What follows belongs to an exercise in optimizing a design on an open flow for small area, a short achievable clock period and few clock cycles; a production flow would make more cautious choices. At most, simulation tests tie the RTL to the original design; equivalence was not proved. Some runs may be left out. An edit can pass the tests and still lose a function that they never use. No functional check of the RTL was part of runs 8 to 10.

Figure 1. Flops by top-level scope (run 1).
Other cells in gray.
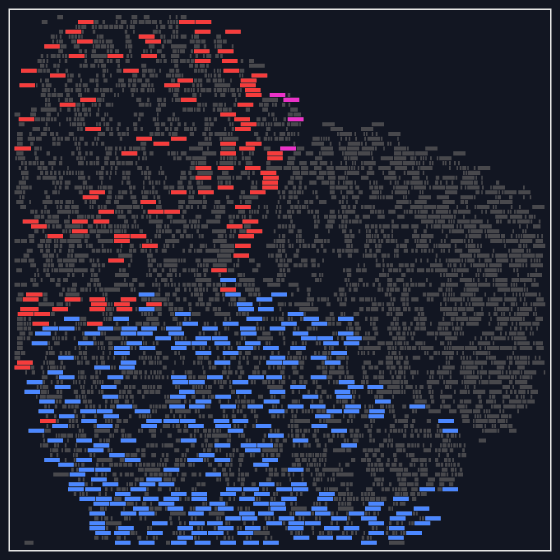
Figure 2. Cell sizes after repair (run 1).
Bar = 100 um.
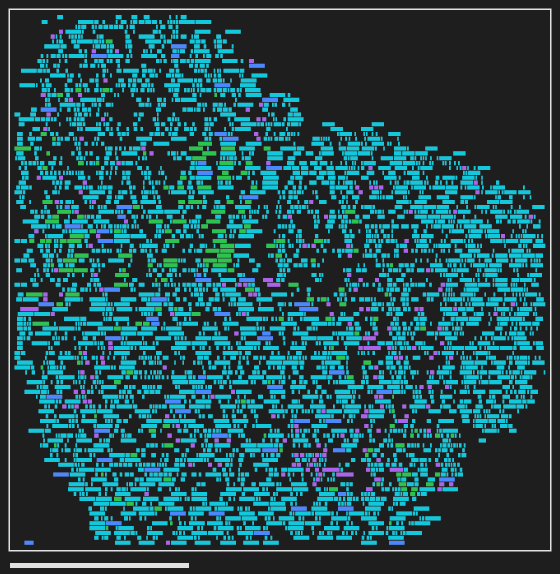
Figure 3. Cell outlines without signal wires (run 1).
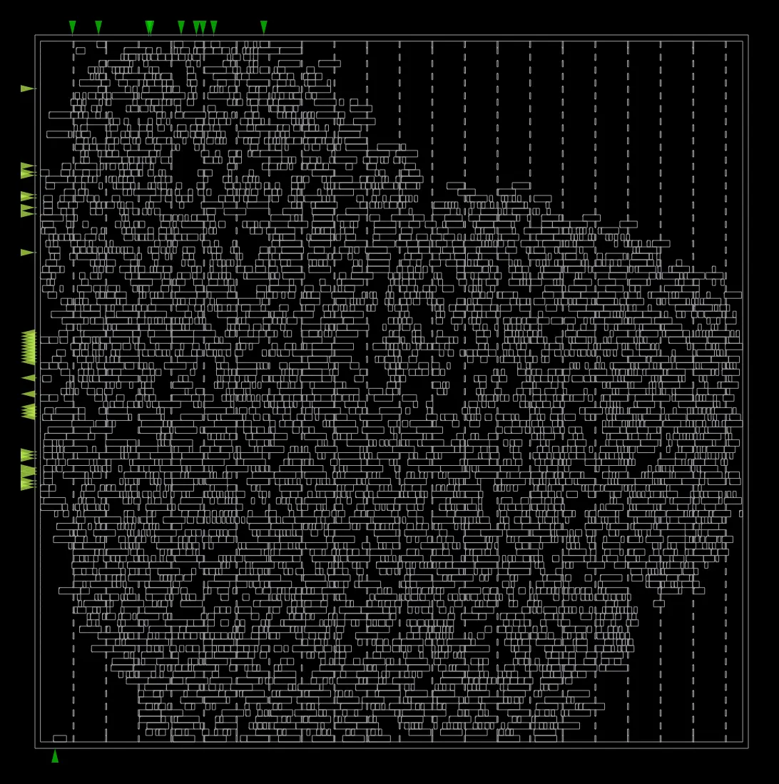
--- flow/design.v ---
module flex_counter
#(
	parameter NUM_CNT_BITS = 4
)
(
	input wire clk,
	input wire n_rst,
	input wire clear,
	input wire count_enable,
	input wire [NUM_CNT_BITS-1:0]rollover_val,
	output reg [NUM_CNT_BITS-1:0]count_out,
	output reg rollover_flag
);
	reg [NUM_CNT_BITS-1:0] next_count;
	reg flag;
 	always_comb
	begin
		next_count = count_out;
		flag = rollover_flag;
		if (clear)
		begin
			next_count = 0;
			flag = 0;
		end		
		else if (count_enable)
		begin
			if (rollover_flag == 1'b1)
			begin
				next_count = 1;
			end
			else begin
				next_count = count_out + 1'b1;
			end
			if ((count_out + 1 == rollover_val) || (count_out == 1 && rollover_val == 1))
			begin
				flag = 1'b1;
			end
			else
			begin
				flag = 1'b0;
			end
		end
	end
	always_ff @(negedge n_rst, posedge clk)
	begin
		if(n_rst == 0)
		begin
			count_out <= 0;
			rollover_flag <= 1'b0;
		end
		else
		begin
			count_out <= next_count;
			rollover_flag <= flag;
		end
	end
endmodule
module counter
(
    input wire clk,
    input wire n_rst,
    input wire cnt_up,
    input wire clear,
    output reg one_k_samples
);
    wire [9:0] o;
    flex_counter #(
    	.NUM_CNT_BITS(10)
    )
    CORE (
	.clk(clk),
	.n_rst(n_rst),
	.clear(clear),
	.count_enable(cnt_up),
	.rollover_val(10'd1000),
	.count_out(o),
	.rollover_flag(one_k_samples)
    );
endmodule
module magnitude
(
   input wire [16:0] in,
   output reg [15:0] out
);
   always_comb
   begin: SIGNED
   	if (in [16] == 1'b1)
	    out = (~in[15:0] + 1'b1);
   	else
	    out = in[15:0];
   end
endmodule
module datapath_decode
(
  input  wire [2:0] op,
  output wire       w_en,
  output wire [1:0] w_data_sel,
  output wire [1:0] alu_op
);
  assign w_en          = (op != 3'b000);
  assign w_data_sel[1] = ~(op[1] & ~op[2]);
  assign w_data_sel[0] = ~w_data_sel[1] & op[0];
  assign alu_op[0]     = op[2] & ~op[0];
  assign alu_op[1]     = op[1] ? (op[2] & ~op[0]) : (op[2] & op[0]);
endmodule
module alu
(
  input  wire [16:0] src1_data,
  input  wire [16:0] src2_data,
  input  wire [1:0]  alu_op,
  output reg  [16:0] result,
  output reg         overflow
);
  wire [17:0] large_sum;
  wire [17:0] large_dif;
  wire [31:0] full_mult;
  assign large_sum = {src1_data[16], src1_data} + {src2_data[16], src2_data};
  assign large_dif = {src1_data[16], src1_data} - {src2_data[16], src2_data};
  assign full_mult = src1_data[15:0] * src2_data[15:0];
  always_comb
  begin
    case (alu_op)
      2'b00: begin
        result   = src1_data;
        overflow = 1'b0;
      end
      2'b01: begin
        result   = large_sum[16:0];
        overflow = large_sum[17] ^ large_sum[16];
      end
      2'b10: begin
        result   = large_dif[16:0];
        overflow = large_dif[17] ^ large_dif[16];
      end
      default: begin
        result   = {1'b0, full_mult[30:15]};
        overflow = full_mult[31];
      end
    endcase
  end
endmodule
module flex_sreg
#(
  parameter NUM_BITS = 17
)
(
  input  wire                clk,
  input  wire                n_reset,
  input  wire                write_enable,
  input  wire [NUM_BITS-1:0] new_value,
  output reg  [NUM_BITS-1:0] current_value
);
  always_ff @ (posedge clk, negedge n_reset)
  begin
    if (!n_reset)
      current_value <= '0;
    else if (write_enable)
      current_value <= new_value;
  end
endmodule
module register_file
(
  input  wire        clk,
  input  wire        n_reset,
  input  wire        w_en,
  input  wire [3:0]  r1_sel,
  input  wire [3:0]  r2_sel,
  input  wire [3:0]  w_sel,
  input  wire [16:0] w_data,
  output wire [16:0] r1_data,
  output wire [16:0] r2_data,
  output wire [16:0] outreg_data
);
  wire [16:0] regs_matrix [15:0];
  genvar i;
  generate
    for (i = 0; i < 16; i = i + 1) begin : genblk1
      flex_sreg #(.NUM_BITS(17)) REGX
      (
        .clk(clk),
        .n_reset(n_reset),
        .write_enable(w_en && (w_sel == i)),
        .new_value(w_data),
        .current_value(regs_matrix[i])
      );
    end
  endgenerate
  assign r1_data     = regs_matrix[r1_sel];
  assign r2_data     = regs_matrix[r2_sel];
  assign outreg_data = regs_matrix[0];
endmodule
module datapath
(
  input  wire        clk,
  input  wire        n_reset,
  input  wire [2:0]  op,
  input  wire [3:0]  src1,
  input  wire [3:0]  src2,
  input  wire [3:0]  dest,
  input  wire [15:0] ext_data1,
  input  wire [15:0] ext_data2,
  output wire [16:0] outreg_data,
  output wire        overflow
);
  wire        w_en;
  wire [1:0]  w_data_sel;
  wire [1:0]  alu_op;
  wire [16:0] src1_data;
  wire [16:0] src2_data;
  wire [16:0] alu_result;
  reg  [16:0] dest_data;
  datapath_decode DEC
  (
    .op(op),
    .w_en(w_en),
    .w_data_sel(w_data_sel),
    .alu_op(alu_op)
  );
  alu CORE
  (
    .src1_data(src1_data),
    .src2_data(src2_data),
    .alu_op(alu_op),
    .result(alu_result),
    .overflow(overflow)
  );
  register_file RF
  (
    .clk(clk),
    .n_reset(n_reset),
    .w_en(w_en),
    .r1_sel(src1),
    .r2_sel(src2),
    .w_sel(dest),
    .w_data(dest_data),
    .r1_data(src1_data),
    .r2_data(src2_data),
    .outreg_data(outreg_data)
  );
  always_comb
  begin
    if (w_data_sel[1])
      dest_data = alu_result;
    else if (w_data_sel[0])
      dest_data = {1'b0, ext_data2};
    else
      dest_data = {1'b0, ext_data1};
  end
endmodule
module controller
(
    input wire clk,
    input wire n_rst,
    input wire dr,
    input wire lc,
    input wire overflow,
    output reg cnt_up,
    output reg clear,
    output reg modwait,
    output reg [2:0] op,
    output reg [3:0] src1,
    output reg [3:0] src2,
    output reg [3:0] dest,
    output reg err
);
    typedef enum bit[4:0] {IDLE,  LOAD1, WAIT1, LOAD2, WAIT2, LOAD3,
               WAIT3, LOAD4, STORE, ZERO, SORT1, SORT2,
               SORT3, SORT4, MUL1, ADD1, MUL2, SUB1,
               MUL3, ADD2, MUL4, SUB2, EIDLE} stateType;
    stateType state;
    stateType next_state;
    always_ff @ (posedge clk, negedge n_rst)
    begin: STATE
    	if (!n_rst)
	    state <= IDLE;
	else
	    state <= next_state;
    end
    always_comb
    begin: PROCESS
      next_state = state;
      case(state)
	IDLE:begin
	      begin
		if (dr)	next_state = STORE;
	      end 
	      begin
		if (lc)	next_state = LOAD1;
	      end
	     end
	LOAD1:	next_state = WAIT1;
	WAIT1:	if (lc)	next_state = LOAD2;
		else next_state = WAIT1;
	LOAD2:	next_state = WAIT2;
	WAIT2:	if (lc)	next_state = LOAD3;
		else next_state = WAIT2;
	LOAD3:	next_state = WAIT3;
	WAIT3:	if (lc)	next_state = LOAD4;
		else next_state = WAIT3;
	LOAD4:	next_state = IDLE;
	STORE:	if (!dr) next_state = EIDLE;
		else next_state = ZERO;
	ZERO:	next_state = SORT1;
	SORT1:	next_state = SORT2;
	SORT2:	next_state = SORT3;
	SORT3:	next_state = SORT4;
	SORT4:	next_state = MUL1;
	MUL1:	next_state = ADD1;
	ADD1:  if (overflow) next_state = EIDLE;
	       else next_state = MUL2;
	MUL2: next_state = SUB1;
	SUB1: if (overflow) next_state = EIDLE;
	      else next_state = MUL3;
	MUL3: next_state = ADD2;
	ADD2:   if (overflow) next_state = EIDLE;
	        else next_state = MUL4;
	MUL4:	next_state = SUB2;
	SUB2:	if (overflow) next_state = EIDLE;
		else	next_state = IDLE;
	EIDLE: begin
		  if (lc)	next_state = LOAD1;
		  else if (dr)	next_state = STORE;
		  else next_state = EIDLE;
	     end
      endcase
    end
    always_comb
    begin: OUTPUT
      cnt_up = 1'b0;
      clear = 1'b0;
      modwait = 1'b1;
      op = 3'b000;
      src1 = 4'b0000;
      src2 = 4'b0000;
      dest = 4'b0000;
      err = 1'b0;
      case(state)
	IDLE: begin
		cnt_up = 1'b0;
		clear = 1'b0;
		modwait = 1'b0;
		op = 3'b000;
		src1 = 4'b0000;
		src2 = 4'b0000;
		dest = 4'b0000;
		err = 1'b0;
	      end
	LOAD1: begin
		cnt_up = 1'b0;
		clear = 1'b1;
		modwait = 1'b1;
		op = 3'b011;
		src1 = 4'd0;
		src2 = 4'd0;
		dest = 4'd9;
		err = 1'b0;
	      end
	WAIT1: begin
		cnt_up = 1'b0;
		clear = 1'b1;
		modwait = 1'b0;
		op = 3'b000;
		src1 = 4'd0;
		src2 = 4'd0;
		dest = 4'd0;
		err = 1'b0;
	      end
	LOAD2: begin
		cnt_up = 1'b0;
		clear = 1'b1;
		modwait = 1'b1;
		op = 3'b011;
		src1 = 4'd0;
		src2 = 4'd0;
		dest = 4'd8;
		err = 1'b0;
	      end
	WAIT2: begin
		cnt_up = 1'b0;
		clear = 1'b1;
		modwait = 1'b0;
		op = 3'b000;
		src1 = 4'b0000;
		src2 = 4'b0000;
		dest = 4'b0000;
		err = 1'b0;
	       end
	LOAD3: begin
		cnt_up = 1'b0;
		clear = 1'b1;
		modwait = 1'b1;
		op = 3'b011;
		src1 = 4'b0000;
		src2 = 4'b0000;
		dest = 4'd7;
		err = 1'b0;
	       end
	WAIT3: begin
		cnt_up = 1'b0;
		clear = 1'b1;
		modwait = 1'b0;
		op = 3'b000;
		src1 = 4'b0000;
		src2 = 4'b0000;
		dest = 4'b0000;
		err = 1'b0;
	       end
	LOAD4: begin
		cnt_up = 1'b0;
		clear = 1'b1;
		modwait = 1'b1;
		op = 3'b011;
		src1 = 4'b0000;
		src2 = 4'b0000;
		dest = 4'd6;
		err = 1'b0;
	       end
	STORE: begin
		cnt_up = 1'b0;
		clear = 1'b0;
		modwait = 1'b1;
		op = 3'b010;
		src1 = 4'b0000;
		src2 = 4'b0000;
		dest = 4'd5;
		err = 1'b0;
	      end
	ZERO: begin
		cnt_up = 1'b1;
		clear = 1'b0;
		modwait = 1'b1;
		op = 3'b101;
		src1 = 4'd5;
		src2 = 4'd5;
		dest = 4'b0000;
		err = 1'b0;
	      end
	SORT1: begin
		cnt_up = 1'b0;
		clear = 1'b0;
		modwait = 1'b1;
		op = 3'b001;
		src1 = 4'd2;
		src2 = 4'b0000;
		dest = 4'd1;
		err = 1'b0;
	      end
	SORT2: begin
		cnt_up = 1'b0;
		clear = 1'b0;
		modwait = 1'b1;
		op = 3'b001;
		src1 = 4'd3;
		src2 = 4'b0000;
		dest = 4'd2;
		err = 1'b0;
	      end
	SORT3: begin
		cnt_up = 1'b0;
		clear = 1'b0;
		modwait = 1'b1;
		op = 3'b001;
		src1 = 4'd4;
		src2 = 4'b0000;
		dest = 4'd3;
		err = 1'b0;
	      end
	SORT4: begin
		cnt_up = 1'b0;
		clear = 1'b0;
		modwait = 1'b1;
		op = 3'b001;
		src1 = 4'd5;
		src2 = 4'b0000;
		dest = 4'd4;
		err = 1'b0;
	      end
	MUL1: begin
		cnt_up = 1'b0;
		clear = 1'b0;
		modwait = 1'b1;
		op = 3'b110;
		src1 = 4'd1;
		src2 = 4'd6;
		dest = 4'd10;
		err = 1'b0;
	      end
	ADD1: begin
		cnt_up = 1'b0;
		clear = 1'b0;
		modwait = 1'b1;
		op = 3'b100;
		src1 = 4'd0;
		src2 = 4'd10;
		dest = 4'd0;
		err = 1'b0;
	      end
	MUL2: begin
		cnt_up = 1'b0;
		clear = 1'b0;
		modwait = 1'b1;
		op = 3'b110;
		src1 = 4'd2;
		src2 = 4'd7;
		dest = 4'd10;
		err = 1'b0;
	      end
	SUB1: begin
		cnt_up = 1'b0;
		clear = 1'b0;
		modwait = 1'b1;
		op = 3'b101;
		src1 = 4'd0;
		src2 = 4'd10;
		dest = 4'd0;
		err = 1'b0;
	      end
	MUL3: begin
		cnt_up = 1'b0;
		clear = 1'b0;
		modwait = 1'b1;
		op = 3'b110;
		src1 = 4'd3;
		src2 = 4'd8;
		dest = 4'd10;
		err = 1'b0;
	      end
	ADD2: begin
		cnt_up = 1'b0;
		clear = 1'b0;
		modwait = 1'b1;
		op = 3'b100;
		src1 = 4'd0;
		src2 = 4'd10;
		dest = 4'd0;
		err = 1'b0;
	      end
	MUL4: begin
		cnt_up = 1'b0;
		clear = 1'b0;
		modwait = 1'b1;
		op = 3'b110;
		src1 = 4'd4;
		src2 = 4'd9;
		dest = 4'd10;
		err = 1'b0;
	      end
	SUB2: begin
		cnt_up = 1'b0;
		clear = 1'b0;
		modwait = 1'b1;
		op = 3'b101;
		src1 = 4'd0;
		src2 = 4'd10;
		dest = 4'd0;
		err = 1'b0;
	      end
	EIDLE: begin
		cnt_up = 1'b0;
		clear = 1'b0;
		modwait = 1'b0;
		op = 3'b000;
		src1 = 4'b0000;
		src2 = 4'b0000;
		dest = 4'b0000;
		err = 1'b1;
	      end
      endcase
    end
endmodule
module fir_filter
(
  input wire clk,
  input wire n_reset,
  input wire [15:0] sample_data,
  input wire [15:0] fir_coefficient,
  input wire load_coeff,
  input wire data_ready,
  output reg one_k_samples,
  output reg modwait,
  output reg [15:0] fir_out,
  output reg err
);
  wire clear, cnt_up, overflow;
  wire [2:0] op;
  wire [3:0] src1;
  wire [3:0] src2;
  wire [3:0] dest;
  wire [16:0] outreg_data;
  controller CTRL
    (
	.clk(clk),
	.n_rst(n_reset),
	.dr(data_ready),
	.lc(load_coeff),
	.overflow(overflow),
	.cnt_up(cnt_up),
	.clear(clear),
	.modwait(modwait),
	.op(op),
	.src1(src1),
	.src2(src2),
	.dest(dest),
	.err(err)
    );
  counter COUNTER
    (
	.clk(clk),
	.n_rst(n_reset),
	.cnt_up(cnt_up),
	.clear(clear),
	.one_k_samples(one_k_samples)
    );
  magnitude MGNTD
    (
	.in(outreg_data),
	.out(fir_out)
    );
  datapath DTPATH
    (
	.clk(clk),
	.n_reset(n_reset),
	.op(op),
	.src1(src1),
	.src2(src2),
	.dest(dest),
	.ext_data1(sample_data),
	.ext_data2(fir_coefficient),
	.outreg_data(outreg_data),
	.overflow(overflow)
    );
endmodule
module coefficient_loader
(
  input wire clk,
  input wire n_reset,
  input wire new_coefficient_set,
  input wire modwait,
  output reg load_coeff,
  output reg [1:0] coefficient_num,
  output reg load_done
);
  typedef enum bit[3:0] {IDLE, LOAD1, WAIT1, LOAD2, WAIT2, LOAD3, WAIT3, LOAD4, WAIT4} stateType;
  stateType state;
  stateType next_state;
  always_ff @ (posedge clk, negedge n_reset)
  begin: STATE
    if (!n_reset)
      state <= IDLE;
    else
      state <= next_state;
  end
  always_comb
  begin: PROCESS
    next_state = state;
    case(state)
      IDLE: 	if (!modwait && new_coefficient_set)  next_state = LOAD1;
	    	else	next_state = IDLE;
      LOAD1: 	next_state = WAIT1;
      WAIT1:	if (!modwait)	next_state = LOAD2;
		else	next_state = WAIT1;
      LOAD2:	next_state = WAIT2;
      WAIT2:	if (!modwait)	next_state = LOAD3;
		else	next_state = WAIT2;
      LOAD3:	next_state = WAIT3;
      WAIT3:	if (!modwait)	next_state = LOAD4;
		else	next_state = WAIT3;
      LOAD4:	next_state = WAIT4;
      WAIT4:    next_state = IDLE;
    endcase
  end
  always_comb
  begin: OUTPUT
    load_coeff = 1'b0;
    coefficient_num = 2'd0;
    load_done = 1'b0;
    case(state)
      LOAD1: begin
		load_coeff = 1'b1;
		coefficient_num = 2'd0;
      end
      WAIT1: begin
               coefficient_num = 2'd0;
	 end
      LOAD2: begin
		load_coeff = 1'b1;
		coefficient_num = 2'd1;
      end
      WAIT2: begin
               coefficient_num = 2'd1;
	    end
      LOAD3: begin
		load_coeff = 1'b1;
		coefficient_num = 2'd2;
      end
      WAIT3: begin
               coefficient_num = 2'd2;
	 end
      LOAD4: begin
		load_coeff = 1'b1;
		coefficient_num = 2'd3;
      end
      WAIT4: begin;
	        load_done = 1'b1;
                coefficient_num = 2'd3;
             end
    endcase
  end
endmodule
module ahb_lite_slave
(
  input wire 	    clk,
  input wire 	    n_rst,
  output reg [15:0] sample_data,
  output reg 	    data_ready,
  output reg [15:0] fir_coefficient,
  output reg 	    new_coefficient_set,
  input wire [1:0]  coefficient_num,
  input wire 	    modwait, 
  input wire [15:0] fir_out,
  input wire 	    err,
  input wire        load_done,
  input wire 	    hsel,
  input wire [3:0]  haddr,
  input wire 	    hsize,
  input wire [1:0]  htrans,
  input wire 	    hwrite,
  input wire [15:0] hwdata,
  output reg [15:0] hrdata,
  output reg 	    hresp
);
  typedef enum bit[1:0] {IDLE, WRITE, READ, ERROR} stateType;
  stateType state;
  stateType next_state;
  reg [14:0][7:0] rf;
  reg [14:0][7:0] next_rf;
  reg [3:0] prev_haddr;
  reg prev_hsize;
  reg [2:0] next_data_ready;
  always_ff @ (posedge clk, negedge n_rst)
  begin: STATE
    if (!n_rst) begin
      state <= IDLE;
      rf[0] <= '0;
      rf[1] <= '0; 
      rf[2] <= '0;
      rf[3] <= '0; 
      rf[4] <= '0;
      rf[5] <= '0; 
      rf[6] <= '0;
      rf[7] <= '0; 
      rf[8] <= '0;
      rf[9] <= '0; 
      rf[10] <= '0;
      rf[11] <= '0; 
      rf[12] <= '0;
      rf[13] <= '0; 
      rf[14] <= '0;
      sample_data <= '0;
      fir_coefficient <= '0;
      new_coefficient_set <= 0;
      prev_haddr <= '0;
      prev_hsize <= '0;
      next_data_ready <= '0;
    end
    else begin
      state <= next_state;
      rf <= next_rf;
      sample_data <= {next_rf[5],next_rf[4]};
      if (coefficient_num == 2'd0) fir_coefficient <= {next_rf[7],next_rf[6]};
      else if (coefficient_num == 2'd1) fir_coefficient <= {next_rf[9],next_rf[8]};
      else if (coefficient_num == 2'd2) fir_coefficient <= {next_rf[11],next_rf[10]};
      else if (coefficient_num == 2'd3) fir_coefficient <= {next_rf[13],next_rf[12]};
      if (load_done) begin
        new_coefficient_set <= 1'b0; 
	rf[14] <= 8'd0;
      end
      else new_coefficient_set <= next_rf[14][0]; 
      prev_haddr <= haddr;
      prev_hsize <= hsize;
      if (htrans == 2'd2 && hsel && hwrite && (haddr == 4'd4 || haddr == 4'd5)) 
	 next_data_ready <= 3'b011;
      else
	next_data_ready <= {next_data_ready[1:0],1'b0};     
    end
  end
  always_comb
  begin: LOGIC
    next_state = state;
   hresp = 1'b0;
    case(state)
      IDLE: begin 
	     if (htrans == 2'd2 && hsel && hwrite) begin
		if (haddr == 4'd4 || haddr == 4'd5 || haddr == 4'd6 || 
                    haddr == 4'd7 || haddr == 4'd8 || haddr == 4'd9 || 
                    haddr == 4'd10 || haddr == 4'd11 || haddr == 4'd12 || 
                    haddr == 4'd13 || haddr == 4'd14)
		  next_state = WRITE;
		else begin
		  hresp = 1'b1;
                  next_state = ERROR;
		end
	     end
	     else if (htrans == 2'd2 && hsel && !hwrite) begin
	        if (haddr == 4'd15) begin
		  hresp = 1'b1;
		  next_state = ERROR;
		end
		else  
		  next_state = READ;
	     end
	     else
		next_state = IDLE;
	    end
      WRITE: begin 
	     if (htrans == 2'd0)
		next_state = IDLE;
	     else if (htrans == 2'd2 && hsel && !hwrite) begin
	        if (haddr == 4'd15) begin
		  hresp = 1'b1;
                  next_state = ERROR;
		end
		else  
		  next_state = READ;
	     end
	     else if (htrans == 2'd2 && hsel && hwrite) begin
		if (haddr == 4'd4 || haddr == 4'd5 || haddr == 4'd6 || 
                    haddr == 4'd7 || haddr == 4'd8 || haddr == 4'd9 || 
                    haddr == 4'd10 || haddr == 4'd11 || haddr == 4'd12 || 
                    haddr == 4'd13 || haddr == 4'd14)
		  next_state = WRITE;
		else begin
		  hresp = 1'b1;
		  next_state = ERROR; 
		end
	     end
	     else
		next_state = IDLE;
	    end
      READ:  begin 
	     if (htrans == 2'd0)
		next_state = IDLE;
	     else if (htrans == 2'd2 && hsel && hwrite) begin
		if (haddr == 4'd4 || haddr == 4'd5 || haddr == 4'd6 || 
                    haddr == 4'd7 || haddr == 4'd8 || haddr == 4'd9 || 
                    haddr == 4'd10 || haddr == 4'd11 || haddr == 4'd12 || 
                    haddr == 4'd13 || haddr == 4'd14)
		  next_state = WRITE;
		else begin
		  hresp = 1'b1;
		  next_state = ERROR; 
		end
	     end
	     else if (htrans == 2'd2 && hsel && !hwrite) begin
	        if (haddr == 4'd15) begin
		  hresp = 1'b1;
                  next_state = ERROR;
		end
		else  
		  next_state = READ;
	     end
	     else
		next_state = IDLE;
      end  
      ERROR:  begin 
	     if (htrans == 2'd0)
		next_state = IDLE;
	     else if (htrans == 2'd2 && hsel && hwrite) begin
		if (haddr == 4'd4 || haddr == 4'd5 || haddr == 4'd6 || 
                    haddr == 4'd7 || haddr == 4'd8 || haddr == 4'd9 || 
                    haddr == 4'd10 || haddr == 4'd11 || haddr == 4'd12 || 
                    haddr == 4'd13 || haddr == 4'd14)
		  next_state = WRITE;
		else begin
		  hresp = 1'b1;
		  next_state = ERROR; 
		end
	     end
	     else if (htrans == 2'd2 && hsel && !hwrite) begin
	        if (haddr == 4'd15) begin
		  hresp = 1'b1;
                  next_state = ERROR;
		end
		else  
		  next_state = READ;
	     end
	     else
		next_state = IDLE;
	   end
    endcase 
  end
  always_comb
    begin: OUTPUT
    next_rf = rf;   
    hrdata ='0;
    data_ready = next_data_ready[2];
    if (new_coefficient_set)  next_rf[0] = 8'd1;
    else if (modwait)  next_rf[0] = 8'd1;
    else next_rf[0] = 8'd0; 
    next_rf[1] = {7'd0,err};
    next_rf[2] = fir_out[7:0];
    next_rf[3] = fir_out[15:8]; 
    next_rf[4] = sample_data[7:0];
    next_rf[5] = sample_data[15:8];
    next_rf[6] = rf[6];
    next_rf[7] = rf[7]; 
    next_rf[8] = rf[8];
    next_rf[9] = rf[9]; 
    next_rf[10] = rf[10];
    next_rf[11] = rf[11]; 
    next_rf[12] = rf[12];
    next_rf[13] = rf[13]; 
    next_rf[14] = {7'd0, new_coefficient_set};
    case(state)
      WRITE: begin
	      if (prev_hsize == 1'b0)
		if (prev_haddr % 2 == 0) 
		  next_rf [prev_haddr] = hwdata[7:0];
	        else  
		  next_rf [prev_haddr] = hwdata[15:8];
	      else begin
		 if (prev_haddr == 4'he) begin
		    next_rf [prev_haddr] = hwdata[7:0];
		 end
		 else if (prev_haddr % 2 == 0) begin  
	           next_rf [prev_haddr] = hwdata[7:0];
		   next_rf [prev_haddr+1'b1] = hwdata[15:8];
		 end
		 else begin  
		   next_rf [prev_haddr-1'b1] = hwdata[7:0];
		   next_rf [prev_haddr] = hwdata[15:8];
		 end
	      end
	     end
      READ: begin
	      if (prev_hsize == 1'b0)
		if (prev_haddr % 2 == 0) 
		  hrdata = {8'd0,next_rf[prev_haddr]};
	        else  
		  hrdata = {next_rf[prev_haddr],8'd0};
	      else begin
		 if (prev_haddr == 4'he)
		   hrdata = {8'd0, next_rf[prev_haddr]};
		 else if (prev_haddr % 2 == 0)  
	            hrdata = {next_rf[prev_haddr+1'b1],next_rf[prev_haddr]};
		 else  
		    hrdata = {next_rf[prev_haddr],next_rf[prev_haddr-1'b1]};
	      end
	     end
    endcase 
  end 
endmodule
module ahb_lite_fir_filter
(
  input wire clk,
  input wire n_rst,
  input wire hsel,
  input wire [3:0] haddr,
  input wire hsize,
  input wire [1:0] htrans,
  input wire hwrite,
  input wire [15:0] hwdata,
  output reg [15:0] hrdata,
  output reg hresp
);
  wire data_ready, new_coefficient_set, modwait, err, load_coeff, load_done;
  wire [15:0] fir_coefficient;
  wire [15:0] fir_out;
  wire [15:0] sample_data; 
  wire [1:0] coefficient_num;
  ahb_lite_slave CTRL
  (
    .clk(clk),
    .n_rst(n_rst),
    .sample_data(sample_data),
    .data_ready(data_ready),
    .fir_coefficient(fir_coefficient),
    .new_coefficient_set(new_coefficient_set),
    .coefficient_num(coefficient_num),
    .modwait(modwait), 
    .fir_out(fir_out),
    .err(err),
    .load_done(load_done),
    .hsel(hsel),
    .haddr(haddr),
    .hsize(hsize),
    .htrans(htrans),
    .hwrite(hwrite),
    .hwdata(hwdata),
    .hrdata(hrdata),
    .hresp(hresp)
  );
  coefficient_loader LOADER
  (
    .clk(clk),
    .n_reset(n_rst),
    .new_coefficient_set(new_coefficient_set),
    .modwait(modwait),
    .load_coeff(load_coeff),
    .coefficient_num(coefficient_num),
    .load_done(load_done)
  );
  fir_filter FILTER
  (
    .clk(clk),
    .n_reset(n_rst),
    .sample_data(sample_data),
    .fir_coefficient(fir_coefficient),
    .load_coeff(load_coeff),
    .data_ready(data_ready),
    .one_k_samples(),
    .modwait(modwait),
    .fir_out(fir_out),
    .err(err)
  );
endmodule
--- flow/run.sh ---
#!/bin/bash
# synth_recipe.tcl (not shown) runs the flow's synth.tcl, then flattens the netlist and writes it again
# the make line also repeats each setting of config.mk as NAME=value (left out here)
make -C /OpenROAD-flow-scripts/flow DESIGN_CONFIG=/design/flow/config.mk WORK_HOME=/design/flow/orfs CLKGATE_MAP_FILE= SYNTH_SCRIPT=/design/flow/synth_recipe.tcl finish
--- flow/config.mk ---
export PLATFORM = sky130hd
export DESIGN_NAME = ahb_lite_fir_filter
export DESIGN_NICKNAME = ahb_lite_fir_filter
export VERILOG_FILES = /design/flow/design.v
export SDC_FILE = /design/flow/constraint.sdc
export NUM_CORES = 4
export LEC_CHECK = 0
export CAP_MARGIN = 20
export CORE_MARGIN = 2
export CORE_UTILIZATION = 40
export SLEW_MARGIN = 20
--- flow/constraint.sdc ---
create_clock -name core_clock -period 11.0 [get_ports {clk}]
set_input_delay 2.2000 -clock core_clock [delete_from_list [all_inputs] [get_ports {clk}]]
set_output_delay 2.2000 -clock core_clock [all_outputs]
set_load 0.01 [all_outputs]
==> summary.txt, run 1 <==
- TritonRoute pass-1 iters: 7
- Vias: 34900
- Top FF cell, synth: dfrtp_1
- Mux share of post-synthesis cell area: 5.25%
- Seq cells post-synth: 388
- Antenna-violating nets left: 0
- Clk_skew: 0.0260 ns
- Area share of xor/xnor cells in the synthesized design: 1.05%
- Worst-path maximum fanout: 16
- GR Util All Layers: 32.5%
- EDFF count, synth: 0
- Most common cell in the synthesized netlist: nand2_1
- Drt drc: 0
- Core Rows: 109
- Initial core utilization: 40.3%
- Post-synthesis adder-cell area fraction: 16.7%
- Req. time, crit path: 11.50 ns
- Vias/cell: 6.39
- Max-cap violation count: 0
- I/O Buffers: 43
- Largest family of logic cells by synthesized area: compound AO/OA/AOI/OAI gates
- Area leader, netlist: dfrtp_1
- Endpoint type of the worst setup path: flop
- Slowest Stage Delay on Critical Path: 0.93 ns
- Multi-input logic area: 23400 um2
- First-pass GRT wire length: 223000 um
- Htree depth: 2
- HPWL Detailed: 110000 um
- Synthesized Nets: 4704
- Routed wire length: 149000 um
- Clock buffer depth: 3
- GPL Wtd Cong: 0.996
- Worst-skew pair later-pin latency: 0.61 ns
- Post-CTS Setup Repair Bufs: 0
- Fin Hold WS: 0.438 ns
- Clock Tree Root: clkbuf_16
- Max-slew headroom: 18.2%
- Pins Over Slew Limit: 0
- Fmax: 95.1 MHz
- Final period util: 95.6%
- Syn Std Cell Area: 35500 um2
- Post-placement cell count: 5377
- Post-synth top cells: 712 x nand2_1, 388 x dfrtp_1, 326 x nor2_1
- Seq. cell area: 9720 um2
- Status: finished clean
- Register area share after synthesis: 27.4%
- CTS buffer count: 45
- Die width: 302 um
- Layout cell share with drive strength beyond 1: 9.50%
- Die span in y: 302 um
- RSZ-0062 raised after global routing: false
- Asr flop ratio synth: 100%
- Syn Area/Cell: 8.21 um2
- Critical Path Most Common Cell: fa_1
- Slowest CP cell: a2111oi_4
- CTS clk-pin slew, worst paths: 0.06 ns
- Fillers: 8826
- GRT overflow: 0
- Vias in the first global route: 33600
- WP data arrival: 11.02 ns
- Fin. Hold Viols: 0
- Largest net degree at the start of global routing: 119
Testbench counts for the RTL of run 1, summed over its fixed seeds: cycles 15,160.
Notes on Figure 1 above:
| color | scope | sequential cells |
|---|---|---|
| magenta | LOADER | 4 |
| red | CTRL | 107 |
| blue | FILTER | 277 |
final core utilization: 44.2%
final cell count without fillers: 5461
die area: 91100 um2

Notes on Figure 2 above:
| color | size | cells | share |
|---|---|---|---|
| blue | x6 and larger | 60 | 1.4% |
| cyan | x1 and smaller | 3886 | 90% |
| green | x2 | 160 | 3.7% |
| purple | x3 and x4 | 188 | 4.4% |
Layout area overhead: 9.78%
Plain + repair buffers: 210
fin worst setup slack: 0.482 ns
Final Instance Area: 39000 um2

Notes on Figure 3 above:
Well Taps: 1165
register share of the cell area: 24.9%
Seq cells: 388
core area: 88100 um2

-- run 1: critical path, delay by kind of cell, from the launching register on --
| kind | cells | cell delay (ns) |
|---|---|---|
| and+or+nand+nor | 9 | 1.63 |
| adders and majority gates | 8 | 3.74 |
| buffers and inverters | 8 | 1.40 |
| AOI/OAI and AO/OA | 9 | 3.06 |
| DFF | 1 | 0.51 |
-- run 1: registers in the layout (all words and copies together), names as in the netlist --
signal / flops
FILTER.DTPATH.RF.genblk1.REGX.current_value: 272
CTRL.rf: 65
CTRL.fir_coefficient: 16
CTRL.sample_data: 15
FILTER.CTRL.state: 5
CTRL.prev_haddr: 4
LOADER.state: 4
CTRL.next_data_ready: 3
CTRL.state: 2
CTRL.new_coefficient_set: 1
CTRL.prev_hsize: 1
-- run 1: routing by layer --
| metal | share of wire, % | track usage [%] | vias to the layer above |
|---|---|---|---|
| met4 | 5.1 | 14.7 | 0 |
| met3 | 11 | 8.30 | 420 |
| met1 | 41 | 45.0 | 17100 |
| li1 | - | - | 15200 |
| met5 | 0 | 0 | - |
| met2 | 42 | 47.9 | 2166 |
-- run 1: placed cells by master (no fill, tap or decap), types with 56 or more instances in the layout --
cell     count
and2_1      56
ha_1       162
nand2_1    710
mux2i_1     67
nor3_1      63
fa_1       195
a21oi_1    273
dfrtp_1    384
a22oi_1    140
o21ai_0    320
buf_4      165
nor2_1     320
inv_1      306
nand3_1     97
-- run 1: final cells by class --
type / instances / area share (%)
multi-input combinational: 3301 / 60.1
tap: 1165 / 3.74
clock inverter: 27 / 0.591
clock buffer: 55 / 3.17
timing repair buffer: 210 / 4.40
inverter: 313 / 3.02
sequential: 388 / 24.9
antenna: 2 / 0.0128
-- run 1: cell families after synthesis --
logic type / count (synthesis)
xor+xnor: 41
mux: 136
flops: 388
simple gates: 1451
buf+inv: 631
fa+ha+maj: 357
compound gates: 1316
-- run 1: final timing paths --
path | startpoint | to | slack, ns | cells past startpoint
setup / recovery | FILTER.CTRL.state[1] | flop | 0.48 | 34
hold / removal | CTRL.next_data_ready[0] | CTRL.next_data_ready[1] | 0.44 | 1
setup reg to reg | FILTER.CTRL.state[1] | flop | 0.48 | 34
hold reg to reg | CTRL.next_data_ready[0] | CTRL.next_data_ready[1] | 0.44 | 1
max in group asynchronous | n_rst | CTRL.prev_hsize | 7.74 | 2
min in group asynchronous | n_rst | async pin | 1.69 | 1
-- run 1: stage by stage --
step	area (um2)	utilization, %	setup WS, ns
6_report	39000	44.2	0.482
5_1_grt	38900	44.2	0.00263
4_1_cts	38900	44.2	0.357
3_5_place_dp	37500	42.5	0.410
3_3_place_gp	37500	42.5	0.683
2_1_floorplan	35500	-	1.97
-- run 1: repair_timing --
item,4_1_cts,5_1_grt
gates resized for setup,0,3
setup endpoints to repair,0,67
endpoints found under the hold margin,0,0
hold buffers,0,0
==> run 2: a larger rewrite; changed files in full <==
==> flow/design.v <==
module ahb_lite_fir_filter
(
  input  wire        clk,
  input  wire        n_rst,
  input  wire        hsel,
  input  wire [3:0]  haddr,
  input  wire        hsize,
  input  wire [1:0]  htrans,
  input  wire        hwrite,
  input  wire [15:0] hwdata,
  output reg  [15:0] hrdata,
  output reg         hresp
);
  wire xfer   = hsel & (htrans == 2'd2);
  wire wr_ok  = (haddr >= 4'd4) & (haddr <= 4'd14);
  always_comb hresp = xfer & (hwrite ? ~wr_ok : (haddr == 4'd15));
  reg        wp;           
  reg [3:0]  pa;           
  reg        ps;           
  always_ff @(posedge clk, negedge n_rst)
    if (!n_rst) wp <= 1'b0;
    else        wp <= xfer & hwrite & wr_ok;
  always_ff @(posedge clk) begin
    pa <= haddr;
    ps <= hsize;
  end
  wire wlo = wp & (ps | ~pa[0]);
  wire whi = wp & (ps |  pa[0]);
  reg [15:0] smp;                  
  reg [15:0] f0, f1, f2, f3;       
  reg [15:0] c0, c1, c2, c3;       
  reg [15:0] x1, x2;               
  reg [17:0] acc;                  
  reg [15:0] res;                  
  reg        rneg;                 
  reg        err;
  reg        go;                   
  reg [1:0]  pc;                   
  wire sel_smp = pa[3:1] == 3'd2;
  wire start   = wp & sel_smp;
  wire load    = wp & (pa == 4'd14) & hwdata[0];
  wire [15:0] smp_n = {whi & sel_smp ? hwdata[15:8] : smp[15:8],
                       wlo & sel_smp ? hwdata[7:0]  : smp[7:0]};
  reg  [15:0] ma, mb;
  always_comb begin
    if (go)              begin ma = smp; mb = c0; end
    else if (pc == 2'd1) begin ma = smp; mb = c1; end
    else if (pc == 2'd2) begin ma = x1;  mb = c2; end
    else                 begin ma = x2;  mb = c3; end
  end
  wire [31:0] prod = ma * mb;
  wire [15:0] m    = prod[30:15];
  wire        sub  = go | (pc == 2'd2);
  wire [17:0] opa  = (pc == 2'd1 && !go) ? 18'd0 : acc;
  wire [17:0] sum  = sub ? opa - {2'b0, m} : opa + {2'b0, m};
  wire ovf3 = ~acc[17] & acc[16];           
  wire ovf4 = sum[17] & ~sum[16];           
  always_ff @(posedge clk, negedge n_rst) begin
    if (!n_rst) begin
      smp <= '0;
      f0 <= '0; f1 <= '0; f2 <= '0; f3 <= '0;
      c0 <= '0; c1 <= '0; c2 <= '0; c3 <= '0;
      x1 <= '0; x2 <= '0;
      acc <= '0;
      res <= '0;
      rneg <= 1'b0;
      err <= 1'b0;
      go <= 1'b0;
      pc <= 2'd0;
    end else begin
      smp <= smp_n;
      if (wlo && pa[3:1] == 3'd3) f0[7:0]  <= hwdata[7:0];
      if (whi && pa[3:1] == 3'd3) f0[15:8] <= hwdata[15:8];
      if (wlo && pa[3:1] == 3'd4) f1[7:0]  <= hwdata[7:0];
      if (whi && pa[3:1] == 3'd4) f1[15:8] <= hwdata[15:8];
      if (wlo && pa[3:1] == 3'd5) f2[7:0]  <= hwdata[7:0];
      if (whi && pa[3:1] == 3'd5) f2[15:8] <= hwdata[15:8];
      if (wlo && pa[3:1] == 3'd6) f3[7:0]  <= hwdata[7:0];
      if (whi && pa[3:1] == 3'd6) f3[15:8] <= hwdata[15:8];
      if (start) begin
        x1 <= smp;
        x2 <= x1;
      end
      go <= start;
      if (load) begin
        c0 <= f0; c1 <= f1; c2 <= f2; c3 <= f3;
        err <= 1'b0;
        pc <= 2'd1;
      end else if (go) begin
        pc <= 2'd1;
      end else if (pc != 2'd0) begin
        pc <= pc + 2'd1;
      end
      if (go) begin
        err  <= ovf3 | ovf4;
        res  <= sum[15:0];
        rneg <= sum[17];
      end else begin
        if (pc != 2'd0)
          acc <= sum;
        if (rneg) begin
          res  <= -res;
          rneg <= 1'b0;
        end
      end
    end
  end
  reg [7:0] blo, bhi;
  always_comb begin
    case (pa[3:1])
      3'd0:    begin blo = {7'b0, go}; bhi = {7'b0, err}; end
      3'd1:    begin blo = res[7:0];   bhi = res[15:8];   end
      3'd2:    begin blo = smp[7:0];   bhi = smp[15:8];   end
      3'd3:    begin blo = f0[7:0];    bhi = f0[15:8];    end
      3'd4:    begin blo = f1[7:0];    bhi = f1[15:8];    end
      3'd5:    begin blo = f2[7:0];    bhi = f2[15:8];    end
      3'd6:    begin blo = f3[7:0];    bhi = f3[15:8];    end
      default: begin blo = 8'd0;       bhi = 8'd0;        end
    endcase
    hrdata = {(ps | pa[0]) ? bhi : 8'd0, (ps | ~pa[0]) ? blo : 8'd0};
  end
endmodule
Figure 4. Placed cells, one color a class (run 2).
Bar = 50 um.
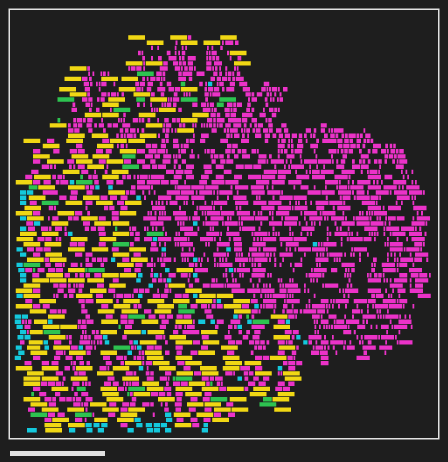
| color | class | cells | share of their area |
|---|---|---|---|
| magenta | remaining logic cells | 1700 | 66% |
| yellow | sequential cells | 221 | 26% |
| green | clock drivers and dummy loads | 42 | 3.5% |
| cyan | remaining buffers and delay cells | 90 | 3.8% |
Core Rows: 81
final core utilization: 44.6%
core area: 48600 um2
register share of the cell area: 25.4%

==> run 2 against run 1 <==
  * Still clean on timing, DRC and antenna
  * Core utilization up 0.37 points
  * Flip-flop and latch count down 167
  * Global-route usage fell by 10 points
  * Via count is 58% lower
  * Count of clock-buffer cells in the layout down 20
  * Sequential share of layout area rose by 0.45 points
  * Highest routed layer unchanged
==> summary.txt, run 2 <==
- Status: finished clean
- Critical Path Most Common Cell: fa_1
- Endpoint type of the worst setup path: flop
- Htree depth: 1
- TritonRoute pass-1 iters: 5
- RSZ-0062 raised after global routing: false
- Clock Tree Root: clkbuf_16
- Worst Setup Slack post-DPL: 0.565 ns
- Buf+Inv Stages, Crit Path: 6
- GRT overflow: 0
- Worst-path maximum fanout: 17
- Mux share of post-synthesis cell area: 12.9%
- Largest family of logic cells by synthesized area: adder cells
- Die area: 50800 um2
- Synthesized Nets: 2338
- Req. time, crit path: 11.39 ns
- Final period util: 93.6%
- Layout area overhead: 10.7%
- Fin worst setup slack: 0.702 ns
- Slowest Stage Delay on Critical Path: 0.57 ns
- Number of gates resized after cts: 0
- I/O Buffers: 43
- CTS buffer count: 23
- Post-synthesis adder-cell area fraction: 27.3%
- Crit path max-delay family: adder cells
- Register area share after synthesis: 28.1%
- GR Util All Layers: 22.3%
- Top FF cell, synth: dfrtp_1
- Fin Hold WS: 0.471 ns
- Post-CTS Setup Repair Bufs: 0
- CTS clk-pin slew, worst paths: 0.06 ns
- Fmax: 97.1 MHz
- Max reg flops: 18
- EDFF count, synth: 0
- HPWL Detailed: 41200 um
- Die width: 225 um
- Commonest non-fill, non-tap cell in the layout: inv_1
- Fin. Hold Viols: 0
- First-pass GRT wire length: 87400 um
- Top reg by flops: acc
- N_diodes: 0
- Area leader, netlist: dfrtp_1
- GPL Wtd Cong: 0.945
- Asr flop ratio synth: 97.7%
- Max-slew headroom: 31.2%
Testbench counts for the RTL of run 2, summed over its fixed seeds: cycles 4,104.
Figure 5. Clock network drawn from the DEF (run 2).
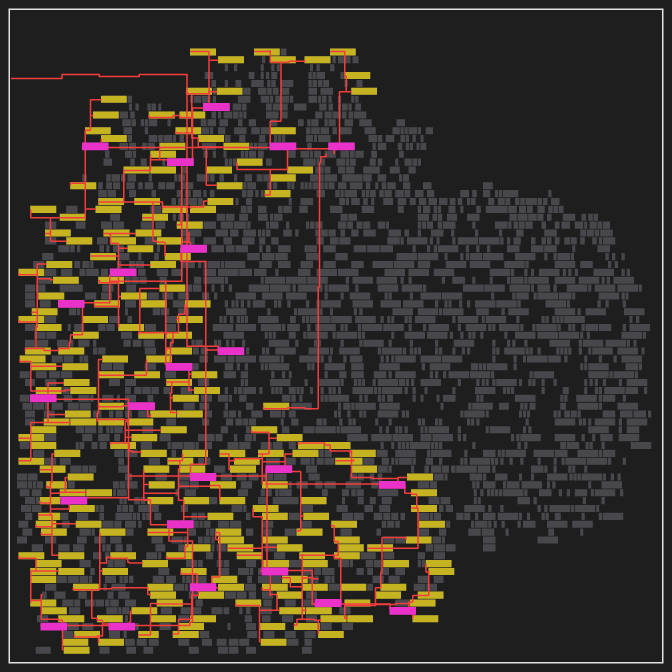
[magenta] clock-net drivers | count: 23
[yellow] flip-flops | count: 221
[red] clock wires | length: 3030 um
routed clock nets: 24
clk_skew: 0.0303 ns

-- run 2: changes by cell type in the layout (fill, tap and decap cells not counted), sizes merged, moves of 132 or more --
cell,delta
nand2,-483
o21ai,-322
a21oi,-208
dfrtp,-172
mux2,+156
nor2,-137
a22oi,-132
-- run 2: path summary, 6_finish.rpt --
check                         from  endpoint  slack [ns]  cells after the start
hold reg to reg            acc[13]   acc[13]        0.47                      2
min in group asynchronous    n_rst     f0[6]        1.61                      1
max in group asynchronous    n_rst   acc[10]        7.94                      2
setup / recovery             pc[0]   acc[16]        0.70                     38
setup reg to reg             pc[0]   acc[16]        0.70                     38
hold / removal             acc[13]   acc[13]        0.47                      2
-- run 2: cell type report --
class / count / area, um2
fillers: 4711 / 27000
inverters: 247 / 927
clock inverters: 7 / 58.8
well taps: 622 / 778
flip-flops and latches: 221 / 5510
clock buffers: 35 / 671
multi-input cells: 1453 / 13000
repair buffers: 90 / 792
-- run 2: per-stage QoR --
step	std cells	instance area [um2]	utilization [%]
2_1_floorplan	1999	19600	-
3_3_place_gp	2633	20900	43.0
3_5_place_dp	2633	20900	43.0
4_1_cts	2675	21600	44.5
5_1_grt	2675	21700	44.6
6_report	2675	21700	44.6
-- run 2: kinds of logic (layout without fill, tap and decap cells) --
logic type                 after synthesis  after routing
AOI/OAI and AO/OA                      295            295
xor gates and xnor gates                64             64
adders and majority gates              312            312
buffers and inverters                  325            379
DFF                                    221            221
muxes                                  226            226
and+or+nand+nor                        556            556
-- run 2: worst min-delay path, cell delays in order, from the launching register on --
cell	delay [ns]
dfrtp_1	0.34
nand2_1	0.05
nand2_1	0.05
-- run 2: per-layer routing --
layer | vias to the layer above | global-route usage [%] | wire (um)
li1 | 6708 | - | -
met1 | 7476 | 29.5 | 23400
met2 | 454 | 36.8 | 25300
met3 | 105 | 3.32 | 3370
met4 | 0 | 9.38 | 2430
met5 | - | 0 | 0
==> inputs of run 3 (changes only) <==
==> flow/design.v (replaced) <==
module ahb_lite_fir_filter
(
  input  wire        clk,
  input  wire        n_rst,
  input  wire        hsel,
  input  wire [3:0]  haddr,
  input  wire        hsize,
  input  wire [1:0]  htrans,
  input  wire        hwrite,
  input  wire [15:0] hwdata,
  output reg  [15:0] hrdata,
  output reg         hresp
);
  wire xfer   = hsel & (htrans == 2'd2);
  wire wr_ok  = (haddr >= 4'd4) & (haddr <= 4'd14);
  always_comb hresp = xfer & (hwrite ? ~wr_ok : (haddr == 4'd15));
  reg        wp;           
  reg [3:0]  pa;           
  reg        ps;           
  always_ff @(posedge clk, negedge n_rst)
    if (!n_rst) wp <= 1'b0;
    else        wp <= xfer & hwrite & wr_ok;
  always_ff @(posedge clk) begin
    pa <= haddr;
    ps <= hsize;
  end
  wire wlo = wp & (ps | ~pa[0]);
  wire whi = wp & (ps |  pa[0]);
  reg [15:0] smp;                  
  reg [15:0] f0, f1, f2, f3;       
  reg [15:0] c0, c1, c2, c3;       
  reg [15:0] x1, x2;               
  reg [17:0] acc;                  
  reg [15:0] res;                  
  reg        err;
  reg [15:0] mr;                   
  reg [15:0] ma, mb;               
  reg s_0;                         
  reg u;                           
  reg s_c1;                        
  reg s_c2;                        
  reg s_c3;                        
  reg s_a3;                        
  reg g2;                          
  wire sel_smp = pa[3:1] == 3'd2;
  wire start   = wp & sel_smp;
  wire load    = wp & (pa == 4'd14) & hwdata[0];
  wire [15:0] smp_n = {whi & sel_smp ? hwdata[15:8] : smp[15:8],
                       wlo & sel_smp ? hwdata[7:0]  : smp[7:0]};
  always_ff @(posedge clk) begin
    if (start)     begin ma <= smp_n; mb <= c0; end
    else if (s_0)  begin ma <= smp;   mb <= c1; end
    else if (s_c1) begin ma <= x1;    mb <= c2; end
    else           begin ma <= x2;    mb <= c3; end
  end
  wire [31:0] prod = ma * mb;
  wire        sub  = g2 | s_c3;
  wire [17:0] opa  = s_c2 ? 18'd0 : acc;
  wire [17:0] sum  = sub ? opa - {2'b0, mr} : opa + {2'b0, mr};
  wire err_now = (~acc[17] & acc[16]) | (acc[17] & (mr > acc[15:0]));
  always_ff @(posedge clk)
    mr <= prod[30:15];
  always_ff @(posedge clk, negedge n_rst) begin
    if (!n_rst) begin
      smp <= '0;
      f0 <= '0; f1 <= '0; f2 <= '0; f3 <= '0;
      c0 <= '0; c1 <= '0; c2 <= '0; c3 <= '0;
      x1 <= '0; x2 <= '0;
      acc <= '0;
      res <= '0;
      err <= 1'b0;
      s_0 <= 1'b0; u <= 1'b0; s_c1 <= 1'b0; s_c2 <= 1'b0; s_c3 <= 1'b0;
      s_a3 <= 1'b0; g2 <= 1'b0;
    end else begin
      smp <= smp_n;
      if (wlo && pa[3:1] == 3'd3) f0[7:0]  <= hwdata[7:0];
      if (whi && pa[3:1] == 3'd3) f0[15:8] <= hwdata[15:8];
      if (wlo && pa[3:1] == 3'd4) f1[7:0]  <= hwdata[7:0];
      if (whi && pa[3:1] == 3'd4) f1[15:8] <= hwdata[15:8];
      if (wlo && pa[3:1] == 3'd5) f2[7:0]  <= hwdata[7:0];
      if (whi && pa[3:1] == 3'd5) f2[15:8] <= hwdata[15:8];
      if (wlo && pa[3:1] == 3'd6) f3[7:0]  <= hwdata[7:0];
      if (whi && pa[3:1] == 3'd6) f3[15:8] <= hwdata[15:8];
      if (start) begin
        x1 <= smp;
        x2 <= x1;
      end
      s_0  <= start | load;
      u    <= start;
      s_c1 <= s_0;
      g2   <= s_0 & u;
      s_c2 <= s_c1;
      s_c3 <= s_c2;
      s_a3 <= s_c3;
      if (load) begin
        c0 <= f0; c1 <= f1; c2 <= f2; c3 <= f3;
      end
      if (load)
        err <= 1'b0;
      else if (g2)
        err <= err_now;
      if (g2)
        res <= sum[17] ? 16'd0 - sum[15:0] : sum[15:0];
      if (s_c2 | s_c3 | s_a3)
        acc <= sum;
    end
  end
  reg [7:0] blo, bhi;
  always_comb begin
    case (pa[3:1])
      3'd0:    begin blo = {7'b0, s_0}; bhi = {7'b0, g2 ? err_now : err}; end
      3'd1:    begin blo = res[7:0];     bhi = res[15:8];   end
      3'd2:    begin blo = smp[7:0];     bhi = smp[15:8];   end
      3'd3:    begin blo = f0[7:0];      bhi = f0[15:8];    end
      3'd4:    begin blo = f1[7:0];      bhi = f1[15:8];    end
      3'd5:    begin blo = f2[7:0];      bhi = f2[15:8];    end
      3'd6:    begin blo = f3[7:0];      bhi = f3[15:8];    end
      default: begin blo = 8'd0;         bhi = 8'd0;        end
    endcase
    hrdata = {(ps | pa[0]) ? bhi : 8'd0, (ps | ~pa[0]) ? blo : 8'd0};
  end
endmodule
Figure 6. Placed cells, one color a class (run 3).
Bar = 50 um.
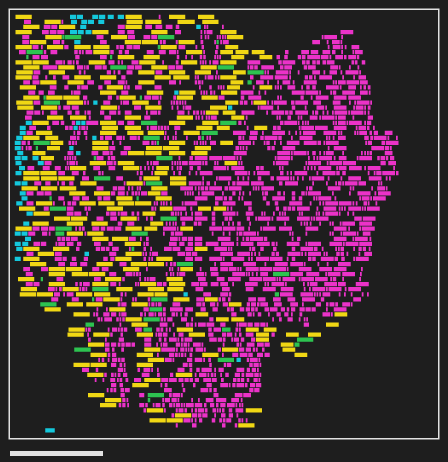
register share of the cell area: 29.0%
final core utilization: 44.1%
core area: 51100 um2

==> run 3 against run 2 <==
  * Synthesized cell count grew 4.6%
  * Sequential share of layout area grew 3.6 points
  * Global-route usage shrank 2.8 points
  * Hold slack lost 0.029 ns
  * Register-to-register slack gained 3.6 ns
  * Die area grew 5.0%
  * Count of clock-buffer cells in the layout grew 12
  * Clock skew shrank 0.016 ns
  * Critical path depth shrank 17
==> summary.txt, run 3 <==
- Final period util: 60.6%
- Vias/cell: 5.19
- Max-slew headroom: 34.6%
- Register area share after synthesis: 31.8%
- Slowest Stage Delay on Critical Path: 0.73 ns
- Layout cell share with drive strength beyond 1: 11.0%
- Antenna-violating nets left: 0
- CTS Hold Bufs: 0
- Req. time, crit path: 11.46 ns
- Worst-path maximum fanout: 16
- Htree depth: 1
- Fillers: 4874
- GR Util All Layers: 19.6%
- Fmax: 150 MHz
- Layout area overhead: 9.59%
- Number of gates resized after cts: 0
- Top FF cell, synth: dfrtp_1
- WP data arrival: 7.13 ns
- Commonest cells after routing, fill and taps aside: 315 x nand2_1, 256 x inv_1, 217 x dfrtp_1, 193 x fa_1, 154 x mux2_2
- Max reg flops: 18
- Vias: 14500
- Fin Hold WS: 0.442 ns
- Seq cells post-synth: 272
- RSZ-0062 raised after global routing: false
- Pins Over Slew Limit: 0
- Post-synthesis adder-cell area fraction: 26.8%
- Fin. Hold Viols: 0
- Post-CTS Setup Repair Bufs: 0
- TritonRoute pass-1 iters: 5
- Clock buffer depth: 3
- Die width: 231 um
- GPL Wtd Cong: 0.861
- Die area: 53300 um2
- Clock Tree Root: clkbuf_16
- Seq. cell area: 6540 um2
- Clk_skew: 0.0143 ns
- N_diodes: 0
- Multi-input logic area: 12800 um2
- Top reg by flops: acc
- Synthesized Nets: 2442
- HPWL Detailed: 37700 um
- GRT overflow: 0
- Critical Path Most Common Cell: fa_1
- Syn Area/Cell: 9.85 um2
- I/O Buffers: 43
- Largest net degree at the start of global routing: 84
- Status: finished clean
- Initial core utilization: 40.3%
- Routed wire length: 50500 um
Testbench counts for the RTL of run 3, summed over its fixed seeds: cycles 4,104.
Figure 7. Zoomed window (run 3).
Window x 105 to 125, y 59 to 79 um. Cells in gray, sequential cells in the stronger gray; small squares are vias.
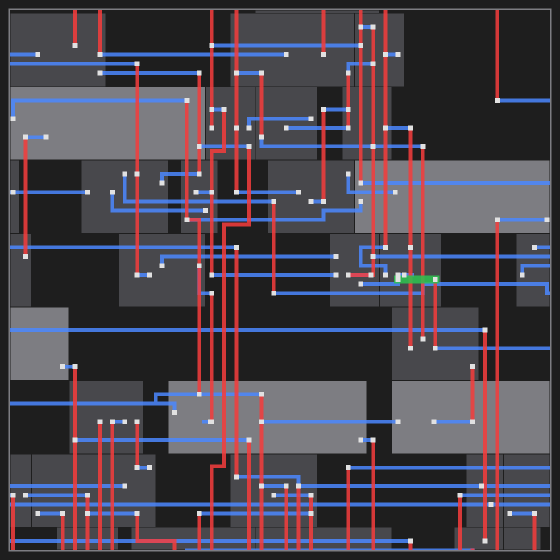
| color | layer |
|---|---|
| green | M3 |
| red | M2 |
| blue | M1 |
cells with their middle in the window: 21
netlist names of flops here include: mr (4)
sequential cells in the window: 4
most frequent: dfxtp_1 (4)

[run 3: path summary, 6_finish.rpt]
check                       start       to  slack (ns)  cells after the start
setup / recovery           ma[10]   mr[15]        4.33                     21
hold / removal               s_c3     s_a3        0.44                      0
setup reg to reg           ma[10]   mr[15]        4.33                     21
hold reg to reg              s_c3     s_a3        0.44                      0
max in group asynchronous   n_rst     s_c1        7.36                      3
min in group asynchronous   n_rst  res[10]        1.57                      1
[run 3: logic make-up (layout without fill, tap and decap cells)]
kind of cell	after synthesis	count (layout)
and+or+nand+nor	622	622
buffers and inverters	346	368
adders and majority gates	325	325
AOI/OAI and AO/OA	272	272
DFF	272	272
muxes	193	193
xor gates and xnor gates	60	60
[run 3: critical path: cells and delay by family, from the launching register on]
| family | cells | cell delay [ns] |
|---|---|---|
| fa+ha+maj | 7 | 3.32 |
| xor+xnor | 1 | 0.12 |
| compound gates | 8 | 1.96 |
| simple gates | 2 | 0.28 |
| buf+inv | 3 | 0.16 |
| flops | 1 | 0.73 |
[run 3: final cells by class]
cell class / count / share of cell area (%)
clock inverters: 7 / 0.261
flip-flops and latches: 272 / 29.0
multi-input cells: 1472 / 56.6
clock buffers: 47 / 3.69
inverters: 257 / 4.28
repair buffers: 57 / 2.41
well taps: 680 / 3.77
[run 3: layer usage]
| metal | GRT usage, % | share of wire [%] |
|---|---|---|
| met1 | 28.2 | 47 |
| met2 | 31.4 | 46 |
| met3 | 1.90 | 4.3 |
| met4 | 5.42 | 2.4 |
| met5 | 0 | 0.026 |
[run 3: stage by stage]
| step | worst slack (ns) | instances | util, % |
|---|---|---|---|
| floorplan | 5.10 | 2090 | - |
| global placement | 4.38 | 2738 | 42.4 |
| detailed placement | 4.28 | 2738 | 42.4 |
| CTS | 4.26 | 2792 | 44.1 |
| global route | 3.91 | 2792 | 44.1 |
| finish | 4.33 | 2792 | 44.1 |
--- run 4: outline of the changes from run 3 ---
flow/design.v: 122 -> 998 lines; modules unchanged: 0
  fir_mul: new, 841 lines
  fir_booth: new, 19 lines
  ahb_lite_fir_filter: edited, 122 -> 138 lines
==> module fir_booth as of run 4 <==
module fir_booth
(
  input  wire [15:0] b,
  output wire [8:0]  one,
  output wire [7:0]  two,
  output wire [7:0]  neg
);
  wire [16:0] bx = {b, 1'b0};
  genvar i;
  generate
    for (i = 0; i < 8; i = i + 1) begin : dig
      wire h = bx[2*i+2], m = bx[2*i+1], l = bx[2*i];
      assign one[i] = m ^ l;
      assign two[i] = (h & ~m & ~l) | (~h & m & l);
      assign neg[i] = h & ~(m & l);
    end
  endgenerate
  assign one[8] = b[15];
endmodule
==> module ahb_lite_fir_filter as of run 4 <==
module ahb_lite_fir_filter
(
  input  wire        clk,
  input  wire        n_rst,
  input  wire        hsel,
  input  wire [3:0]  haddr,
  input  wire        hsize,
  input  wire [1:0]  htrans,
  input  wire        hwrite,
  input  wire [15:0] hwdata,
  output reg  [15:0] hrdata,
  output reg         hresp
);
  wire xfer   = hsel & (htrans == 2'd2);
  wire wr_ok  = (haddr >= 4'd4) & (haddr <= 4'd14);
  always_comb hresp = xfer & (hwrite ? ~wr_ok : (haddr == 4'd15));
  reg        wp;           
  reg [3:0]  pa;           
  reg        ps;           
  always_ff @(posedge clk, negedge n_rst)
    if (!n_rst) wp <= 1'b0;
    else        wp <= xfer & hwrite & wr_ok;
  always_ff @(posedge clk) begin
    pa <= haddr;
    ps <= hsize;
  end
  wire wlo = wp & (ps | ~pa[0]);
  wire whi = wp & (ps |  pa[0]);
  reg [15:0] smp;                  
  reg [15:0] f0, f1, f2, f3;       
  reg [15:0] c0, c1, c2, c3;       
  reg [15:0] x1, x2;               
  reg [17:0] acc;                  
  reg [15:0] res;                  
  reg        err;
  reg [15:0] mr;                   
  reg [15:0] ma;                   
  reg [8:0]  bone;                 
  reg [7:0]  btwo, bneg;
  reg s_0;                         
  reg u;                           
  reg s_c1;                        
  reg s_c2;                        
  reg s_c3;                        
  reg s_a3;                        
  reg g2;                          
  wire sel_smp = pa[3:1] == 3'd2;
  wire start   = wp & sel_smp;
  wire load    = wp & (pa == 4'd14) & hwdata[0];
  wire [15:0] smp_n = {whi & sel_smp ? hwdata[15:8] : smp[15:8],
                       wlo & sel_smp ? hwdata[7:0]  : smp[7:0]};
  reg  [15:0] bn;
  wire [8:0]  bn_one;
  wire [7:0]  bn_two, bn_neg;
  wire [15:0] m;
  always_comb begin
    if (start)     bn = c0;
    else if (s_0)  bn = c1;
    else if (s_c1) bn = c2;
    else           bn = c3;
  end
  fir_booth ENC (.b(bn), .one(bn_one), .two(bn_two), .neg(bn_neg));
  always_ff @(posedge clk) begin
    if (start)     ma <= smp_n;
    else if (s_0)  ma <= smp;
    else if (s_c1) ma <= x1;
    else           ma <= x2;
    bone <= bn_one;
    btwo <= bn_two;
    bneg <= bn_neg;
  end
  fir_mul MUL (.a(ma), .one(bone), .two(btwo), .neg(bneg), .m(m));
  wire        sub  = g2 | s_c3;
  wire [17:0] opa  = s_c2 ? 18'd0 : acc;
  wire [17:0] sum  = sub ? opa - {2'b0, mr} : opa + {2'b0, mr};
  wire err_now = (~acc[17] & acc[16]) | (acc[17] & (mr > acc[15:0]));
  always_ff @(posedge clk)
    mr <= m;
  always_ff @(posedge clk, negedge n_rst) begin
    if (!n_rst) begin
      smp <= '0;
      f0 <= '0; f1 <= '0; f2 <= '0; f3 <= '0;
      c0 <= '0; c1 <= '0; c2 <= '0; c3 <= '0;
      x1 <= '0; x2 <= '0;
      acc <= '0;
      res <= '0;
      err <= 1'b0;
      s_0 <= 1'b0; u <= 1'b0; s_c1 <= 1'b0; s_c2 <= 1'b0; s_c3 <= 1'b0;
      s_a3 <= 1'b0; g2 <= 1'b0;
    end else begin
      smp <= smp_n;
      if (wlo && pa[3:1] == 3'd3) f0[7:0]  <= hwdata[7:0];
      if (whi && pa[3:1] == 3'd3) f0[15:8] <= hwdata[15:8];
      if (wlo && pa[3:1] == 3'd4) f1[7:0]  <= hwdata[7:0];
      if (whi && pa[3:1] == 3'd4) f1[15:8] <= hwdata[15:8];
      if (wlo && pa[3:1] == 3'd5) f2[7:0]  <= hwdata[7:0];
      if (whi && pa[3:1] == 3'd5) f2[15:8] <= hwdata[15:8];
      if (wlo && pa[3:1] == 3'd6) f3[7:0]  <= hwdata[7:0];
      if (whi && pa[3:1] == 3'd6) f3[15:8] <= hwdata[15:8];
      if (start) begin
        x1 <= smp;
        x2 <= x1;
      end
      s_0  <= start | load;
      u    <= start;
      s_c1 <= s_0;
      g2   <= s_0 & u;
      s_c2 <= s_c1;
      s_c3 <= s_c2;
      s_a3 <= s_c3;
      if (load) begin
        c0 <= f0; c1 <= f1; c2 <= f2; c3 <= f3;
      end
      if (load)
        err <= 1'b0;
      else if (g2)
        err <= err_now;
      if (g2)
        res <= sum[17] ? 16'd0 - sum[15:0] : sum[15:0];
      if (s_c2 | s_c3 | s_a3)
        acc <= sum;
    end
  end
  reg [7:0] blo, bhi;
  always_comb begin
    case (pa[3:1])
      3'd0:    begin blo = {7'b0, s_0}; bhi = {7'b0, g2 ? err_now : err}; end
      3'd1:    begin blo = res[7:0];     bhi = res[15:8];   end
      3'd2:    begin blo = smp[7:0];     bhi = smp[15:8];   end
      3'd3:    begin blo = f0[7:0];      bhi = f0[15:8];    end
      3'd4:    begin blo = f1[7:0];      bhi = f1[15:8];    end
      3'd5:    begin blo = f2[7:0];      bhi = f2[15:8];    end
      3'd6:    begin blo = f3[7:0];      bhi = f3[15:8];    end
      default: begin blo = 8'd0;         bhi = 8'd0;        end
    endcase
    hrdata = {(ps | pa[0]) ? bhi : 8'd0, (ps | ~pa[0]) ? blo : 8'd0};
  end
endmodule
==> flow/flow/run.sh (new file) <==
#!/bin/bash
set -uo pipefail
export SETUP_SLACK_MARGIN=6.0
export BUFFER_PORTS_ARGS="-buffer_cell sky130_fd_sc_hd__buf_2"
bash standard.sh > standard.log 2>&1
==> flow/standard.sh (new file) <==
#!/bin/bash
# synth_recipe.tcl (not shown) runs the flow's synth.tcl, then flattens the netlist and writes it again
# the make line also repeats each setting of config.mk as NAME=value (left out here)
make -C /OpenROAD-flow-scripts/flow DESIGN_CONFIG=/design/flow/config.mk WORK_HOME=/design/flow/orfs CLKGATE_MAP_FILE= SYNTH_SCRIPT=/design/flow/synth_recipe.tcl "${@:-finish}"
--- a/flow/config.mk
+++ b/flow/config.mk
@@ -9,3 +9,4 @@
 export CORE_MARGIN = 2
 export CORE_UTILIZATION = 40
+export CTS_BUF_LIST = sky130_fd_sc_hd__clkbuf_8
 export SLEW_MARGIN = 20
removed: flow/run.sh
Figure 8. Zoomed window (run 4).
Window x 104 to 124, y 58 to 78 um. Cells in gray, sequential cells in the stronger gray; small squares are vias.
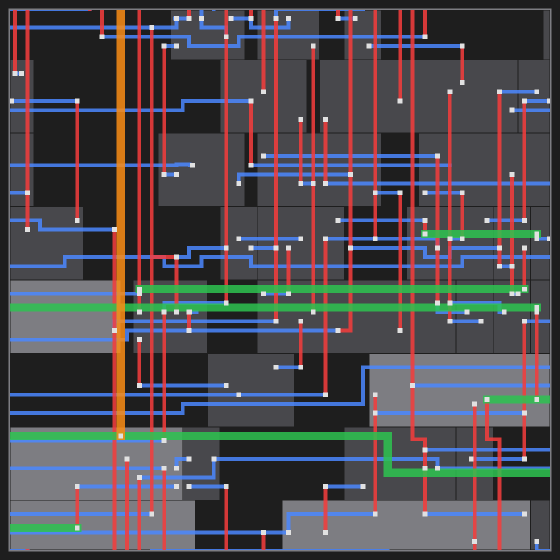
| color | layer |
|---|---|
| red | M2 |
| orange | M4 |
| blue | M1 |
| green | M3 |
most frequent: inv_1 (5), dfrtp_1 (4)
cells with their middle in the window: 26
netlist names of flops here include: res (4), bone (1)
sequential cells in the window: 5

==> run 4 against run 3 <==
  * Sequential share of layout area grew 1.5 points
  * Register-to-register slack improved by 1.8 ns
  * Core utilization is 0.89 points higher
  * Maximum frequency grew 34%
  * First-iteration DRC count increased by 5.0%
  * Synthesized area shrank 2.6%
  * Via count rose by 5.8%
  * Count of clock-buffer cells in the layout increased by 10
  * Highest routed layer is now met4
==> summary.txt, run 4 <==
- Status: finished clean
- Most common cell in the synthesized netlist: dfrtp_1
- Drt drc: 0
- Wl on met1: 25300 um
- Max-cap violation count: 0
- Slowest Stage Delay on Critical Path: 0.42 ns
- Area leader, netlist: dfrtp_1
- Req. time, crit path: 8.80 ns
- Syn Area/Cell: 9.52 um2
- Max-slew headroom: 33.0%
- Final period util: 45.2%
- Layout cell share with drive strength beyond 1: 20.3%
- Top FF cell, synth: dfrtp_1
- Commonest non-fill, non-tap cell in the layout: inv_1
- Critical Path Stages: 9
- Fmax: 201 MHz
- CTS Hold Bufs: 0
- Die width: 228 um
- GR Util All Layers: 20.7%
- Die area: 51900 um2
- Worst-path maximum fanout: 3
- Htree depth: 2
- Clock buffer depth: 3
- Post-synth top cells: 219 x dfrtp_1, 210 x nand2_1, 202 x inv_1
- Wire length on met2: 24900 um
- Clk_skew: 0.0371 ns
- Buf+Inv Stages, Crit Path: 2
- Register area share after synthesis: 33.5%
- Post-placement cell count: 2699
- Asr flop ratio synth: 77.9%
- Endpoint type of the worst setup path: output pin
- CTS clk-pin slew, worst paths: 0.06 ns
- WP data arrival: 2.78 ns
- Layout area overhead: 12.0%
- Clock Tree Root: clkbuf_8
- Worst-skew pair later-pin latency: 0.62 ns
- RSZ-0062 raised after global routing: true
- R2R Setup Slk: 6.15 ns
- Dpl cell area: 20700 um2
- Top reg by flops: acc
Testbench counts for the RTL of run 4, summed over its fixed seeds: cycles 4,104.
Figure 9. Supply voltage drop heat map (run 4).
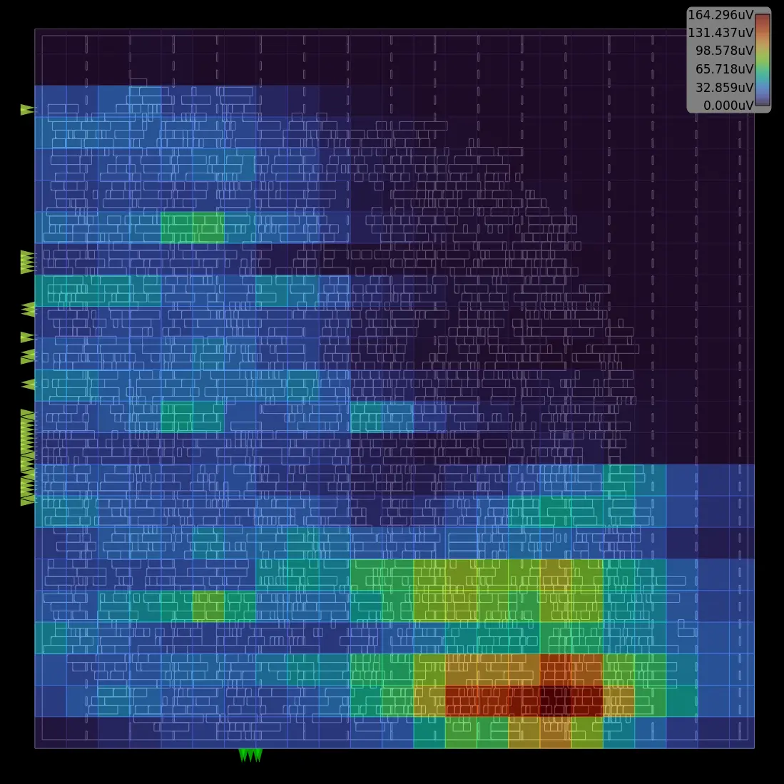

==> run 4: changes by cell type in the layout (fill, tap and decap cells not counted), moves of 53 or more <==
cell	delta
a22oi_1	+88
xnor2_1	+103
and2_1	-110
fa_1	-88
nand2_1	-105
clkbuf_8	+53
==> run 4: metrics by stage <==
stage               setup slack (ns)  util, %
global route                    5.91     45.0
finish                          6.02     45.0
global placement                5.48     41.6
floorplan                       5.98        -
detailed placement              5.44     41.6
CTS                             5.87     43.9
==> run 4: worst paths after layout <==
kind                       startpoint   endpoint
min reg2reg                         u         g2
max                           acc[14]  hrdata[8]
max reg2reg                    ma[14]     mr[10]
min                                 u         g2
min in group asynchronous       n_rst      c2[3]
max in group asynchronous       n_rst     c3[10]
==> run 4: logic make-up after synthesis <==
family | count (synthesis) | synth area share (%)
compound gates | 431 | 14.5
xor+xnor | 176 | 7.69
fa+ha+maj | 195 | 16.1
buf+inv | 347 | 6.64
flops | 281 | 33.5
mux | 200 | 11.0
simple gates | 476 | 10.6
==> run 4: repair_timing <==
action,CTS,global route
endpoints found under the setup margin,28,14
resized for setup,59,61
pin swaps,6,12
setup buffers,6,42
gates cloned,0,0
==> run 4: worst reg2reg max path: cells and delay by family (launching register included) <==
kind | cells | cell delay, ns
xor gates and xnor gates | 1 | 0.12
buffers and inverters | 2 | 0.09
AOI/OAI and AO/OA | 5 | 1.11
DFF | 1 | 0.39
adders and majority gates | 5 | 2.36
and+or+nand+nor | 4 | 0.72
==> run 4: area by class of cell <==
class | count | area, um2 | area share (%)
Clock buffer | 57 | 785 | 3.49
Clock inverter | 31 | 169 | 0.752
Inverter | 206 | 773 | 3.44
Multi-Input combinational cell | 1478 | 12300 | 54.7
Sequential cell | 281 | 6840 | 30.5
Tap cell | 672 | 841 | 3.74
Timing Repair Buffer | 110 | 771 | 3.43
==> run 4: layer usage <==
metal  vias to the layer above  track usage [%]
met1                      7567             29.8
met5                         -                0
met2                       450             32.3
li1                       7222                -
met4                         0             5.23
met3                        83             3.39
==> inputs of run 5 (changes only) <==
--- a/flow/config.mk
+++ b/flow/config.mk
@@ -9,4 +9,3 @@
 export CORE_MARGIN = 2
 export CORE_UTILIZATION = 40
-export CTS_BUF_LIST = sky130_fd_sc_hd__clkbuf_8
 export SLEW_MARGIN = 20
Figure 10. Supply voltage drop heat map (run 5).
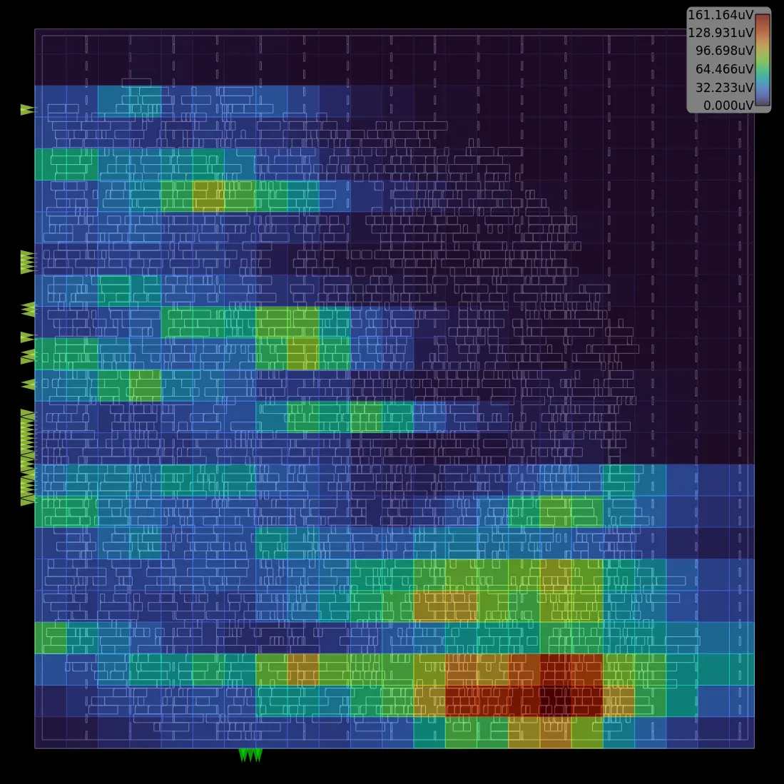

==> run 5 against run 4 <==
  * Synthesized cell count is the same
  * Count of clock-buffer cells in the layout down 9
  * Critical endpoint unchanged
  * Critical path depth stayed put
  * Setup slack better by 0.034 ns
  * Largest cell class unchanged
  * Cell count is 0.74% lower
  * Clock skew decreased by 0.0094 ns
  * Core utilization grew 0.35 points
  * Routed wire length up 0.43%
  * First-iteration DRC count hardly changed
  * Non-clock buffer count increased by 8
==> summary.txt, run 5 <==
- Max-cap violation count: 0
- Clock Sinks: 281
- Die span in y: 228 um
- Commonest non-fill, non-tap cell in the layout: dfrtp_1
- Syn Std Cell Area: 20100 um2
- Seq. cell area: 6840 um2
- Core area: 49900 um2
- Hold Path End: s_a3
- TritonRoute pass-1 iters: 5
- Setup TNS: 0 ns
- Initial core utilization: 40.2%
- Crit path cell chain: inv_1 > ha_1 > nand4_1 > nor2_1 > o31ai_2 > a2111oi_4 > o21ai_1 > a21oi_1 > buf_2
- N_diodes: 0
- Clk_skew: 0.0277 ns
- Layer with the highest usage: met2
- Worst Setup SP: acc[14]
- Layout area overhead: 12.8%
- Core Rows: 82
- Min cycle time layout: 4.94 ns
- R2R Setup Slk: 6.14 ns
- Vias/cell: 5.45
- GRT overflow: 0
- HPWL Detailed: 39100 um
- Seq cells post-synth: 281
- WL/cell: 19.4 um
- Die area: 51900 um2
- Layout Nets: 2341
- First-pass GRT wire length: 85900 um
- Final period util: 44.9%
- Worst Setup Slack post-DPL: 5.44 ns
- Most common cell in the synthesized netlist: dfrtp_1
- Commonest cells after routing, fill and taps aside: 217 x dfrtp_1, 210 x nand2_1, 201 x inv_1, 156 x mux2_2, 130 x xnor2_1
- Asr flop ratio synth: 77.9%
- Reg2reg end: mr[10]
- Synth top area share: 27.3%
- CTS Hold Bufs: 0
- Endpoint type of the worst setup path: output pin
- Top reg by flops: acc
- Clock buffer depth: 3
- Synth area leaders: dfrtp_1 27%, fa_1 10%, mux2_2 8.8%
- Vias in the first global route: 15000
- CTS buffer count: 34
- Mapped Cells: 2106
- Register area share after synthesis: 33.5%
- Reg2reg path depth: 16
- Met2 usage: 32.0%
- Hold Path Stages: 0
- Pins Over Slew Limit: 0
- CTS tree: yes
- Slowest CP cell: a2111oi_4
- Synthesized Nets: 2328
- Syn Area/Cell: 9.52 um2
- Critical Path Source Type: flop
- GR Util All Layers: 20.6%
- Least-Margin Pin Slew: 1.03 ns
- Largest net degree at the start of global routing: 98
- WP data arrival: 2.74 ns
- Yosys warns: 1
- EDFF count, synth: 0
- Fmax: 202 MHz
- Worst-skew pair later-pin latency: 0.55 ns
- First DRT Iteration DRCs: 1056
- Fillers: 4795
- Worst-path maximum fanout: 3
- Die width: 228 um
- Post-synth top cells: 219 x dfrtp_1, 210 x nand2_1, 202 x inv_1
- Vias: 15300
- Layout cell share with drive strength beyond 1: 19.9%
- Routed wire length: 54500 um
- Slowest Stage Delay on Critical Path: 0.44 ns
- Number of distinct library cells after synthesis: 76
- FF-to-FF Start: ma[0]
- Status: finished clean
- Fin worst setup slack: 6.06 ns
- Antenna-violating nets left: 0
- GPL Wtd Cong: 0.877
- Boundary Pins: 44
- Req. time, crit path: 8.80 ns
- Clock Tree Root: clkbuf_16
- GR met1 Demand/Resource: 29.8%
- CTS clk-pin slew, worst paths: 0.06 ns
- Worst Hold Class: reg2reg
- WS Path Type: reg2out
- Fin. Hold Viols: 0
- Max reg flops: 18
- I/O Buffers: 43
- M3 GR Usage: 3.30%
- RSZ-0062 raised after global routing: true
- Multi-input logic area: 12200 um2
- Top FF cell, synth: dfrtp_1
- Final setup violation count: 0
- Initial antenna violation count: 0
- Hold path start: s_c3
- Htree depth: 2
- Area leader, netlist: dfrtp_1
- Max-slew headroom: 29.7%
- Drt drc: 0
Figure 11. Clock network drawn from the DEF (run 5).
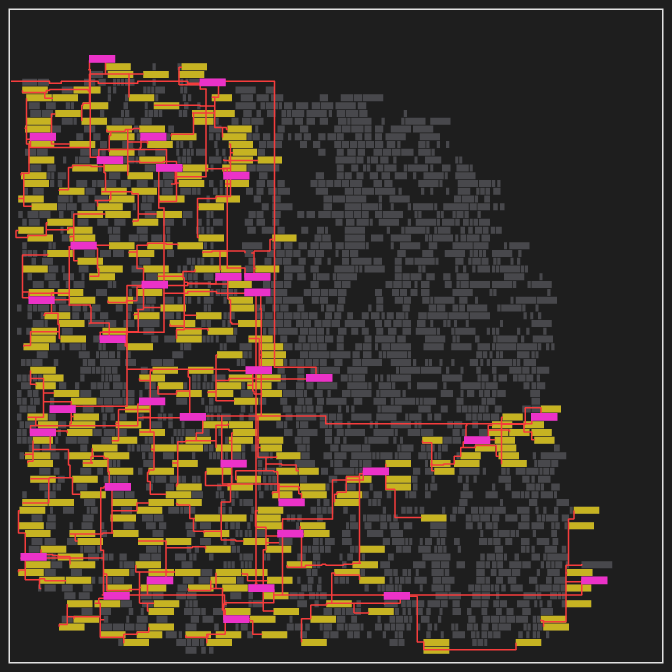
[yellow] flip-flops | count: 281
[red] clock wires | length: 3930 um
[magenta] clock-net drivers | count: 34
routed clock nets: 35

==> run 5: cell counts after synthesis <==
No cell type changed its count.
==> run 5: repair_timing <==
action                     4_1_cts  5_1_grt
gates resized for setup         67       48
setup buffers                    1       55
setup endpoints to repair       27       17
pin swaps                        5       15
==> run 5: how the worst max path moves through the flow <==
stage	slack, ns	cells past startpoint	endpoint
4_1_cts	5.96	11	hrdata[8]
6_report	6.06	9	hrdata[8]
2_1_floorplan	5.98	18	mr[10]
3_3_place_gp	5.48	17	mr[15]
5_1_grt	5.92	19	mr[15]
3_5_place_dp	5.44	17	mr[15]
==> run 5: layout make-up <==
cell class	instances	share of cell area, %
clock inverters	11	0.464
clock buffers	48	4.30
inverters	206	3.42
repair buffers	118	3.77
well taps	672	3.72
flip-flops and latches	281	30.2
multi-input cells	1478	54.1
==> run 5: stage by stage <==
| step | area, um2 | util (%) | hold slack [ns] | cells |
|---|---|---|---|---|
| 2_1_floorplan | 20100 | - | 0.352 | 2106 |
| 5_1_grt | 22600 | 45.4 | 0.472 | 2814 |
| 4_1_cts | 22000 | 44.1 | 0.451 | 2759 |
| 3_5_place_dp | 20700 | 41.6 | 0.432 | 2699 |
| 3_3_place_gp | 20700 | 41.6 | 0.422 | 2699 |
| 6_report | 22600 | 45.4 | 0.452 | 2814 |
==> run 5: layer usage <==
metal / wire length (um) / share of wire, %
met2: 24800 / 45
met5: 0 / 0
met1: 25300 / 46
met4: 1260 / 2.3
met3: 3250 / 6.0
==> run 5: cell families (layout without fill, tap and decap cells) <==
group / count (synthesis) / count (layout) / share of synthesized area [%]
adders and majority gates: 195 / 195 / 16.1
muxes: 200 / 200 / 11.0
AOI/OAI and AO/OA: 431 / 431 / 14.5
xor gates and xnor gates: 176 / 176 / 7.69
DFF: 281 / 281 / 33.5
and+or+nand+nor: 476 / 476 / 10.6
buffers and inverters: 347 / 383 / 6.64
==> run 5: critical path, delay by kind of cell, from the launching register on <==
kind                       cells  cell delay, ns
and+or+nand+nor                2            0.42
AOI/OAI and AO/OA              4            0.87
adders and majority gates      1            0.30
buffers and inverters          2            0.24
DFF                            1            0.36
==> inputs of run 6 (changes only) <==
--- a/flow/config.mk
+++ b/flow/config.mk
@@ -9,3 +9,5 @@
 export CORE_MARGIN = 2
 export CORE_UTILIZATION = 40
+export CTS_BUF_LIST = sky130_fd_sc_hd__clkbuf_4
+export CTS_CLUSTER_SIZE = 30
 export SLEW_MARGIN = 20
Figure 12. Cell outlines without signal wires (run 6).
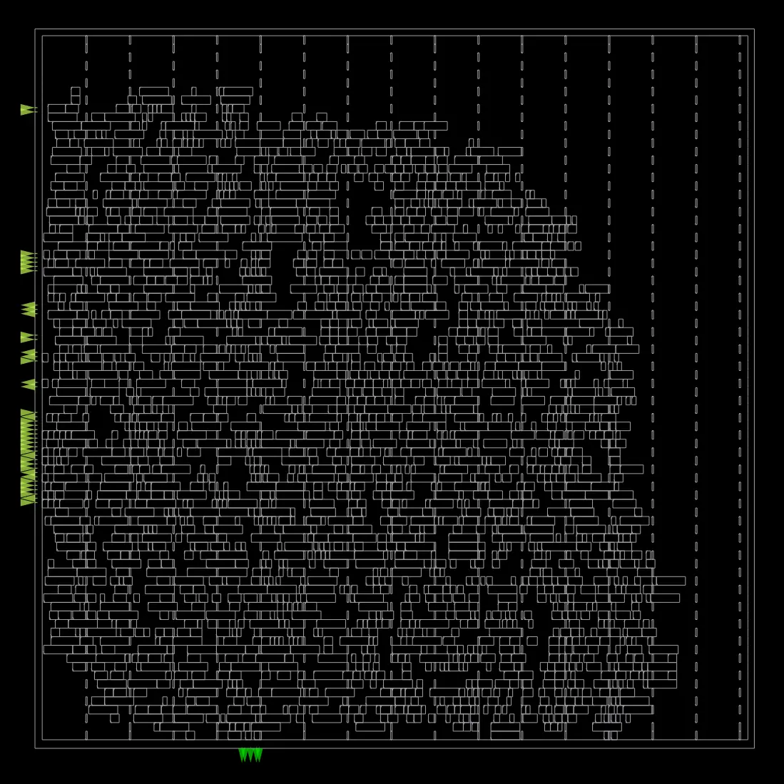
Seq cells: 281
Fillers: 4838

==> run 6 against run 5 <==
  * Global-route usage is 0.25 points higher
  * Via count is 2.4% higher
  * Clock skew is 0.062 ns higher
  * Non-clock buffer count is 16 higher
  * Die area stayed put
  * First-iteration DRC count is 1.8% lower
==> summary.txt, run 6 <==
- Min cycle time layout: 5.22 ns
- Final period util: 47.4%
- Final cell count without fillers: 2909
- Vias: 15700
- Layout Nets: 2399
- Initial antenna violation count: 2
- Endpoint type of the worst setup path: output pin
- Worst-path maximum fanout: 3
- Core area: 49900 um2
- Max-slew headroom: 35.2%
- Number of distinct library cells after synthesis: 76
- CTS buffer count: 76
- CTS Hold Bufs: 0
- Synth top area share: 27.3%
- Post-synth top cells: 219 x dfrtp_1, 210 x nand2_1, 202 x inv_1
- Max-cap violation count: 0
- CTS tree: yes
- Top reg by flops: acc
- Boundary Pins: 44
- I/O Buffers: 43
- Crit path cell chain: inv_1 > ha_1 > nand4_1 > nor2_1 > o31ai_2 > a2111oi_4 > o21ai_1 > a21oi_1 > buf_2
- Drt drc: 0
- GRT overflow: 0
- Clock Tree Root: clkbuf_4
- Worst Hold Class: reg2reg
- Max reg flops: 18
- TritonRoute pass-1 iters: 7
- Final setup violation count: 0
- Vias in the first global route: 15400
- Req. time, crit path: 8.80 ns
- Syn Area/Cell: 9.52 um2
- Clock buffer depth: 3
- Die span in y: 228 um
- Asr flop ratio synth: 77.9%
- Worst-skew pair later-pin latency: 0.82 ns
- First DRT Iteration DRCs: 1037
- Syn Std Cell Area: 20100 um2
- Reg2reg path depth: 18
- Mapped Cells: 2106
- Worst Setup Slack post-DPL: 5.44 ns
- Seq cells post-synth: 281
- Top FF cell, synth: dfrtp_1
- Most common cell in the synthesized netlist: dfrtp_1
- Status: finished clean
- First-pass GRT wire length: 86600 um
- Fmax: 192 MHz
- Die area: 51900 um2
- Critical Path Source Type: flop
- Htree depth: 3
- Die width: 228 um
- Area leader, netlist: dfrtp_1
- Clk_skew: 0.0892 ns
- WP data arrival: 3.02 ns
- Setup TNS: 0 ns
- Core Rows: 82
- Routed wire length: 55000 um
- RSZ-0062 raised after global routing: true
- Register area share after synthesis: 33.5%
- Initial core utilization: 40.2%
- Slowest Stage Delay on Critical Path: 0.45 ns
- Commonest cells after routing, fill and taps aside: 217 x dfrtp_1, 210 x nand2_1, 200 x inv_1, 156 x mux2_2, 132 x xnor2_1
- Commonest non-fill, non-tap cell in the layout: dfrtp_1
- Synth area leaders: dfrtp_1 27%, fa_1 10%, mux2_2 8.8%
- Post-placement cell count: 2699
- Layout cell share with drive strength beyond 1: 23.5%
- CTS clk-pin slew, worst paths: 0.06 ns
- Fin. Hold Viols: 0
- Synthesized Nets: 2328
- Pins Over Slew Limit: 0
- WS Path Type: reg2out
- EDFF count, synth: 0
- Yosys warns: 1
- Hold Path Stages: 1
- GPL Wtd Cong: 0.877
- Vias/cell: 5.40
- Least-Margin Pin Slew: 0.948 ns
- GR Util All Layers: 20.8%
- Clock Sinks: 281
- WL/cell: 18.9 um
- Fin worst setup slack: 5.78 ns
- Final core utilization: 45.6%
- Slowest CP cell: a2111oi_4
- Largest net degree at the start of global routing: 98
- Antenna-violating nets left: 0
- HPWL Detailed: 39100 um
Figure 13. Cell sizes after repair (run 6).
Bar = 50 um.
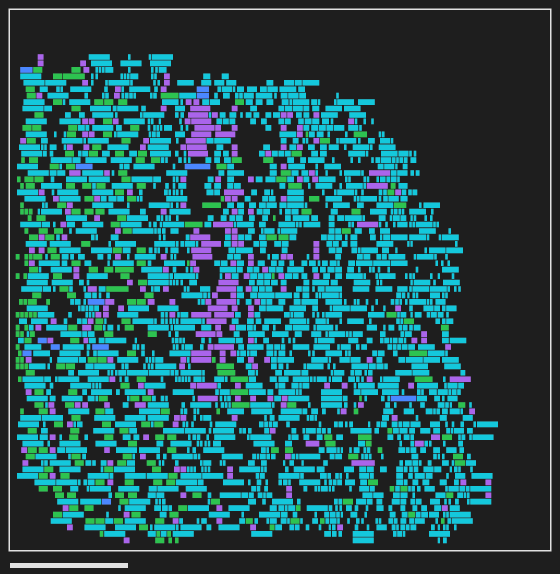
Final Instance Area: 22700 um2
Layout area overhead: 13.3%
Plain + repair buffers: 134

## run 6: cell counts after synthesis
No cell type changed its count.
## run 6: per-stage QoR
step	cell area, um2	hold WS, ns
2_1_floorplan	20100	0.352
3_3_place_gp	20700	0.422
3_5_place_dp	20700	0.432
4_1_cts	22000	0.448
5_1_grt	22700	0.470
6_report	22700	0.447
## run 6: cell type report
cell class / count / area [um2] / area share, %
antenna: 3 / 7.51 / 0.0331
clock buffer: 120 / 901 / 3.97
clock inverter: 15 / 124 / 0.545
inverter: 206 / 776 / 3.42
multi-input combinational: 1478 / 12300 / 53.9
sequential: 281 / 6840 / 30.1
tap: 672 / 841 / 3.70
timing repair buffer: 134 / 973 / 4.29
## run 6: critical path: cells and delay by family (launching register included)
kind	cells	cell delay [ns]
AOI/OAI and AO/OA	4	0.88
adders and majority gates	1	0.30
buffers and inverters	2	0.24
DFF	1	0.36
and+or+nand+nor	2	0.41
## run 6: path summary, 6_finish.rpt
kind	startpoint	endpoint	slack, ns
hold reg to reg	u	g2	0.45
hold / removal	u	g2	0.45
setup reg to reg	ma[11]	mr[10]	6.17
max in group asynchronous	n_rst	s_c2	8.32
setup / recovery	acc[14]	hrdata[8]	5.78
min in group asynchronous	n_rst	c2[3]	1.43
## run 6: cell families (layout without fill, tap and decap cells)
| group | after synthesis | in the layout | share of synthesized area (%) |
|---|---|---|---|
| AOI/OAI and AO/OA | 431 | 431 | 14.5 |
| xor gates and xnor gates | 176 | 176 | 7.69 |
| adders and majority gates | 195 | 195 | 16.1 |
| buffers and inverters | 347 | 475 | 6.64 |
| DFF | 281 | 281 | 33.5 |
| muxes | 200 | 200 | 11.0 |
| other | 0 | 3 | 0 |
| and+or+nand+nor | 476 | 476 | 10.6 |
## run 6: timing repair
item,4_1_cts,5_1_grt
pin swaps,6,19
hold endpoints to repair,0,0
gates resized for setup,56,63
buffers inserted,8,64
endpoints found under the setup margin,29,22
## run 6: metal layers
layer  vias up  part of all wire (%)  global-route usage (%)
li1       7381                     -                       -
met1      7775                    47                    29.7
met2       472                    46                    32.4
met3        86                   5.4                    4.11
met4         0                   2.0                    5.47
met5         -                     0                       0
==> inputs of run 7 (changes only) <==
==> flow/run.sh (new file) <==
#!/bin/bash
# synth_recipe.tcl (not shown) runs the flow's synth.tcl, then flattens the netlist and writes it again
# the make line also repeats each setting of config.mk as NAME=value (left out here)
make -C /OpenROAD-flow-scripts/flow DESIGN_CONFIG=/design/flow/config.mk WORK_HOME=/design/flow/orfs CLKGATE_MAP_FILE= SYNTH_SCRIPT=/design/flow/synth_recipe.tcl finish
--- a/flow/config.mk
+++ b/flow/config.mk
@@ -9,5 +9,4 @@
 export CORE_MARGIN = 2
 export CORE_UTILIZATION = 40
-export CTS_BUF_LIST = sky130_fd_sc_hd__clkbuf_4
-export CTS_CLUSTER_SIZE = 30
+export SETUP_SLACK_MARGIN = 5
 export SLEW_MARGIN = 20
removed: flow/flow/run.sh
removed: flow/standard.sh
Figure 14. Cell sizes after repair (run 7).
Bar = 50 um.
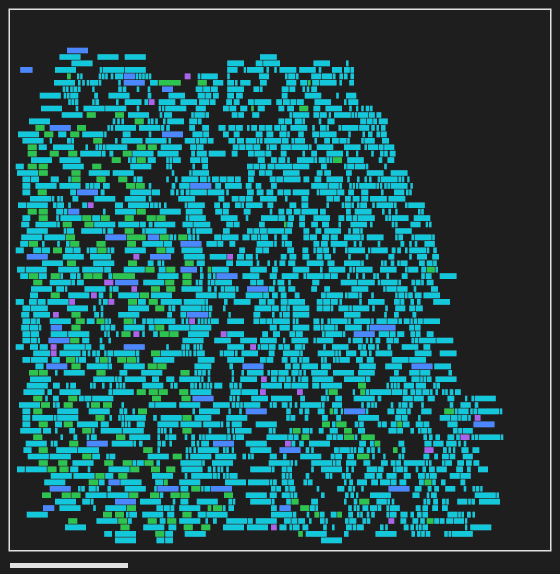
| color | size | cells | share |
|---|---|---|---|
| cyan | x1 and smaller | 1826 | 87% |
| blue | x6 and larger | 43 | 2.1% |
| green | x2 | 193 | 9.2% |
| purple | x3 and x4 | 26 | 1.2% |
Layout area overhead: 9.72%
Plain + repair buffers: 65

==> run 7 against run 6 <==
  * Critical path type is now in2out
  * Highest routed layer unchanged
  * Die area unchanged
  * Non-clock buffer count is 69 lower
  * Clock skew down 0.052 ns
  * Synthesized cell count unchanged
==> summary.txt, run 7 <==
- Status: finished clean
- Dpl cell area: 20900 um2
- Final Instance Area: 22000 um2
- GRT overflow: 0
- Seq. cell area: 6720 um2
- Area share of xor/xnor cells in the synthesized design: 7.69%
- Max-slew headroom: 25.1%
- Fmax: 173 MHz
- Clk_skew: 0.0370 ns
- Register area share after synthesis: 33.5%
- Worst-path maximum fanout: 3
- Final cell count without fillers: 2760
- Antenna-violating nets left: 0
- Simple-gate area share of the yosys netlist: 10.6%
- Htree depth: 1
- Synthesized Nets: 2328
- Routed wire length: 52500 um
- Top reg by flops: acc
- Layout Nets: 2285
- RSZ-0062 raised after global routing: false
- Post-synth top cells: 219 x dfrtp_1, 210 x nand2_1, 202 x inv_1
- Post-synthesis compound-gate area fraction: 14.5%
- Setup TNS: 0 ns
- Die width: 228 um
- Commonest cells after routing, fill and taps aside: 217 x dfrtp_1, 210 x nand2_1, 202 x inv_1, 156 x mux2_2, 134 x xnor2_1
- Final setup violation count: 0
- Worst Setup Slack post-DPL: 5.23 ns
- I/O Buffers: 43
- Vias in the first global route: 15000
- Least-Margin Pin Slew: 1.12 ns
- Initial antenna violation count: 0
- Clock buffer depth: 3
- Vias: 15000
- Largest net degree at the start of global routing: 85
- Post-synthesis adder-cell area fraction: 16.1%
- Clock Sinks: 281
- Reg2reg path depth: 17
- EDFF count, synth: 0
- First-pass GRT wire length: 84500 um
- Layout cell share with drive strength beyond 1: 12.5%
- N_diodes: 0
- Die span in y: 228 um
- TritonRoute pass-1 iters: 5
- Min cycle time layout: 5.77 ns
- WP data arrival: 3.57 ns
- Fillers: 4898
- CTS Hold Bufs: 0
- Clock Tree Root: clkbuf_16
- Fin worst setup slack: 5.23 ns
- Most common cell in the synthesized netlist: dfrtp_1
- Die area: 51900 um2
- Max reg flops: 18
- Syn Area/Cell: 9.52 um2
- Hold Path Stages: 1
- Syn Std Cell Area: 20100 um2
- WS Path Type: in2out
- Worst-skew pair later-pin latency: 0.60 ns
- Mux share of post-synthesis cell area: 11.0%
- Drt drc: 0
- Synth top area share: 27.3%
- Area leader, netlist: dfrtp_1
- CTS buffer count: 31
- Boundary Pins: 44
- First DRT Iteration DRCs: 1176
- Number of distinct library cells after synthesis: 76
- Worst Hold Class: reg2reg
- Fin. Hold Viols: 0
- Max-cap violation count: 0
- Pins Over Slew Limit: 0
- CTS tree: yes
- Vias/cell: 5.43
- Fin Hold WS: 0.454 ns
- GR Util All Layers: 20.1%
- Asr flop ratio synth: 77.9%
- Multi-input logic area: 12000 um2
- Req. time, crit path: 8.80 ns
- Yosys warns: 1
- Final period util: 52.4%
- Initial core utilization: 40.2%
- HPWL Detailed: 38000 um
- Critical Path Source Type: input port
- Largest family of logic cells by synthesized area: adder cells
- WL/cell: 19.0 um
- GPL Wtd Cong: 0.810
- Commonest non-fill, non-tap cell in the layout: dfrtp_1
Figure 15. Placed cells, one color a class (run 7).
Bar = 50 um.
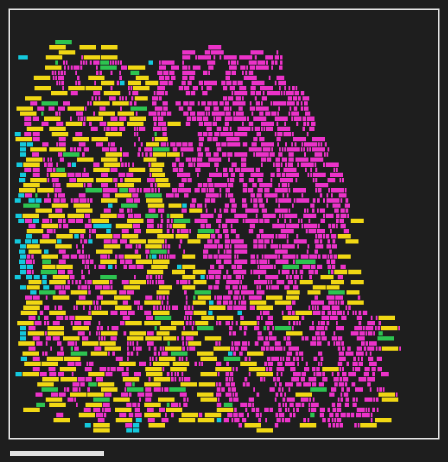
Core Rows: 82
core area: 49900 um2

## run 7: metrics by stage
step	util, %
finish	44.1
global route	44.1
CTS	44.0
detailed placement	42.0
global placement	42.0
floorplan	-
## run 7: cell type report
type	count	share of cell area [%]
Inverter	206	3.51
Clock buffer	49	4.20
Timing Repair Buffer	65	2.82
Clock inverter	9	0.409
Multi-Input combinational cell	1478	54.7
Sequential cell	281	30.6
Tap cell	672	3.82
## run 7: timing repair
action | 4_1_cts | 5_1_grt
setup endpoints to repair | 1 | 1
buffers inserted | 0 | 0
resized for setup | 1 | 1
## run 7: worst max-delay path, cell delays in order
cell and delay, ns:
clkdlybuf4s50_1 0.44, nor2_1 0.15, nand2_1 0.07, a21oi_1 0.15, clkdlybuf4s50_1 0.56
## run 7: path summary, 6_finish.rpt
kind | slack, ns | endpoint | startpoint
hold / removal | 0.45 | g2 | u
setup reg to reg | 5.32 | mr[15] | bneg[4]
hold reg to reg | 0.45 | g2 | u
max in group asynchronous | 7.96 | smp[15] | n_rst
min in group asynchronous | 1.60 | x1[2] | n_rst
setup / recovery | 5.23 | hresp | haddr[2]
## run 7: layer usage
metal | wire (um) | part of all wire (%) | up-vias | global-route usage, %
met5 | 0 | 0 | - | 0
met1 | 24300 | 46 | 7377 | 28.6
met4 | 828 | 1.6 | 0 | 3.94
met3 | 3010 | 5.7 | 65 | 2.51
li1 | - | - | 7088 | -
met2 | 24400 | 46 | 448 | 33.0
## run 7: cell families after synthesis
group,Yosys count
and+or+nand+nor,476
muxes,200
AOI/OAI and AO/OA,431
buffers and inverters,347
DFF,281
xor gates and xnor gates,176
adders and majority gates,195
==> inputs of run 8 (changes only) <==
--- a/flow/design.v
+++ b/flow/design.v
@@ -891,4 +891,5 @@
   reg [15:0] c0, c1, c2, c3;       
   reg [15:0] x1, x2;               
+  reg        vc, vx1, vx2;         
   reg [17:0] acc;                  
   reg [15:0] res;                  
@@ -907,5 +908,6 @@
   wire sel_smp = pa[3:1] == 3'd2;
   wire start   = wp & sel_smp;
-  wire load    = wp & (pa == 4'd14) & hwdata[0];
+  wire wr14    = wp & (pa == 4'd14);
+  wire load    = wr14 & hwdata[0];
   wire [15:0] smp_n = {whi & sel_smp ? hwdata[15:8] : smp[15:8],
                        wlo & sel_smp ? hwdata[7:0]  : smp[7:0]};
@@ -914,16 +916,11 @@
   wire [7:0]  bn_two, bn_neg;
   wire [15:0] m;
-  always_comb begin
-    if (start)     bn = c0;
-    else if (s_0)  bn = c1;
-    else if (s_c1) bn = c2;
-    else           bn = c3;
-  end
+  always_comb
+    bn = ({16{start & vc}} & c0) | ({16{s_0 & vc}} & c1) |
+         ({16{s_c1 & vc}} & c2) | ({16{s_c2 & vc}} & c3);
   fir_booth ENC (.b(bn), .one(bn_one), .two(bn_two), .neg(bn_neg));
   always_ff @(posedge clk) begin
-    if (start)     ma <= smp_n;
-    else if (s_0)  ma <= smp;
-    else if (s_c1) ma <= x1;
-    else           ma <= x2;
+    ma <= ({16{start | wr14 | s_0}} & smp_n) | ({16{s_c1 & vx1}} & x1) |
+          ({16{s_c2 & vx2}} & x2);
     bone <= bn_one;
     btwo <= bn_two;
@@ -941,6 +938,5 @@
       smp <= '0;
       f0 <= '0; f1 <= '0; f2 <= '0; f3 <= '0;
-      c0 <= '0; c1 <= '0; c2 <= '0; c3 <= '0;
-      x1 <= '0; x2 <= '0;
+      vc <= 1'b0; vx1 <= 1'b0; vx2 <= 1'b0;
       acc <= '0;
       res <= '0;
@@ -959,7 +955,9 @@
       if (whi && pa[3:1] == 3'd6) f3[15:8] <= hwdata[15:8];
       if (start) begin
-        x1 <= smp;
-        x2 <= x1;
+        vx1 <= 1'b1;
+        vx2 <= vx1;
       end
+      if (load)
+        vc <= 1'b1;
       s_0  <= start | load;
       u    <= start;
@@ -969,7 +967,4 @@
       s_c3 <= s_c2;
       s_a3 <= s_c3;
-      if (load) begin
-        c0 <= f0; c1 <= f1; c2 <= f2; c3 <= f3;
-      end
       if (load)
         err <= 1'b0;
@@ -982,4 +977,13 @@
     end
   end
+  always_ff @(posedge clk) begin
+    if (start) begin
+      x1 <= smp;
+      x2 <= x1;
+    end
+    if (load) begin
+      c0 <= f0; c1 <= f1; c2 <= f2; c3 <= f3;
+    end
+  end
   reg [7:0] blo, bhi;
   always_comb begin
==> flow/flow/run.sh (new file) <==
#!/bin/bash
set -uo pipefail
export SETUP_SLACK_MARGIN=6.0
export BUFFER_PORTS_ARGS="-buffer_cell sky130_fd_sc_hd__buf_2"
bash standard.sh > standard.log 2>&1
==> flow/standard.sh (new file) <==
#!/bin/bash
# synth_recipe.tcl (not shown) runs the flow's synth.tcl, then flattens the netlist and writes it again
# the make line also repeats each setting of config.mk as NAME=value (left out here)
make -C /OpenROAD-flow-scripts/flow DESIGN_CONFIG=/design/flow/config.mk WORK_HOME=/design/flow/orfs CLKGATE_MAP_FILE= SYNTH_SCRIPT=/design/flow/synth_recipe.tcl "${@:-finish}"
--- a/flow/config.mk
+++ b/flow/config.mk
@@ -9,4 +9,6 @@
 export CORE_MARGIN = 2
 export CORE_UTILIZATION = 40
-export SETUP_SLACK_MARGIN = 5
+export CTS_BUF_LIST = sky130_fd_sc_hd__clkbuf_16
+export CTS_CLUSTER_DIAMETER = 80
+export CTS_CLUSTER_SIZE = 25
 export SLEW_MARGIN = 20
removed: flow/run.sh
Figure 16. Placed cells, one color a class (run 8).
Bar = 50 um.
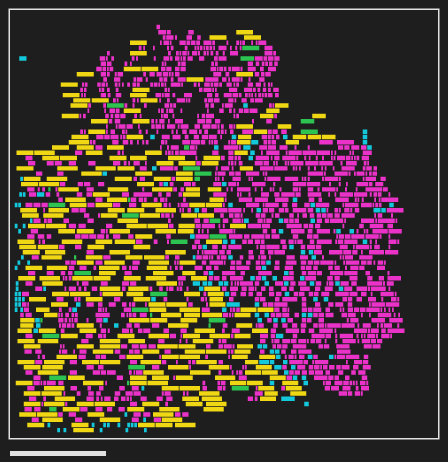
register share of the cell area: 34.4%
core area: 47400 um2
Final Instance Area: 21600 um2
Core Rows: 80

==> run 8 against run 7 <==
  * Still clean
  * Hold slack worse by 0.045 ns
  * Synthesized area is 4.9% lower
  * Die area fell by 4.8%
  * Non-clock buffer count increased by 83
  * Cell area fell by 2.0%
  * Flip-flop and latch count is 3 higher
  * Critical endpoint is now mr[15]
  * Highest routed layer unchanged
==> summary.txt, run 8 <==
- Hold Path Stages: 0
- CTS tree: yes
- First-pass GRT wire length: 82000 um
- EDFF count, synth: 96
- Pins Over Slew Limit: 0
- Htree depth: 1
- Critical Path Source Type: flop
- CTS buffer count: 17
- Worst Setup Slack post-DPL: 5.10 ns
- Synthesized Nets: 2068
- Vias: 14000
- Endpoint type of the worst setup path: flop
- R2R Setup Slk: 5.86 ns
- Clock buffer depth: 3
- Layout Nets: 2110
- Max reg flops: 18
- Seq cells post-synth: 284
- Worst-skew pair later-pin latency: 0.52 ns
- Worst Hold Class: reg2reg
- Mapped Cells: 1846
- Clock Sinks: 284
- N_diodes: 0
- Boundary Pins: 44
- Top FF cell, synth: dfrtp_1
- Fin Hold WS: 0.409 ns
- Yosys warns: 1
- WP data arrival: 5.55 ns
- Worst-path maximum fanout: 6
- Slowest Stage Delay on Critical Path: 0.52 ns
- WL/cell: 20.4 um
- CTS clk-pin slew, worst paths: 0.10 ns
- Reg2reg path depth: 20
- Status: finished clean
- GR Util All Layers: 21.0%
- Clk_skew: 0.0164 ns
- Max-slew headroom: 30.5%
- Min cycle time layout: 5.14 ns
- Clock Tree Root: clkbuf_16
- First DRT Iteration DRCs: 1211
- Largest net degree at the start of global routing: 79
- GPL Wtd Cong: 0.871
- TritonRoute pass-1 iters: 5
- Most common cell in the synthesized netlist: inv_1
- Synth top area share: 16.5%
- Final period util: 46.7%
- Vias in the first global route: 14200
- Vias/cell: 5.55
- Final setup violation count: 0
- Syn Std Cell Area: 19100 um2
- Synth area leaders: dfrtp_1 17%, edfxtp_1 15%, fa_1 11%
- Critical Path Most Common Cell: fa_1
- Die span in y: 222 um
- Layout cell share with drive strength beyond 1: 21.5%
- Post-synth top cells: 209 x inv_1, 143 x a22oi_1, 134 x xnor2_1
- Syn Area/Cell: 10.3 um2
- Crit path cell chain: a22oi_2 > xnor2_1 > fa_2 > fa_1 > inv_2 > fa_1 > inv_1 > fa_1 > inv_2 > ha_4 > a211oi_2 > nor2_2 > or4b_4 > and3_4 > a211o_4 > a211oi_4 > buf_6 > a31oi_4 > a21oi_2 > xnor2_1
- Drt drc: 0
- Req. time, crit path: 11.41 ns
- Commonest cells after routing, fill and taps aside: 204 x inv_1, 126 x xnor2_1, 126 x dfrtp_1, 121 x a22oi_1, 99 x nand2_1
- Fmax: 195 MHz
- RSZ-0062 raised after global routing: true
- Routed wire length: 51400 um
- Least-Margin Pin Slew: 1.04 ns
- Register area share after synthesis: 38.1%
- HPWL Detailed: 35300 um
- Initial core utilization: 40.2%
- Slowest CP cell: fa_1
- Max-cap violation count: 0
- Fin. Hold Viols: 0
- Number of distinct library cells after synthesis: 71
- WS Path Type: reg2reg
- Die width: 222 um
- Die area: 49500 um2
- Top reg by flops: acc
- Asr flop ratio synth: 44.4%
- Setup TNS: 0 ns
- Area leader, netlist: dfrtp_1
- Commonest non-fill, non-tap cell in the layout: inv_1
- Initial antenna violation count: 1
- Antenna-violating nets left: 0
- GRT overflow: 0
- I/O Buffers: 43
Figure 17. Cell sizes after repair (run 8).
Bar = 50 um.
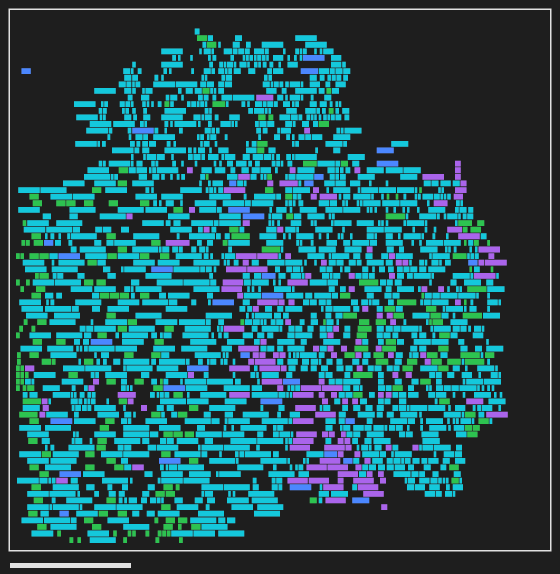
| color | size | cells | share |
|---|---|---|---|
| cyan | x1 and smaller | 1491 | 79% |
| purple | x3 and x4 | 154 | 8.1% |
| green | x2 | 221 | 12% |
| blue | x6 and larger | 33 | 1.7% |
fin worst setup slack: 5.86 ns
Layout area overhead: 13.1%
Plain + repair buffers: 148

## run 8: changes by cell type in the layout (fill, tap and decap cells not counted), moves of 22 or more
cell             previous run  this run
mux2_2                    156        92
clkdlybuf4s50_1            42         0
a22oi_2                     0        22
edfxtp_1                    0        96
buf_4                      21        93
dfxtp_4                     0        36
dfxtp_1                    62        22
a21oi_1                    83        57
nand2_1                   210        99
dfrtp_1                   217       126
nor2_1                    131        89
buf_2                       0        42
## run 8: per-stage QoR
stage | util, % | instances | area, um2
after floorplan | - | 1846 | 19500
after global placement | 41.7 | 2395 | 19800
after detailed placement | 41.7 | 2395 | 19800
after CTS | 44.8 | 2500 | 21300
after global routing | 45.5 | 2514 | 21600
final | 45.5 | 2514 | 21600
## run 8: critical path: cells and delay by family (launching register included)
family | cells | cell delay (ns)
buf+inv | 4 | 0.29
flops | 1 | 0.39
compound gates | 6 | 1.26
xor+xnor | 2 | 0.19
fa+ha+maj | 5 | 2.12
simple gates | 3 | 0.76
## run 8: final timing paths
path | startpoint | to
max in group asynchronous | n_rst | f0[1]
worst min-delay path | s_c1 | s_c2
worst min register to register | s_c1 | s_c2
min in group asynchronous | n_rst | res[14]
worst max register to register | btwo[3] | mr[15]
worst max-delay path | btwo[3] | mr[15]
## run 8: cells by family (layout without fill, tap and decap cells)
group | after synthesis | in the layout | synth area share [%]
mux | 118 | 118 | 6.79
compound gates | 395 | 395 | 14.4
flops | 284 | 284 | 38.1
simple gates | 330 | 330 | 8.39
xor+xnor | 188 | 188 | 8.63
buf+inv | 336 | 389 | 6.69
fa+ha+maj | 195 | 195 | 16.9
## run 8: area by class of cell
cell class	count	area (um2)
Clock buffer	17	425
Multi-Input combinational cell	1226	11000
Sequential cell	284	7420
Tap cell	615	769
Timing Repair Buffer	148	1070
Fill cell	4492	25900
Clock inverter	13	111
Inverter	211	795
## run 8: what timing repair did
| item | CTS | global route |
|---|---|---|
| endpoints found under the hold margin | 0 | 0 |
| hold buffers | 0 | 0 |
| pin swaps | 24 | 31 |
| gates resized for setup | 126 | 41 |
| buffers inserted | 75 | 14 |
| setup endpoints to repair | 26 | 25 |
## run 8: metal layers
| metal | vias up | share of wire (%) | global-route usage [%] |
|---|---|---|---|
| li1 | 6440 | - | - |
| met1 | 6923 | 44 | 29.2 |
| met2 | 497 | 47 | 34.4 |
| met3 | 97 | 5.8 | 2.33 |
| met4 | 0 | 3.0 | 6.62 |
| met5 | - | 0 | 0 |
==> inputs of run 9 (changes only) <==
--- a/flow/config.mk
+++ b/flow/config.mk
@@ -10,5 +10,5 @@
 export CORE_UTILIZATION = 40
 export CTS_BUF_LIST = sky130_fd_sc_hd__clkbuf_16
-export CTS_CLUSTER_DIAMETER = 80
-export CTS_CLUSTER_SIZE = 25
+export CTS_CLUSTER_DIAMETER = 60
+export CTS_CLUSTER_SIZE = 35
 export SLEW_MARGIN = 20
Figure 18. Zoomed window (run 9).
Window x 101 to 121, y 57 to 77 um. Cells in gray, sequential cells in the stronger gray; small squares are vias.
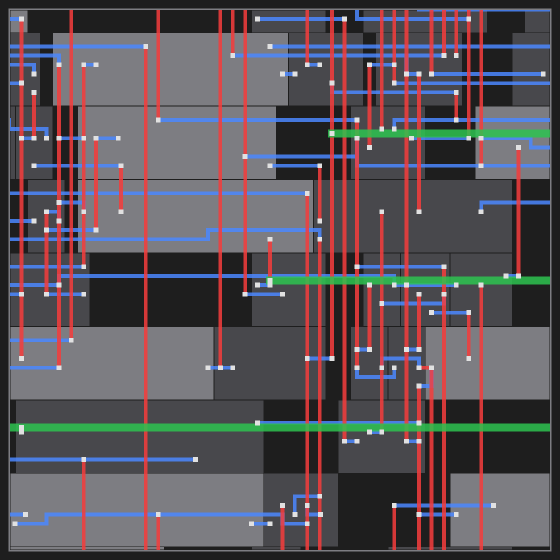
| color | layer |
|---|---|
| blue | M1 |
| red | M2 |
| green | M3 |
most frequent: dfxtp_4 (4), nand2_1 (3)
cells with their middle in the window: 24
netlist names of flops here include: btwo (2)
sequential cells in the window: 6

==> run 9 against run 8 <==
  * Still clean
  * Routed wire length increased by 0.51%
  * Sequential share of layout area shrank 0.45 points
  * Hold slack got worse by 0.0082 ns
  * Maximum frequency decreased by 0.11%
  * Synthesized cell count unchanged
  * Die area is the same
  * First-iteration DRC count decreased by 1.4%
  * Highest routed layer unchanged
==> summary.txt, run 9 <==
- Core area: 47400 um2
- EDFF count, synth: 96
- Register area share after synthesis: 38.1%
- Fin. Hold Viols: 0
- CTS buffer count: 24
- Max reg flops: 18
- Die area: 49500 um2
- Boundary Pins: 44
- Top reg by flops: acc
- Worst-path maximum fanout: 6
- CTS clk-pin slew, worst paths: 0.10 ns
- Top FF cell, synth: dfrtp_1
- GPL Wtd Cong: 0.871
- Asr flop ratio synth: 44.4%
- Max-slew headroom: 31.7%
- Setup TNS: 0 ns
- WP data arrival: 5.63 ns
- HPWL Detailed: 35300 um
- WL/cell: 20.5 um
- TritonRoute pass-1 iters: 6
- N_diodes: 0
- Max-cap violation count: 0
- Seq cells post-synth: 284
- Synth area leaders: dfrtp_1 17%, edfxtp_1 15%, fa_1 11%
- Die span in y: 222 um
- Drt drc: 0
- Area leader, netlist: dfrtp_1
- Clk_skew: 0.0304 ns
- Vias: 14000
- Number of distinct library cells after synthesis: 71
- Syn Area/Cell: 10.3 um2
- Worst-skew pair later-pin latency: 0.56 ns
- Core Rows: 80
- Initial core utilization: 40.2%
- Status: finished clean
- Commonest cells after routing, fill and taps aside: 200 x inv_1, 126 x xnor2_1, 126 x dfrtp_1, 118 x a22oi_1
- Vias/cell: 5.57
- Initial antenna violation count: 1
- Critical Path Source Type: flop
- Largest net degree at the start of global routing: 79
- Mapped Cells: 1846
- Post-synth top cells: 209 x inv_1, 143 x a22oi_1, 134 x xnor2_1
- Yosys warns: 1
- Die width: 222 um
- Synthesized Nets: 2068
Figure 19. Clock network drawn from the DEF (run 9).
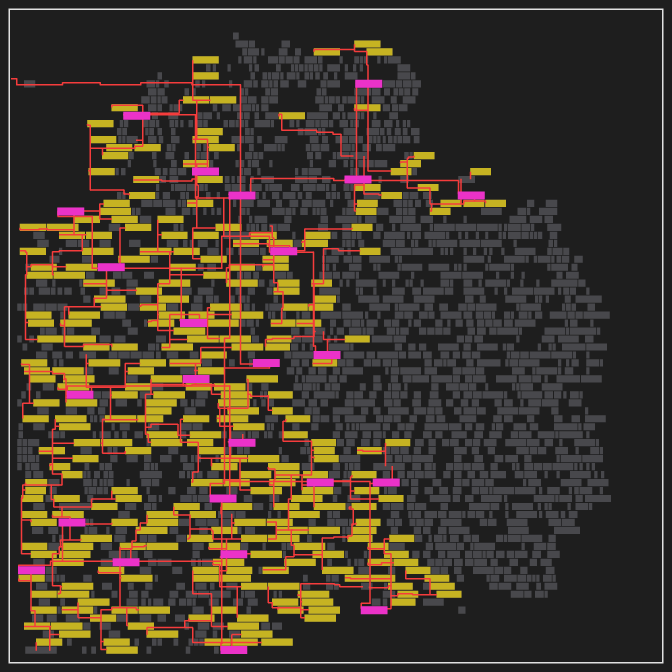
[red] clock wires | length: 3450 um
[yellow] flip-flops | count: 284
[magenta] clock-net drivers | count: 24
routed clock nets: 25

[run 9: cell types whose count changed in the layout (fill, tap and decap cells not counted), sizes merged]
cell	change
bufinv	+1
clkinv	+6
clkinvlp	+1
buf	-8
clkbuf	+6
inv	-2
[run 9: worst paths after layout]
check                           startpoint  endpoint  slack, ns  depth (start not counted)
worst max-delay path               btwo[0]    mr[15]       5.85                         21
max in group asynchronous            n_rst     f1[4]       8.15                          2
worst max register to register     btwo[0]    mr[15]       5.85                         21
min in group asynchronous            n_rst   res[14]       1.70                          1
worst min-delay path                  s_c1      s_c2       0.40                          0
worst min register to register        s_c1      s_c2       0.40                          0
[run 9: layer usage]
metal	global-route usage [%]	share of wire (%)
met2	34.4	47
met3	2.43	6.5
met1	29.2	44
met4	6.97	3.2
met5	0	0
[run 9: worst max-delay path: stages, from the launching register on]
cell and delay [ns]:
dfxtp_4 0.39, a22oi_2 0.21, xnor2_1 0.12, fa_1 0.54, inv_1 0.05, fa_1 0.43
inv_2 0.07, fa_1 0.43, inv_1 0.09, fa_1 0.41, inv_1 0.11, ha_4 0.23
o21ai_2 0.15, nor2_2 0.07, or4b_4 0.52, and3_4 0.16, a211o_4 0.30, a211oi_4 0.26
buf_6 0.15, a31oi_4 0.08, a21oi_2 0.16, xnor2_1 0.11
[run 9: cells by family (layout without fill, tap and decap cells)]
| group | Yosys count | after routing | synth area share (%) |
|---|---|---|---|
| compound gates | 395 | 395 | 14.4 |
| buf+inv | 336 | 393 | 6.69 |
| simple gates | 330 | 330 | 8.39 |
| flops | 284 | 284 | 38.1 |
| fa+ha+maj | 195 | 195 | 16.9 |
| xor+xnor | 188 | 188 | 8.63 |
| mux | 118 | 118 | 6.79 |
[run 9: layout make-up]
class | instances | area (um2)
Clock inverter | 19 | 303
Inverter | 211 | 795
Sequential cell | 284 | 7420
Tap cell | 615 | 769
Multi-Input combinational cell | 1226 | 11000
Timing Repair Buffer | 138 | 990
Clock buffer | 25 | 626
Fill cell | 4466 | 25600
[run 9: repair_timing]
item                                    CTS  global route
endpoints found under the setup margin   26            34
resized for setup                       121            42
hold buffers                              0             0
cloned                                    0             0
buffers inserted                         71             8
pin swaps                                33            25
[run 9: per-stage QoR]
step,hold WS (ns),std cells,utilization [%],setup WS [ns]
after floorplan,0.359,1846,-,5.95
after global placement,0.378,2395,41.7,5.20
after detailed placement,0.387,2395,41.7,5.10
after CTS,0.406,2510,45.6,5.86
after global routing,0.412,2518,46.1,5.65
final,0.400,2518,46.1,5.85
==> inputs of run 10 (changes only) <==
--- a/flow/design.v
+++ b/flow/design.v
@@ -837,6 +837,126 @@
   wire [30:0] r0 = {c412, c410, c408, c406, c404, c402, c400, c398, c396, c394, c392, c390, c388, c386, c384, c382, c380, c378, c376, c374, c372, c370, c368, c366, c364, c362, c360, c358, s357, pp2, pp1};
   wire [30:0] r1 = {s413, s411, s409, s407, s405, s403, s401, s399, s397, s395, s393, s391, s389, s387, s385, s383, s381, s379, s377, s375, s373, s371, s369, s367, s365, s363, s361, s359, neg[1], 1'b0, neg[0]};
-  wire [30:0] p = r0 + r1;
-  assign m = p[30:15];
+  wire [30:0] g0 = r0 & r1;
+  wire [30:0] p0 = r0 ^ r1;
+  wire G1 = g0[1] | (p0[1] & g0[0]);
+  wire P1 = p0[1] & p0[0];
+  wire G2 = g0[3] | (p0[3] & g0[2]);
+  wire P2 = p0[3] & p0[2];
+  wire G3 = g0[5] | (p0[5] & g0[4]);
+  wire P3 = p0[5] & p0[4];
+  wire G4 = g0[7] | (p0[7] & g0[6]);
+  wire P4 = p0[7] & p0[6];
+  wire G5 = g0[9] | (p0[9] & g0[8]);
+  wire P5 = p0[9] & p0[8];
+  wire G6 = g0[11] | (p0[11] & g0[10]);
+  wire P6 = p0[11] & p0[10];
+  wire G7 = g0[13] | (p0[13] & g0[12]);
+  wire P7 = p0[13] & p0[12];
+  wire G8 = g0[15] | (p0[15] & g0[14]);
+  wire P8 = p0[15] & p0[14];
+  wire G9 = g0[17] | (p0[17] & g0[16]);
+  wire P9 = p0[17] & p0[16];
+  wire G10 = g0[19] | (p0[19] & g0[18]);
+  wire P10 = p0[19] & p0[18];
+  wire G11 = g0[21] | (p0[21] & g0[20]);
+  wire P11 = p0[21] & p0[20];
+  wire G12 = g0[23] | (p0[23] & g0[22]);
+  wire P12 = p0[23] & p0[22];
+  wire G13 = g0[25] | (p0[25] & g0[24]);
+  wire P13 = p0[25] & p0[24];
+  wire G14 = g0[27] | (p0[27] & g0[26]);
+  wire P14 = p0[27] & p0[26];
+  wire G15 = g0[29] | (p0[29] & g0[28]);
+  wire P15 = p0[29] & p0[28];
+  wire G16 = G2 | (P2 & G1);
+  wire P16 = P2 & P1;
+  wire G17 = G4 | (P4 & G3);
+  wire P17 = P4 & P3;
+  wire G18 = G6 | (P6 & G5);
+  wire P18 = P6 & P5;
+  wire G19 = G8 | (P8 & G7);
+  wire P19 = P8 & P7;
+  wire G20 = G10 | (P10 & G9);
+  wire P20 = P10 & P9;
+  wire G21 = G12 | (P12 & G11);
+  wire P21 = P12 & P11;
+  wire G22 = G14 | (P14 & G13);
+  wire P22 = P14 & P13;
+  wire G23 = G17 | (P17 & G16);
+  wire P23 = P17 & P16;
+  wire G24 = G19 | (P19 & G18);
+  wire P24 = P19 & P18;
+  wire G25 = G21 | (P21 & G20);
+  wire P25 = P21 & P20;
+  wire G26 = G24 | (P24 & G23);
+  wire P26 = P24 & P23;
+  wire G27 = G25 | (P25 & G26);
+  wire P27 = P25 & P26;
+  wire G28 = G18 | (P18 & G23);
+  wire P28 = P18 & P23;
+  wire G29 = G20 | (P20 & G26);
+  wire P29 = P20 & P26;
+  wire G30 = G22 | (P22 & G27);
+  wire P30 = P22 & P27;
+  wire G31 = G3 | (P3 & G16);
+  wire P31 = P3 & P16;
+  wire G32 = G5 | (P5 & G23);
+  wire P32 = P5 & P23;
+  wire G33 = G7 | (P7 & G28);
+  wire P33 = P7 & P28;
+  wire G34 = G9 | (P9 & G26);
+  wire P34 = P9 & P26;
+  wire G35 = G11 | (P11 & G29);
+  wire P35 = P11 & P29;
+  wire G36 = G13 | (P13 & G27);
+  wire P36 = P13 & P27;
+  wire G37 = G15 | (P15 & G30);
+  wire P37 = P15 & P30;
+  wire G38 = g0[2] | (p0[2] & G1);
+  wire P38 = p0[2] & P1;
+  wire G39 = g0[4] | (p0[4] & G16);
+  wire P39 = p0[4] & P16;
+  wire G40 = g0[6] | (p0[6] & G31);
+  wire P40 = p0[6] & P31;
+  wire G41 = g0[8] | (p0[8] & G23);
+  wire P41 = p0[8] & P23;
+  wire G42 = g0[10] | (p0[10] & G32);
+  wire P42 = p0[10] & P32;
+  wire G43 = g0[12] | (p0[12] & G28);
+  wire P43 = p0[12] & P28;
+  wire G44 = g0[14] | (p0[14] & G33);
+  wire P44 = p0[14] & P33;
+  wire G45 = g0[16] | (p0[16] & G26);
+  wire P45 = p0[16] & P26;
+  wire G46 = g0[18] | (p0[18] & G34);
+  wire P46 = p0[18] & P34;
+  wire G47 = g0[20] | (p0[20] & G29);
+  wire P47 = p0[20] & P29;
+  wire G48 = g0[22] | (p0[22] & G35);
+  wire P48 = p0[22] & P35;
+  wire G49 = g0[24] | (p0[24] & G27);
+  wire P49 = p0[24] & P27;
+  wire G50 = g0[26] | (p0[26] & G36);
+  wire P50 = p0[26] & P36;
+  wire G51 = g0[28] | (p0[28] & G30);
+  wire P51 = p0[28] & P30;
+  wire G52 = g0[30] | (p0[30] & G37);
+  wire P52 = p0[30] & P37;
+  assign m[0] = p0[15] ^ G44;
+  assign m[1] = p0[16] ^ G26;
+  assign m[2] = p0[17] ^ G45;
+  assign m[3] = p0[18] ^ G34;
+  assign m[4] = p0[19] ^ G46;
+  assign m[5] = p0[20] ^ G29;
+  assign m[6] = p0[21] ^ G47;
+  assign m[7] = p0[22] ^ G35;
+  assign m[8] = p0[23] ^ G48;
+  assign m[9] = p0[24] ^ G27;
+  assign m[10] = p0[25] ^ G49;
+  assign m[11] = p0[26] ^ G36;
+  assign m[12] = p0[27] ^ G50;
+  assign m[13] = p0[28] ^ G30;
+  assign m[14] = p0[29] ^ G51;
+  assign m[15] = p0[30] ^ G37;
 endmodule
 module fir_booth
--- a/flow/config.mk
+++ b/flow/config.mk
@@ -10,5 +10,5 @@
 export CORE_UTILIZATION = 40
 export CTS_BUF_LIST = sky130_fd_sc_hd__clkbuf_16
-export CTS_CLUSTER_DIAMETER = 60
-export CTS_CLUSTER_SIZE = 35
+export CTS_CLUSTER_DIAMETER = 80
+export CTS_CLUSTER_SIZE = 25
 export SLEW_MARGIN = 20
Figure 20. Clock network drawn from the DEF (run 10).
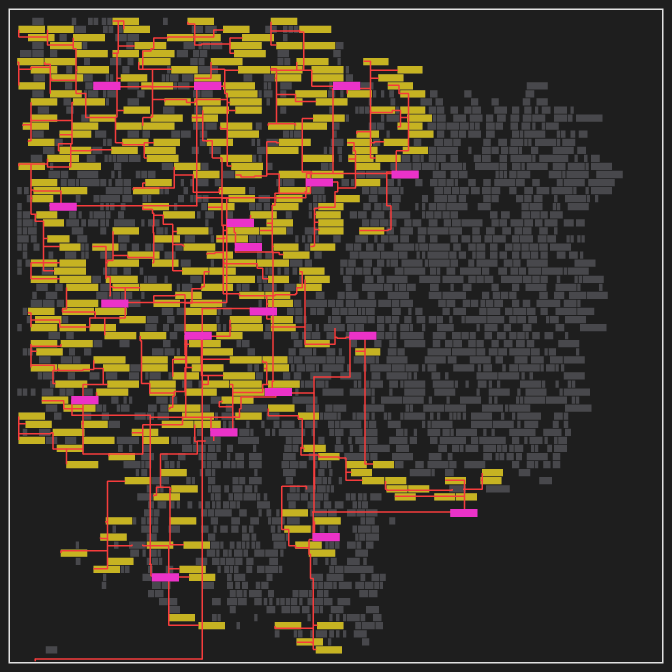
[yellow] flip-flops | count: 284
[red] clock wires | length: 3370 um
[magenta] clock-net drivers | count: 18
routed clock nets: 19

==> run 10 against run 9 <==
  * Still clean
  * Die area decreased by 2.1%
  * Sequential share of layout area grew 0.83 points
  * Clock skew decreased by 0.00064 ns
  * Via count fell by 2.5%
  * Flip-flop and latch count is the same
  * Critical path type is now reg2out
  * Critical endpoint is now hrdata[8]
  * Largest cell class unchanged
==> summary.txt, run 10 <==
- Status: finished clean
- Layout cell share with drive strength beyond 1: 22.0%
- Core area: 46400 um2
- Worst-path maximum fanout: 2
- Met2 usage: 33.7%
- Die area: 48400 um2
- Post-placement cell count: 2307
- Layout area overhead: 14.4%
- Seq cells post-synth: 284
- GR Util All Layers: 20.7%
- Top reg by flops: acc
- Layout Nets: 2045
- Worst-skew pair later-pin latency: 0.53 ns
- Vias/cell: 5.62
- Area leader, netlist: dfrtp_1
- Post-synth top cells: 183 x a22oi_1, 181 x inv_1, 148 x xnor2_1
- RSZ-0062 raised after global routing: true
- Syn Std Cell Area: 18700 um2
- Largest net degree at the start of global routing: 81
- Buf+Inv Stages, Crit Path: 3
- Top FF cell, synth: dfrtp_1
- GR met1 Demand/Resource: 29.1%
- Routed wire length: 50700 um
- Initial core utilization: 40.3%
- Antenna-violating nets left: 0
- Fmax: 199 MHz
- Core Rows: 79
- Critical Path Most Common Cell: o21a_1
- Vias: 13700
- Clock buffer depth: 3
- Fin. Hold Viols: 0
- Synth area leaders: dfrtp_1 17%, edfxtp_1 15%, fa_1 12%
- TritonRoute pass-1 iters: 5
- Req. time, crit path: 8.80 ns
- N_diodes: 0
- Final setup violation count: 0
Figure 21. Supply voltage drop heat map (run 10).
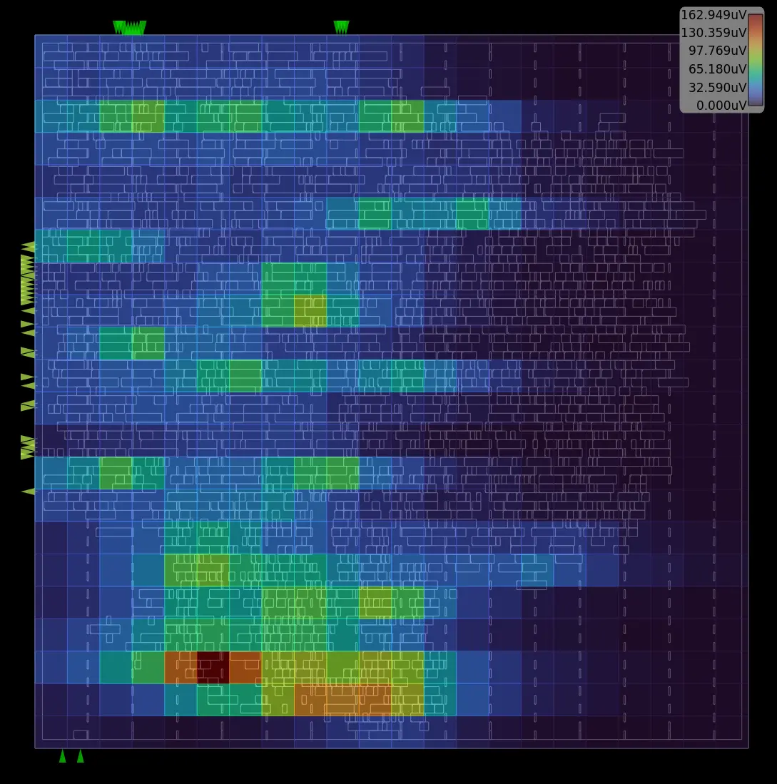

==> run 10: cell count changes after synthesis, moves of 10 or more <==
| cell | change |
|---|---|
| mux2i_1 | -12 |
| a22oi_1 | +40 |
| a21oi_1 | -20 |
| xnor2_1 | +14 |
| o21ai_0 | -15 |
| xor2_1 | -19 |
| a211oi_1 | -14 |
| nor2_1 | -19 |
| inv_1 | -28 |
| a21o_1 | +10 |
| a221oi_1 | -14 |
| nor2b_1 | -14 |
| a31oi_1 | +16 |
==> run 10: routing by layer <==
metal,part of all wire (%),vias up
met3,6.3,80
met2,48,502
li1,-,6219
met1,44,6872
met5,0,-
met4,2.6,0
==> run 10: logic make-up (layout without fill, tap and decap cells) <==
| group | after synthesis | in the layout | synth area share [%] |
|---|---|---|---|
| AO/OA/AOI/OAI | 382 | 382 | 14.4 |
| buffers and inverters | 301 | 367 | 6.09 |
| multiplexers | 98 | 98 | 5.83 |
| AND/OR/NAND/NOR | 310 | 310 | 8.05 |
| adder cells (fa/ha/maj) | 202 | 202 | 18.0 |
| flip-flops | 284 | 284 | 39.0 |
| XOR/XNOR | 184 | 184 | 8.67 |
==> run 10: worst register-to-register path: cells and delay by family (launching register included) <==
kind / cells / cell delay [ns]
DFF: 1 / 0.40
AOI/OAI and AO/OA: 6 / 1.17
adders and majority gates: 6 / 2.62
and+or+nand+nor: 2 / 0.23
buffers and inverters: 4 / 0.39
xor gates and xnor gates: 1 / 0.12
==> run 10: area by class of cell <==
type                       instances  area [um2]  share of cell area, %
multi-input combinational       1176       10800                   50.5
sequential                       284        7430                   34.8
timing repair buffer             150        1080                   5.05
tap                              607         759                   3.55
inverter                         186         704                   3.30
clock buffer                      19         475                   2.23
clock inverter                    12         123                  0.574
==> run 10: repair_timing <==
action                                  4_1_cts  5_1_grt
endpoints found under the setup margin       29       38
buffers inserted                             47       49
pin swaps                                     9       36
resized for setup                            97       75
hold endpoints to repair                      0        0
==> run 10: path summary, 6_finish.rpt <==
check | slack, ns | from | endpoint | depth (start not counted)
setup / recovery | 5.97 | acc[1] | hrdata[8] | 13
hold / removal | 0.40 | s_c1 | s_c2 | 0
setup reg to reg | 6.02 | ma[8] | mr[13] | 19
hold reg to reg | 0.40 | s_c1 | s_c2 | 0
max in group asynchronous | 8.29 | n_rst | res[6] | 2
min in group asynchronous | 1.62 | n_rst | err | 1

static timing again, ports no longer ideal:
How much do the figures lean on ideal ports? The routed layouts below were timed once more, with nothing changed but the port constraints. Step 1, drivers: a clkbuf_16 drives clk and a buf_2 each remaining input, both assumed. Step 2 also shifts input and output timing later by t, the mid clock arrival at the registers, as if the neighbouring blocks saw the same clock. a / b / c = no drivers / after step 1 / after step 2; a / b = the first two.
run	t (ns)	slack for setup (ns)	worst setup path after step 2	worst slew at a driven data input, ns
run 1	0.674	0.482 / 0.482 / 0.482	register to register	0.05
run 2	0.584	0.702 / 0.702 / 0.702	register to register	0.05
run 3	0.619	4.330 / 4.330 / 4.330	register to register	0.05
run 4	0.657	6.023 / 5.969 / 6.037	input to output	0.05
run 5	0.595	6.056 / 5.998 / 6.037	input to output	0.05
run 6	0.827	5.784 / 5.732 / 6.037	input to output	0.05
run 7	0.639	5.234 / 5.212 / 5.212	input to output	0.06
run 8	0.572	5.859 / 5.859 / 5.859	register to register	0.04
run 9	0.599	5.854 / 5.854 / 5.854	register to register	0.04
run 10	0.567	5.968 / 5.917 / 6.019	register to register	0.04
After both steps setup and hold are still met in every run listed. For run 7, which loses most, drivers alone change the setup slack by -0.022 ns; drivers and shift together by -0.022 ns.
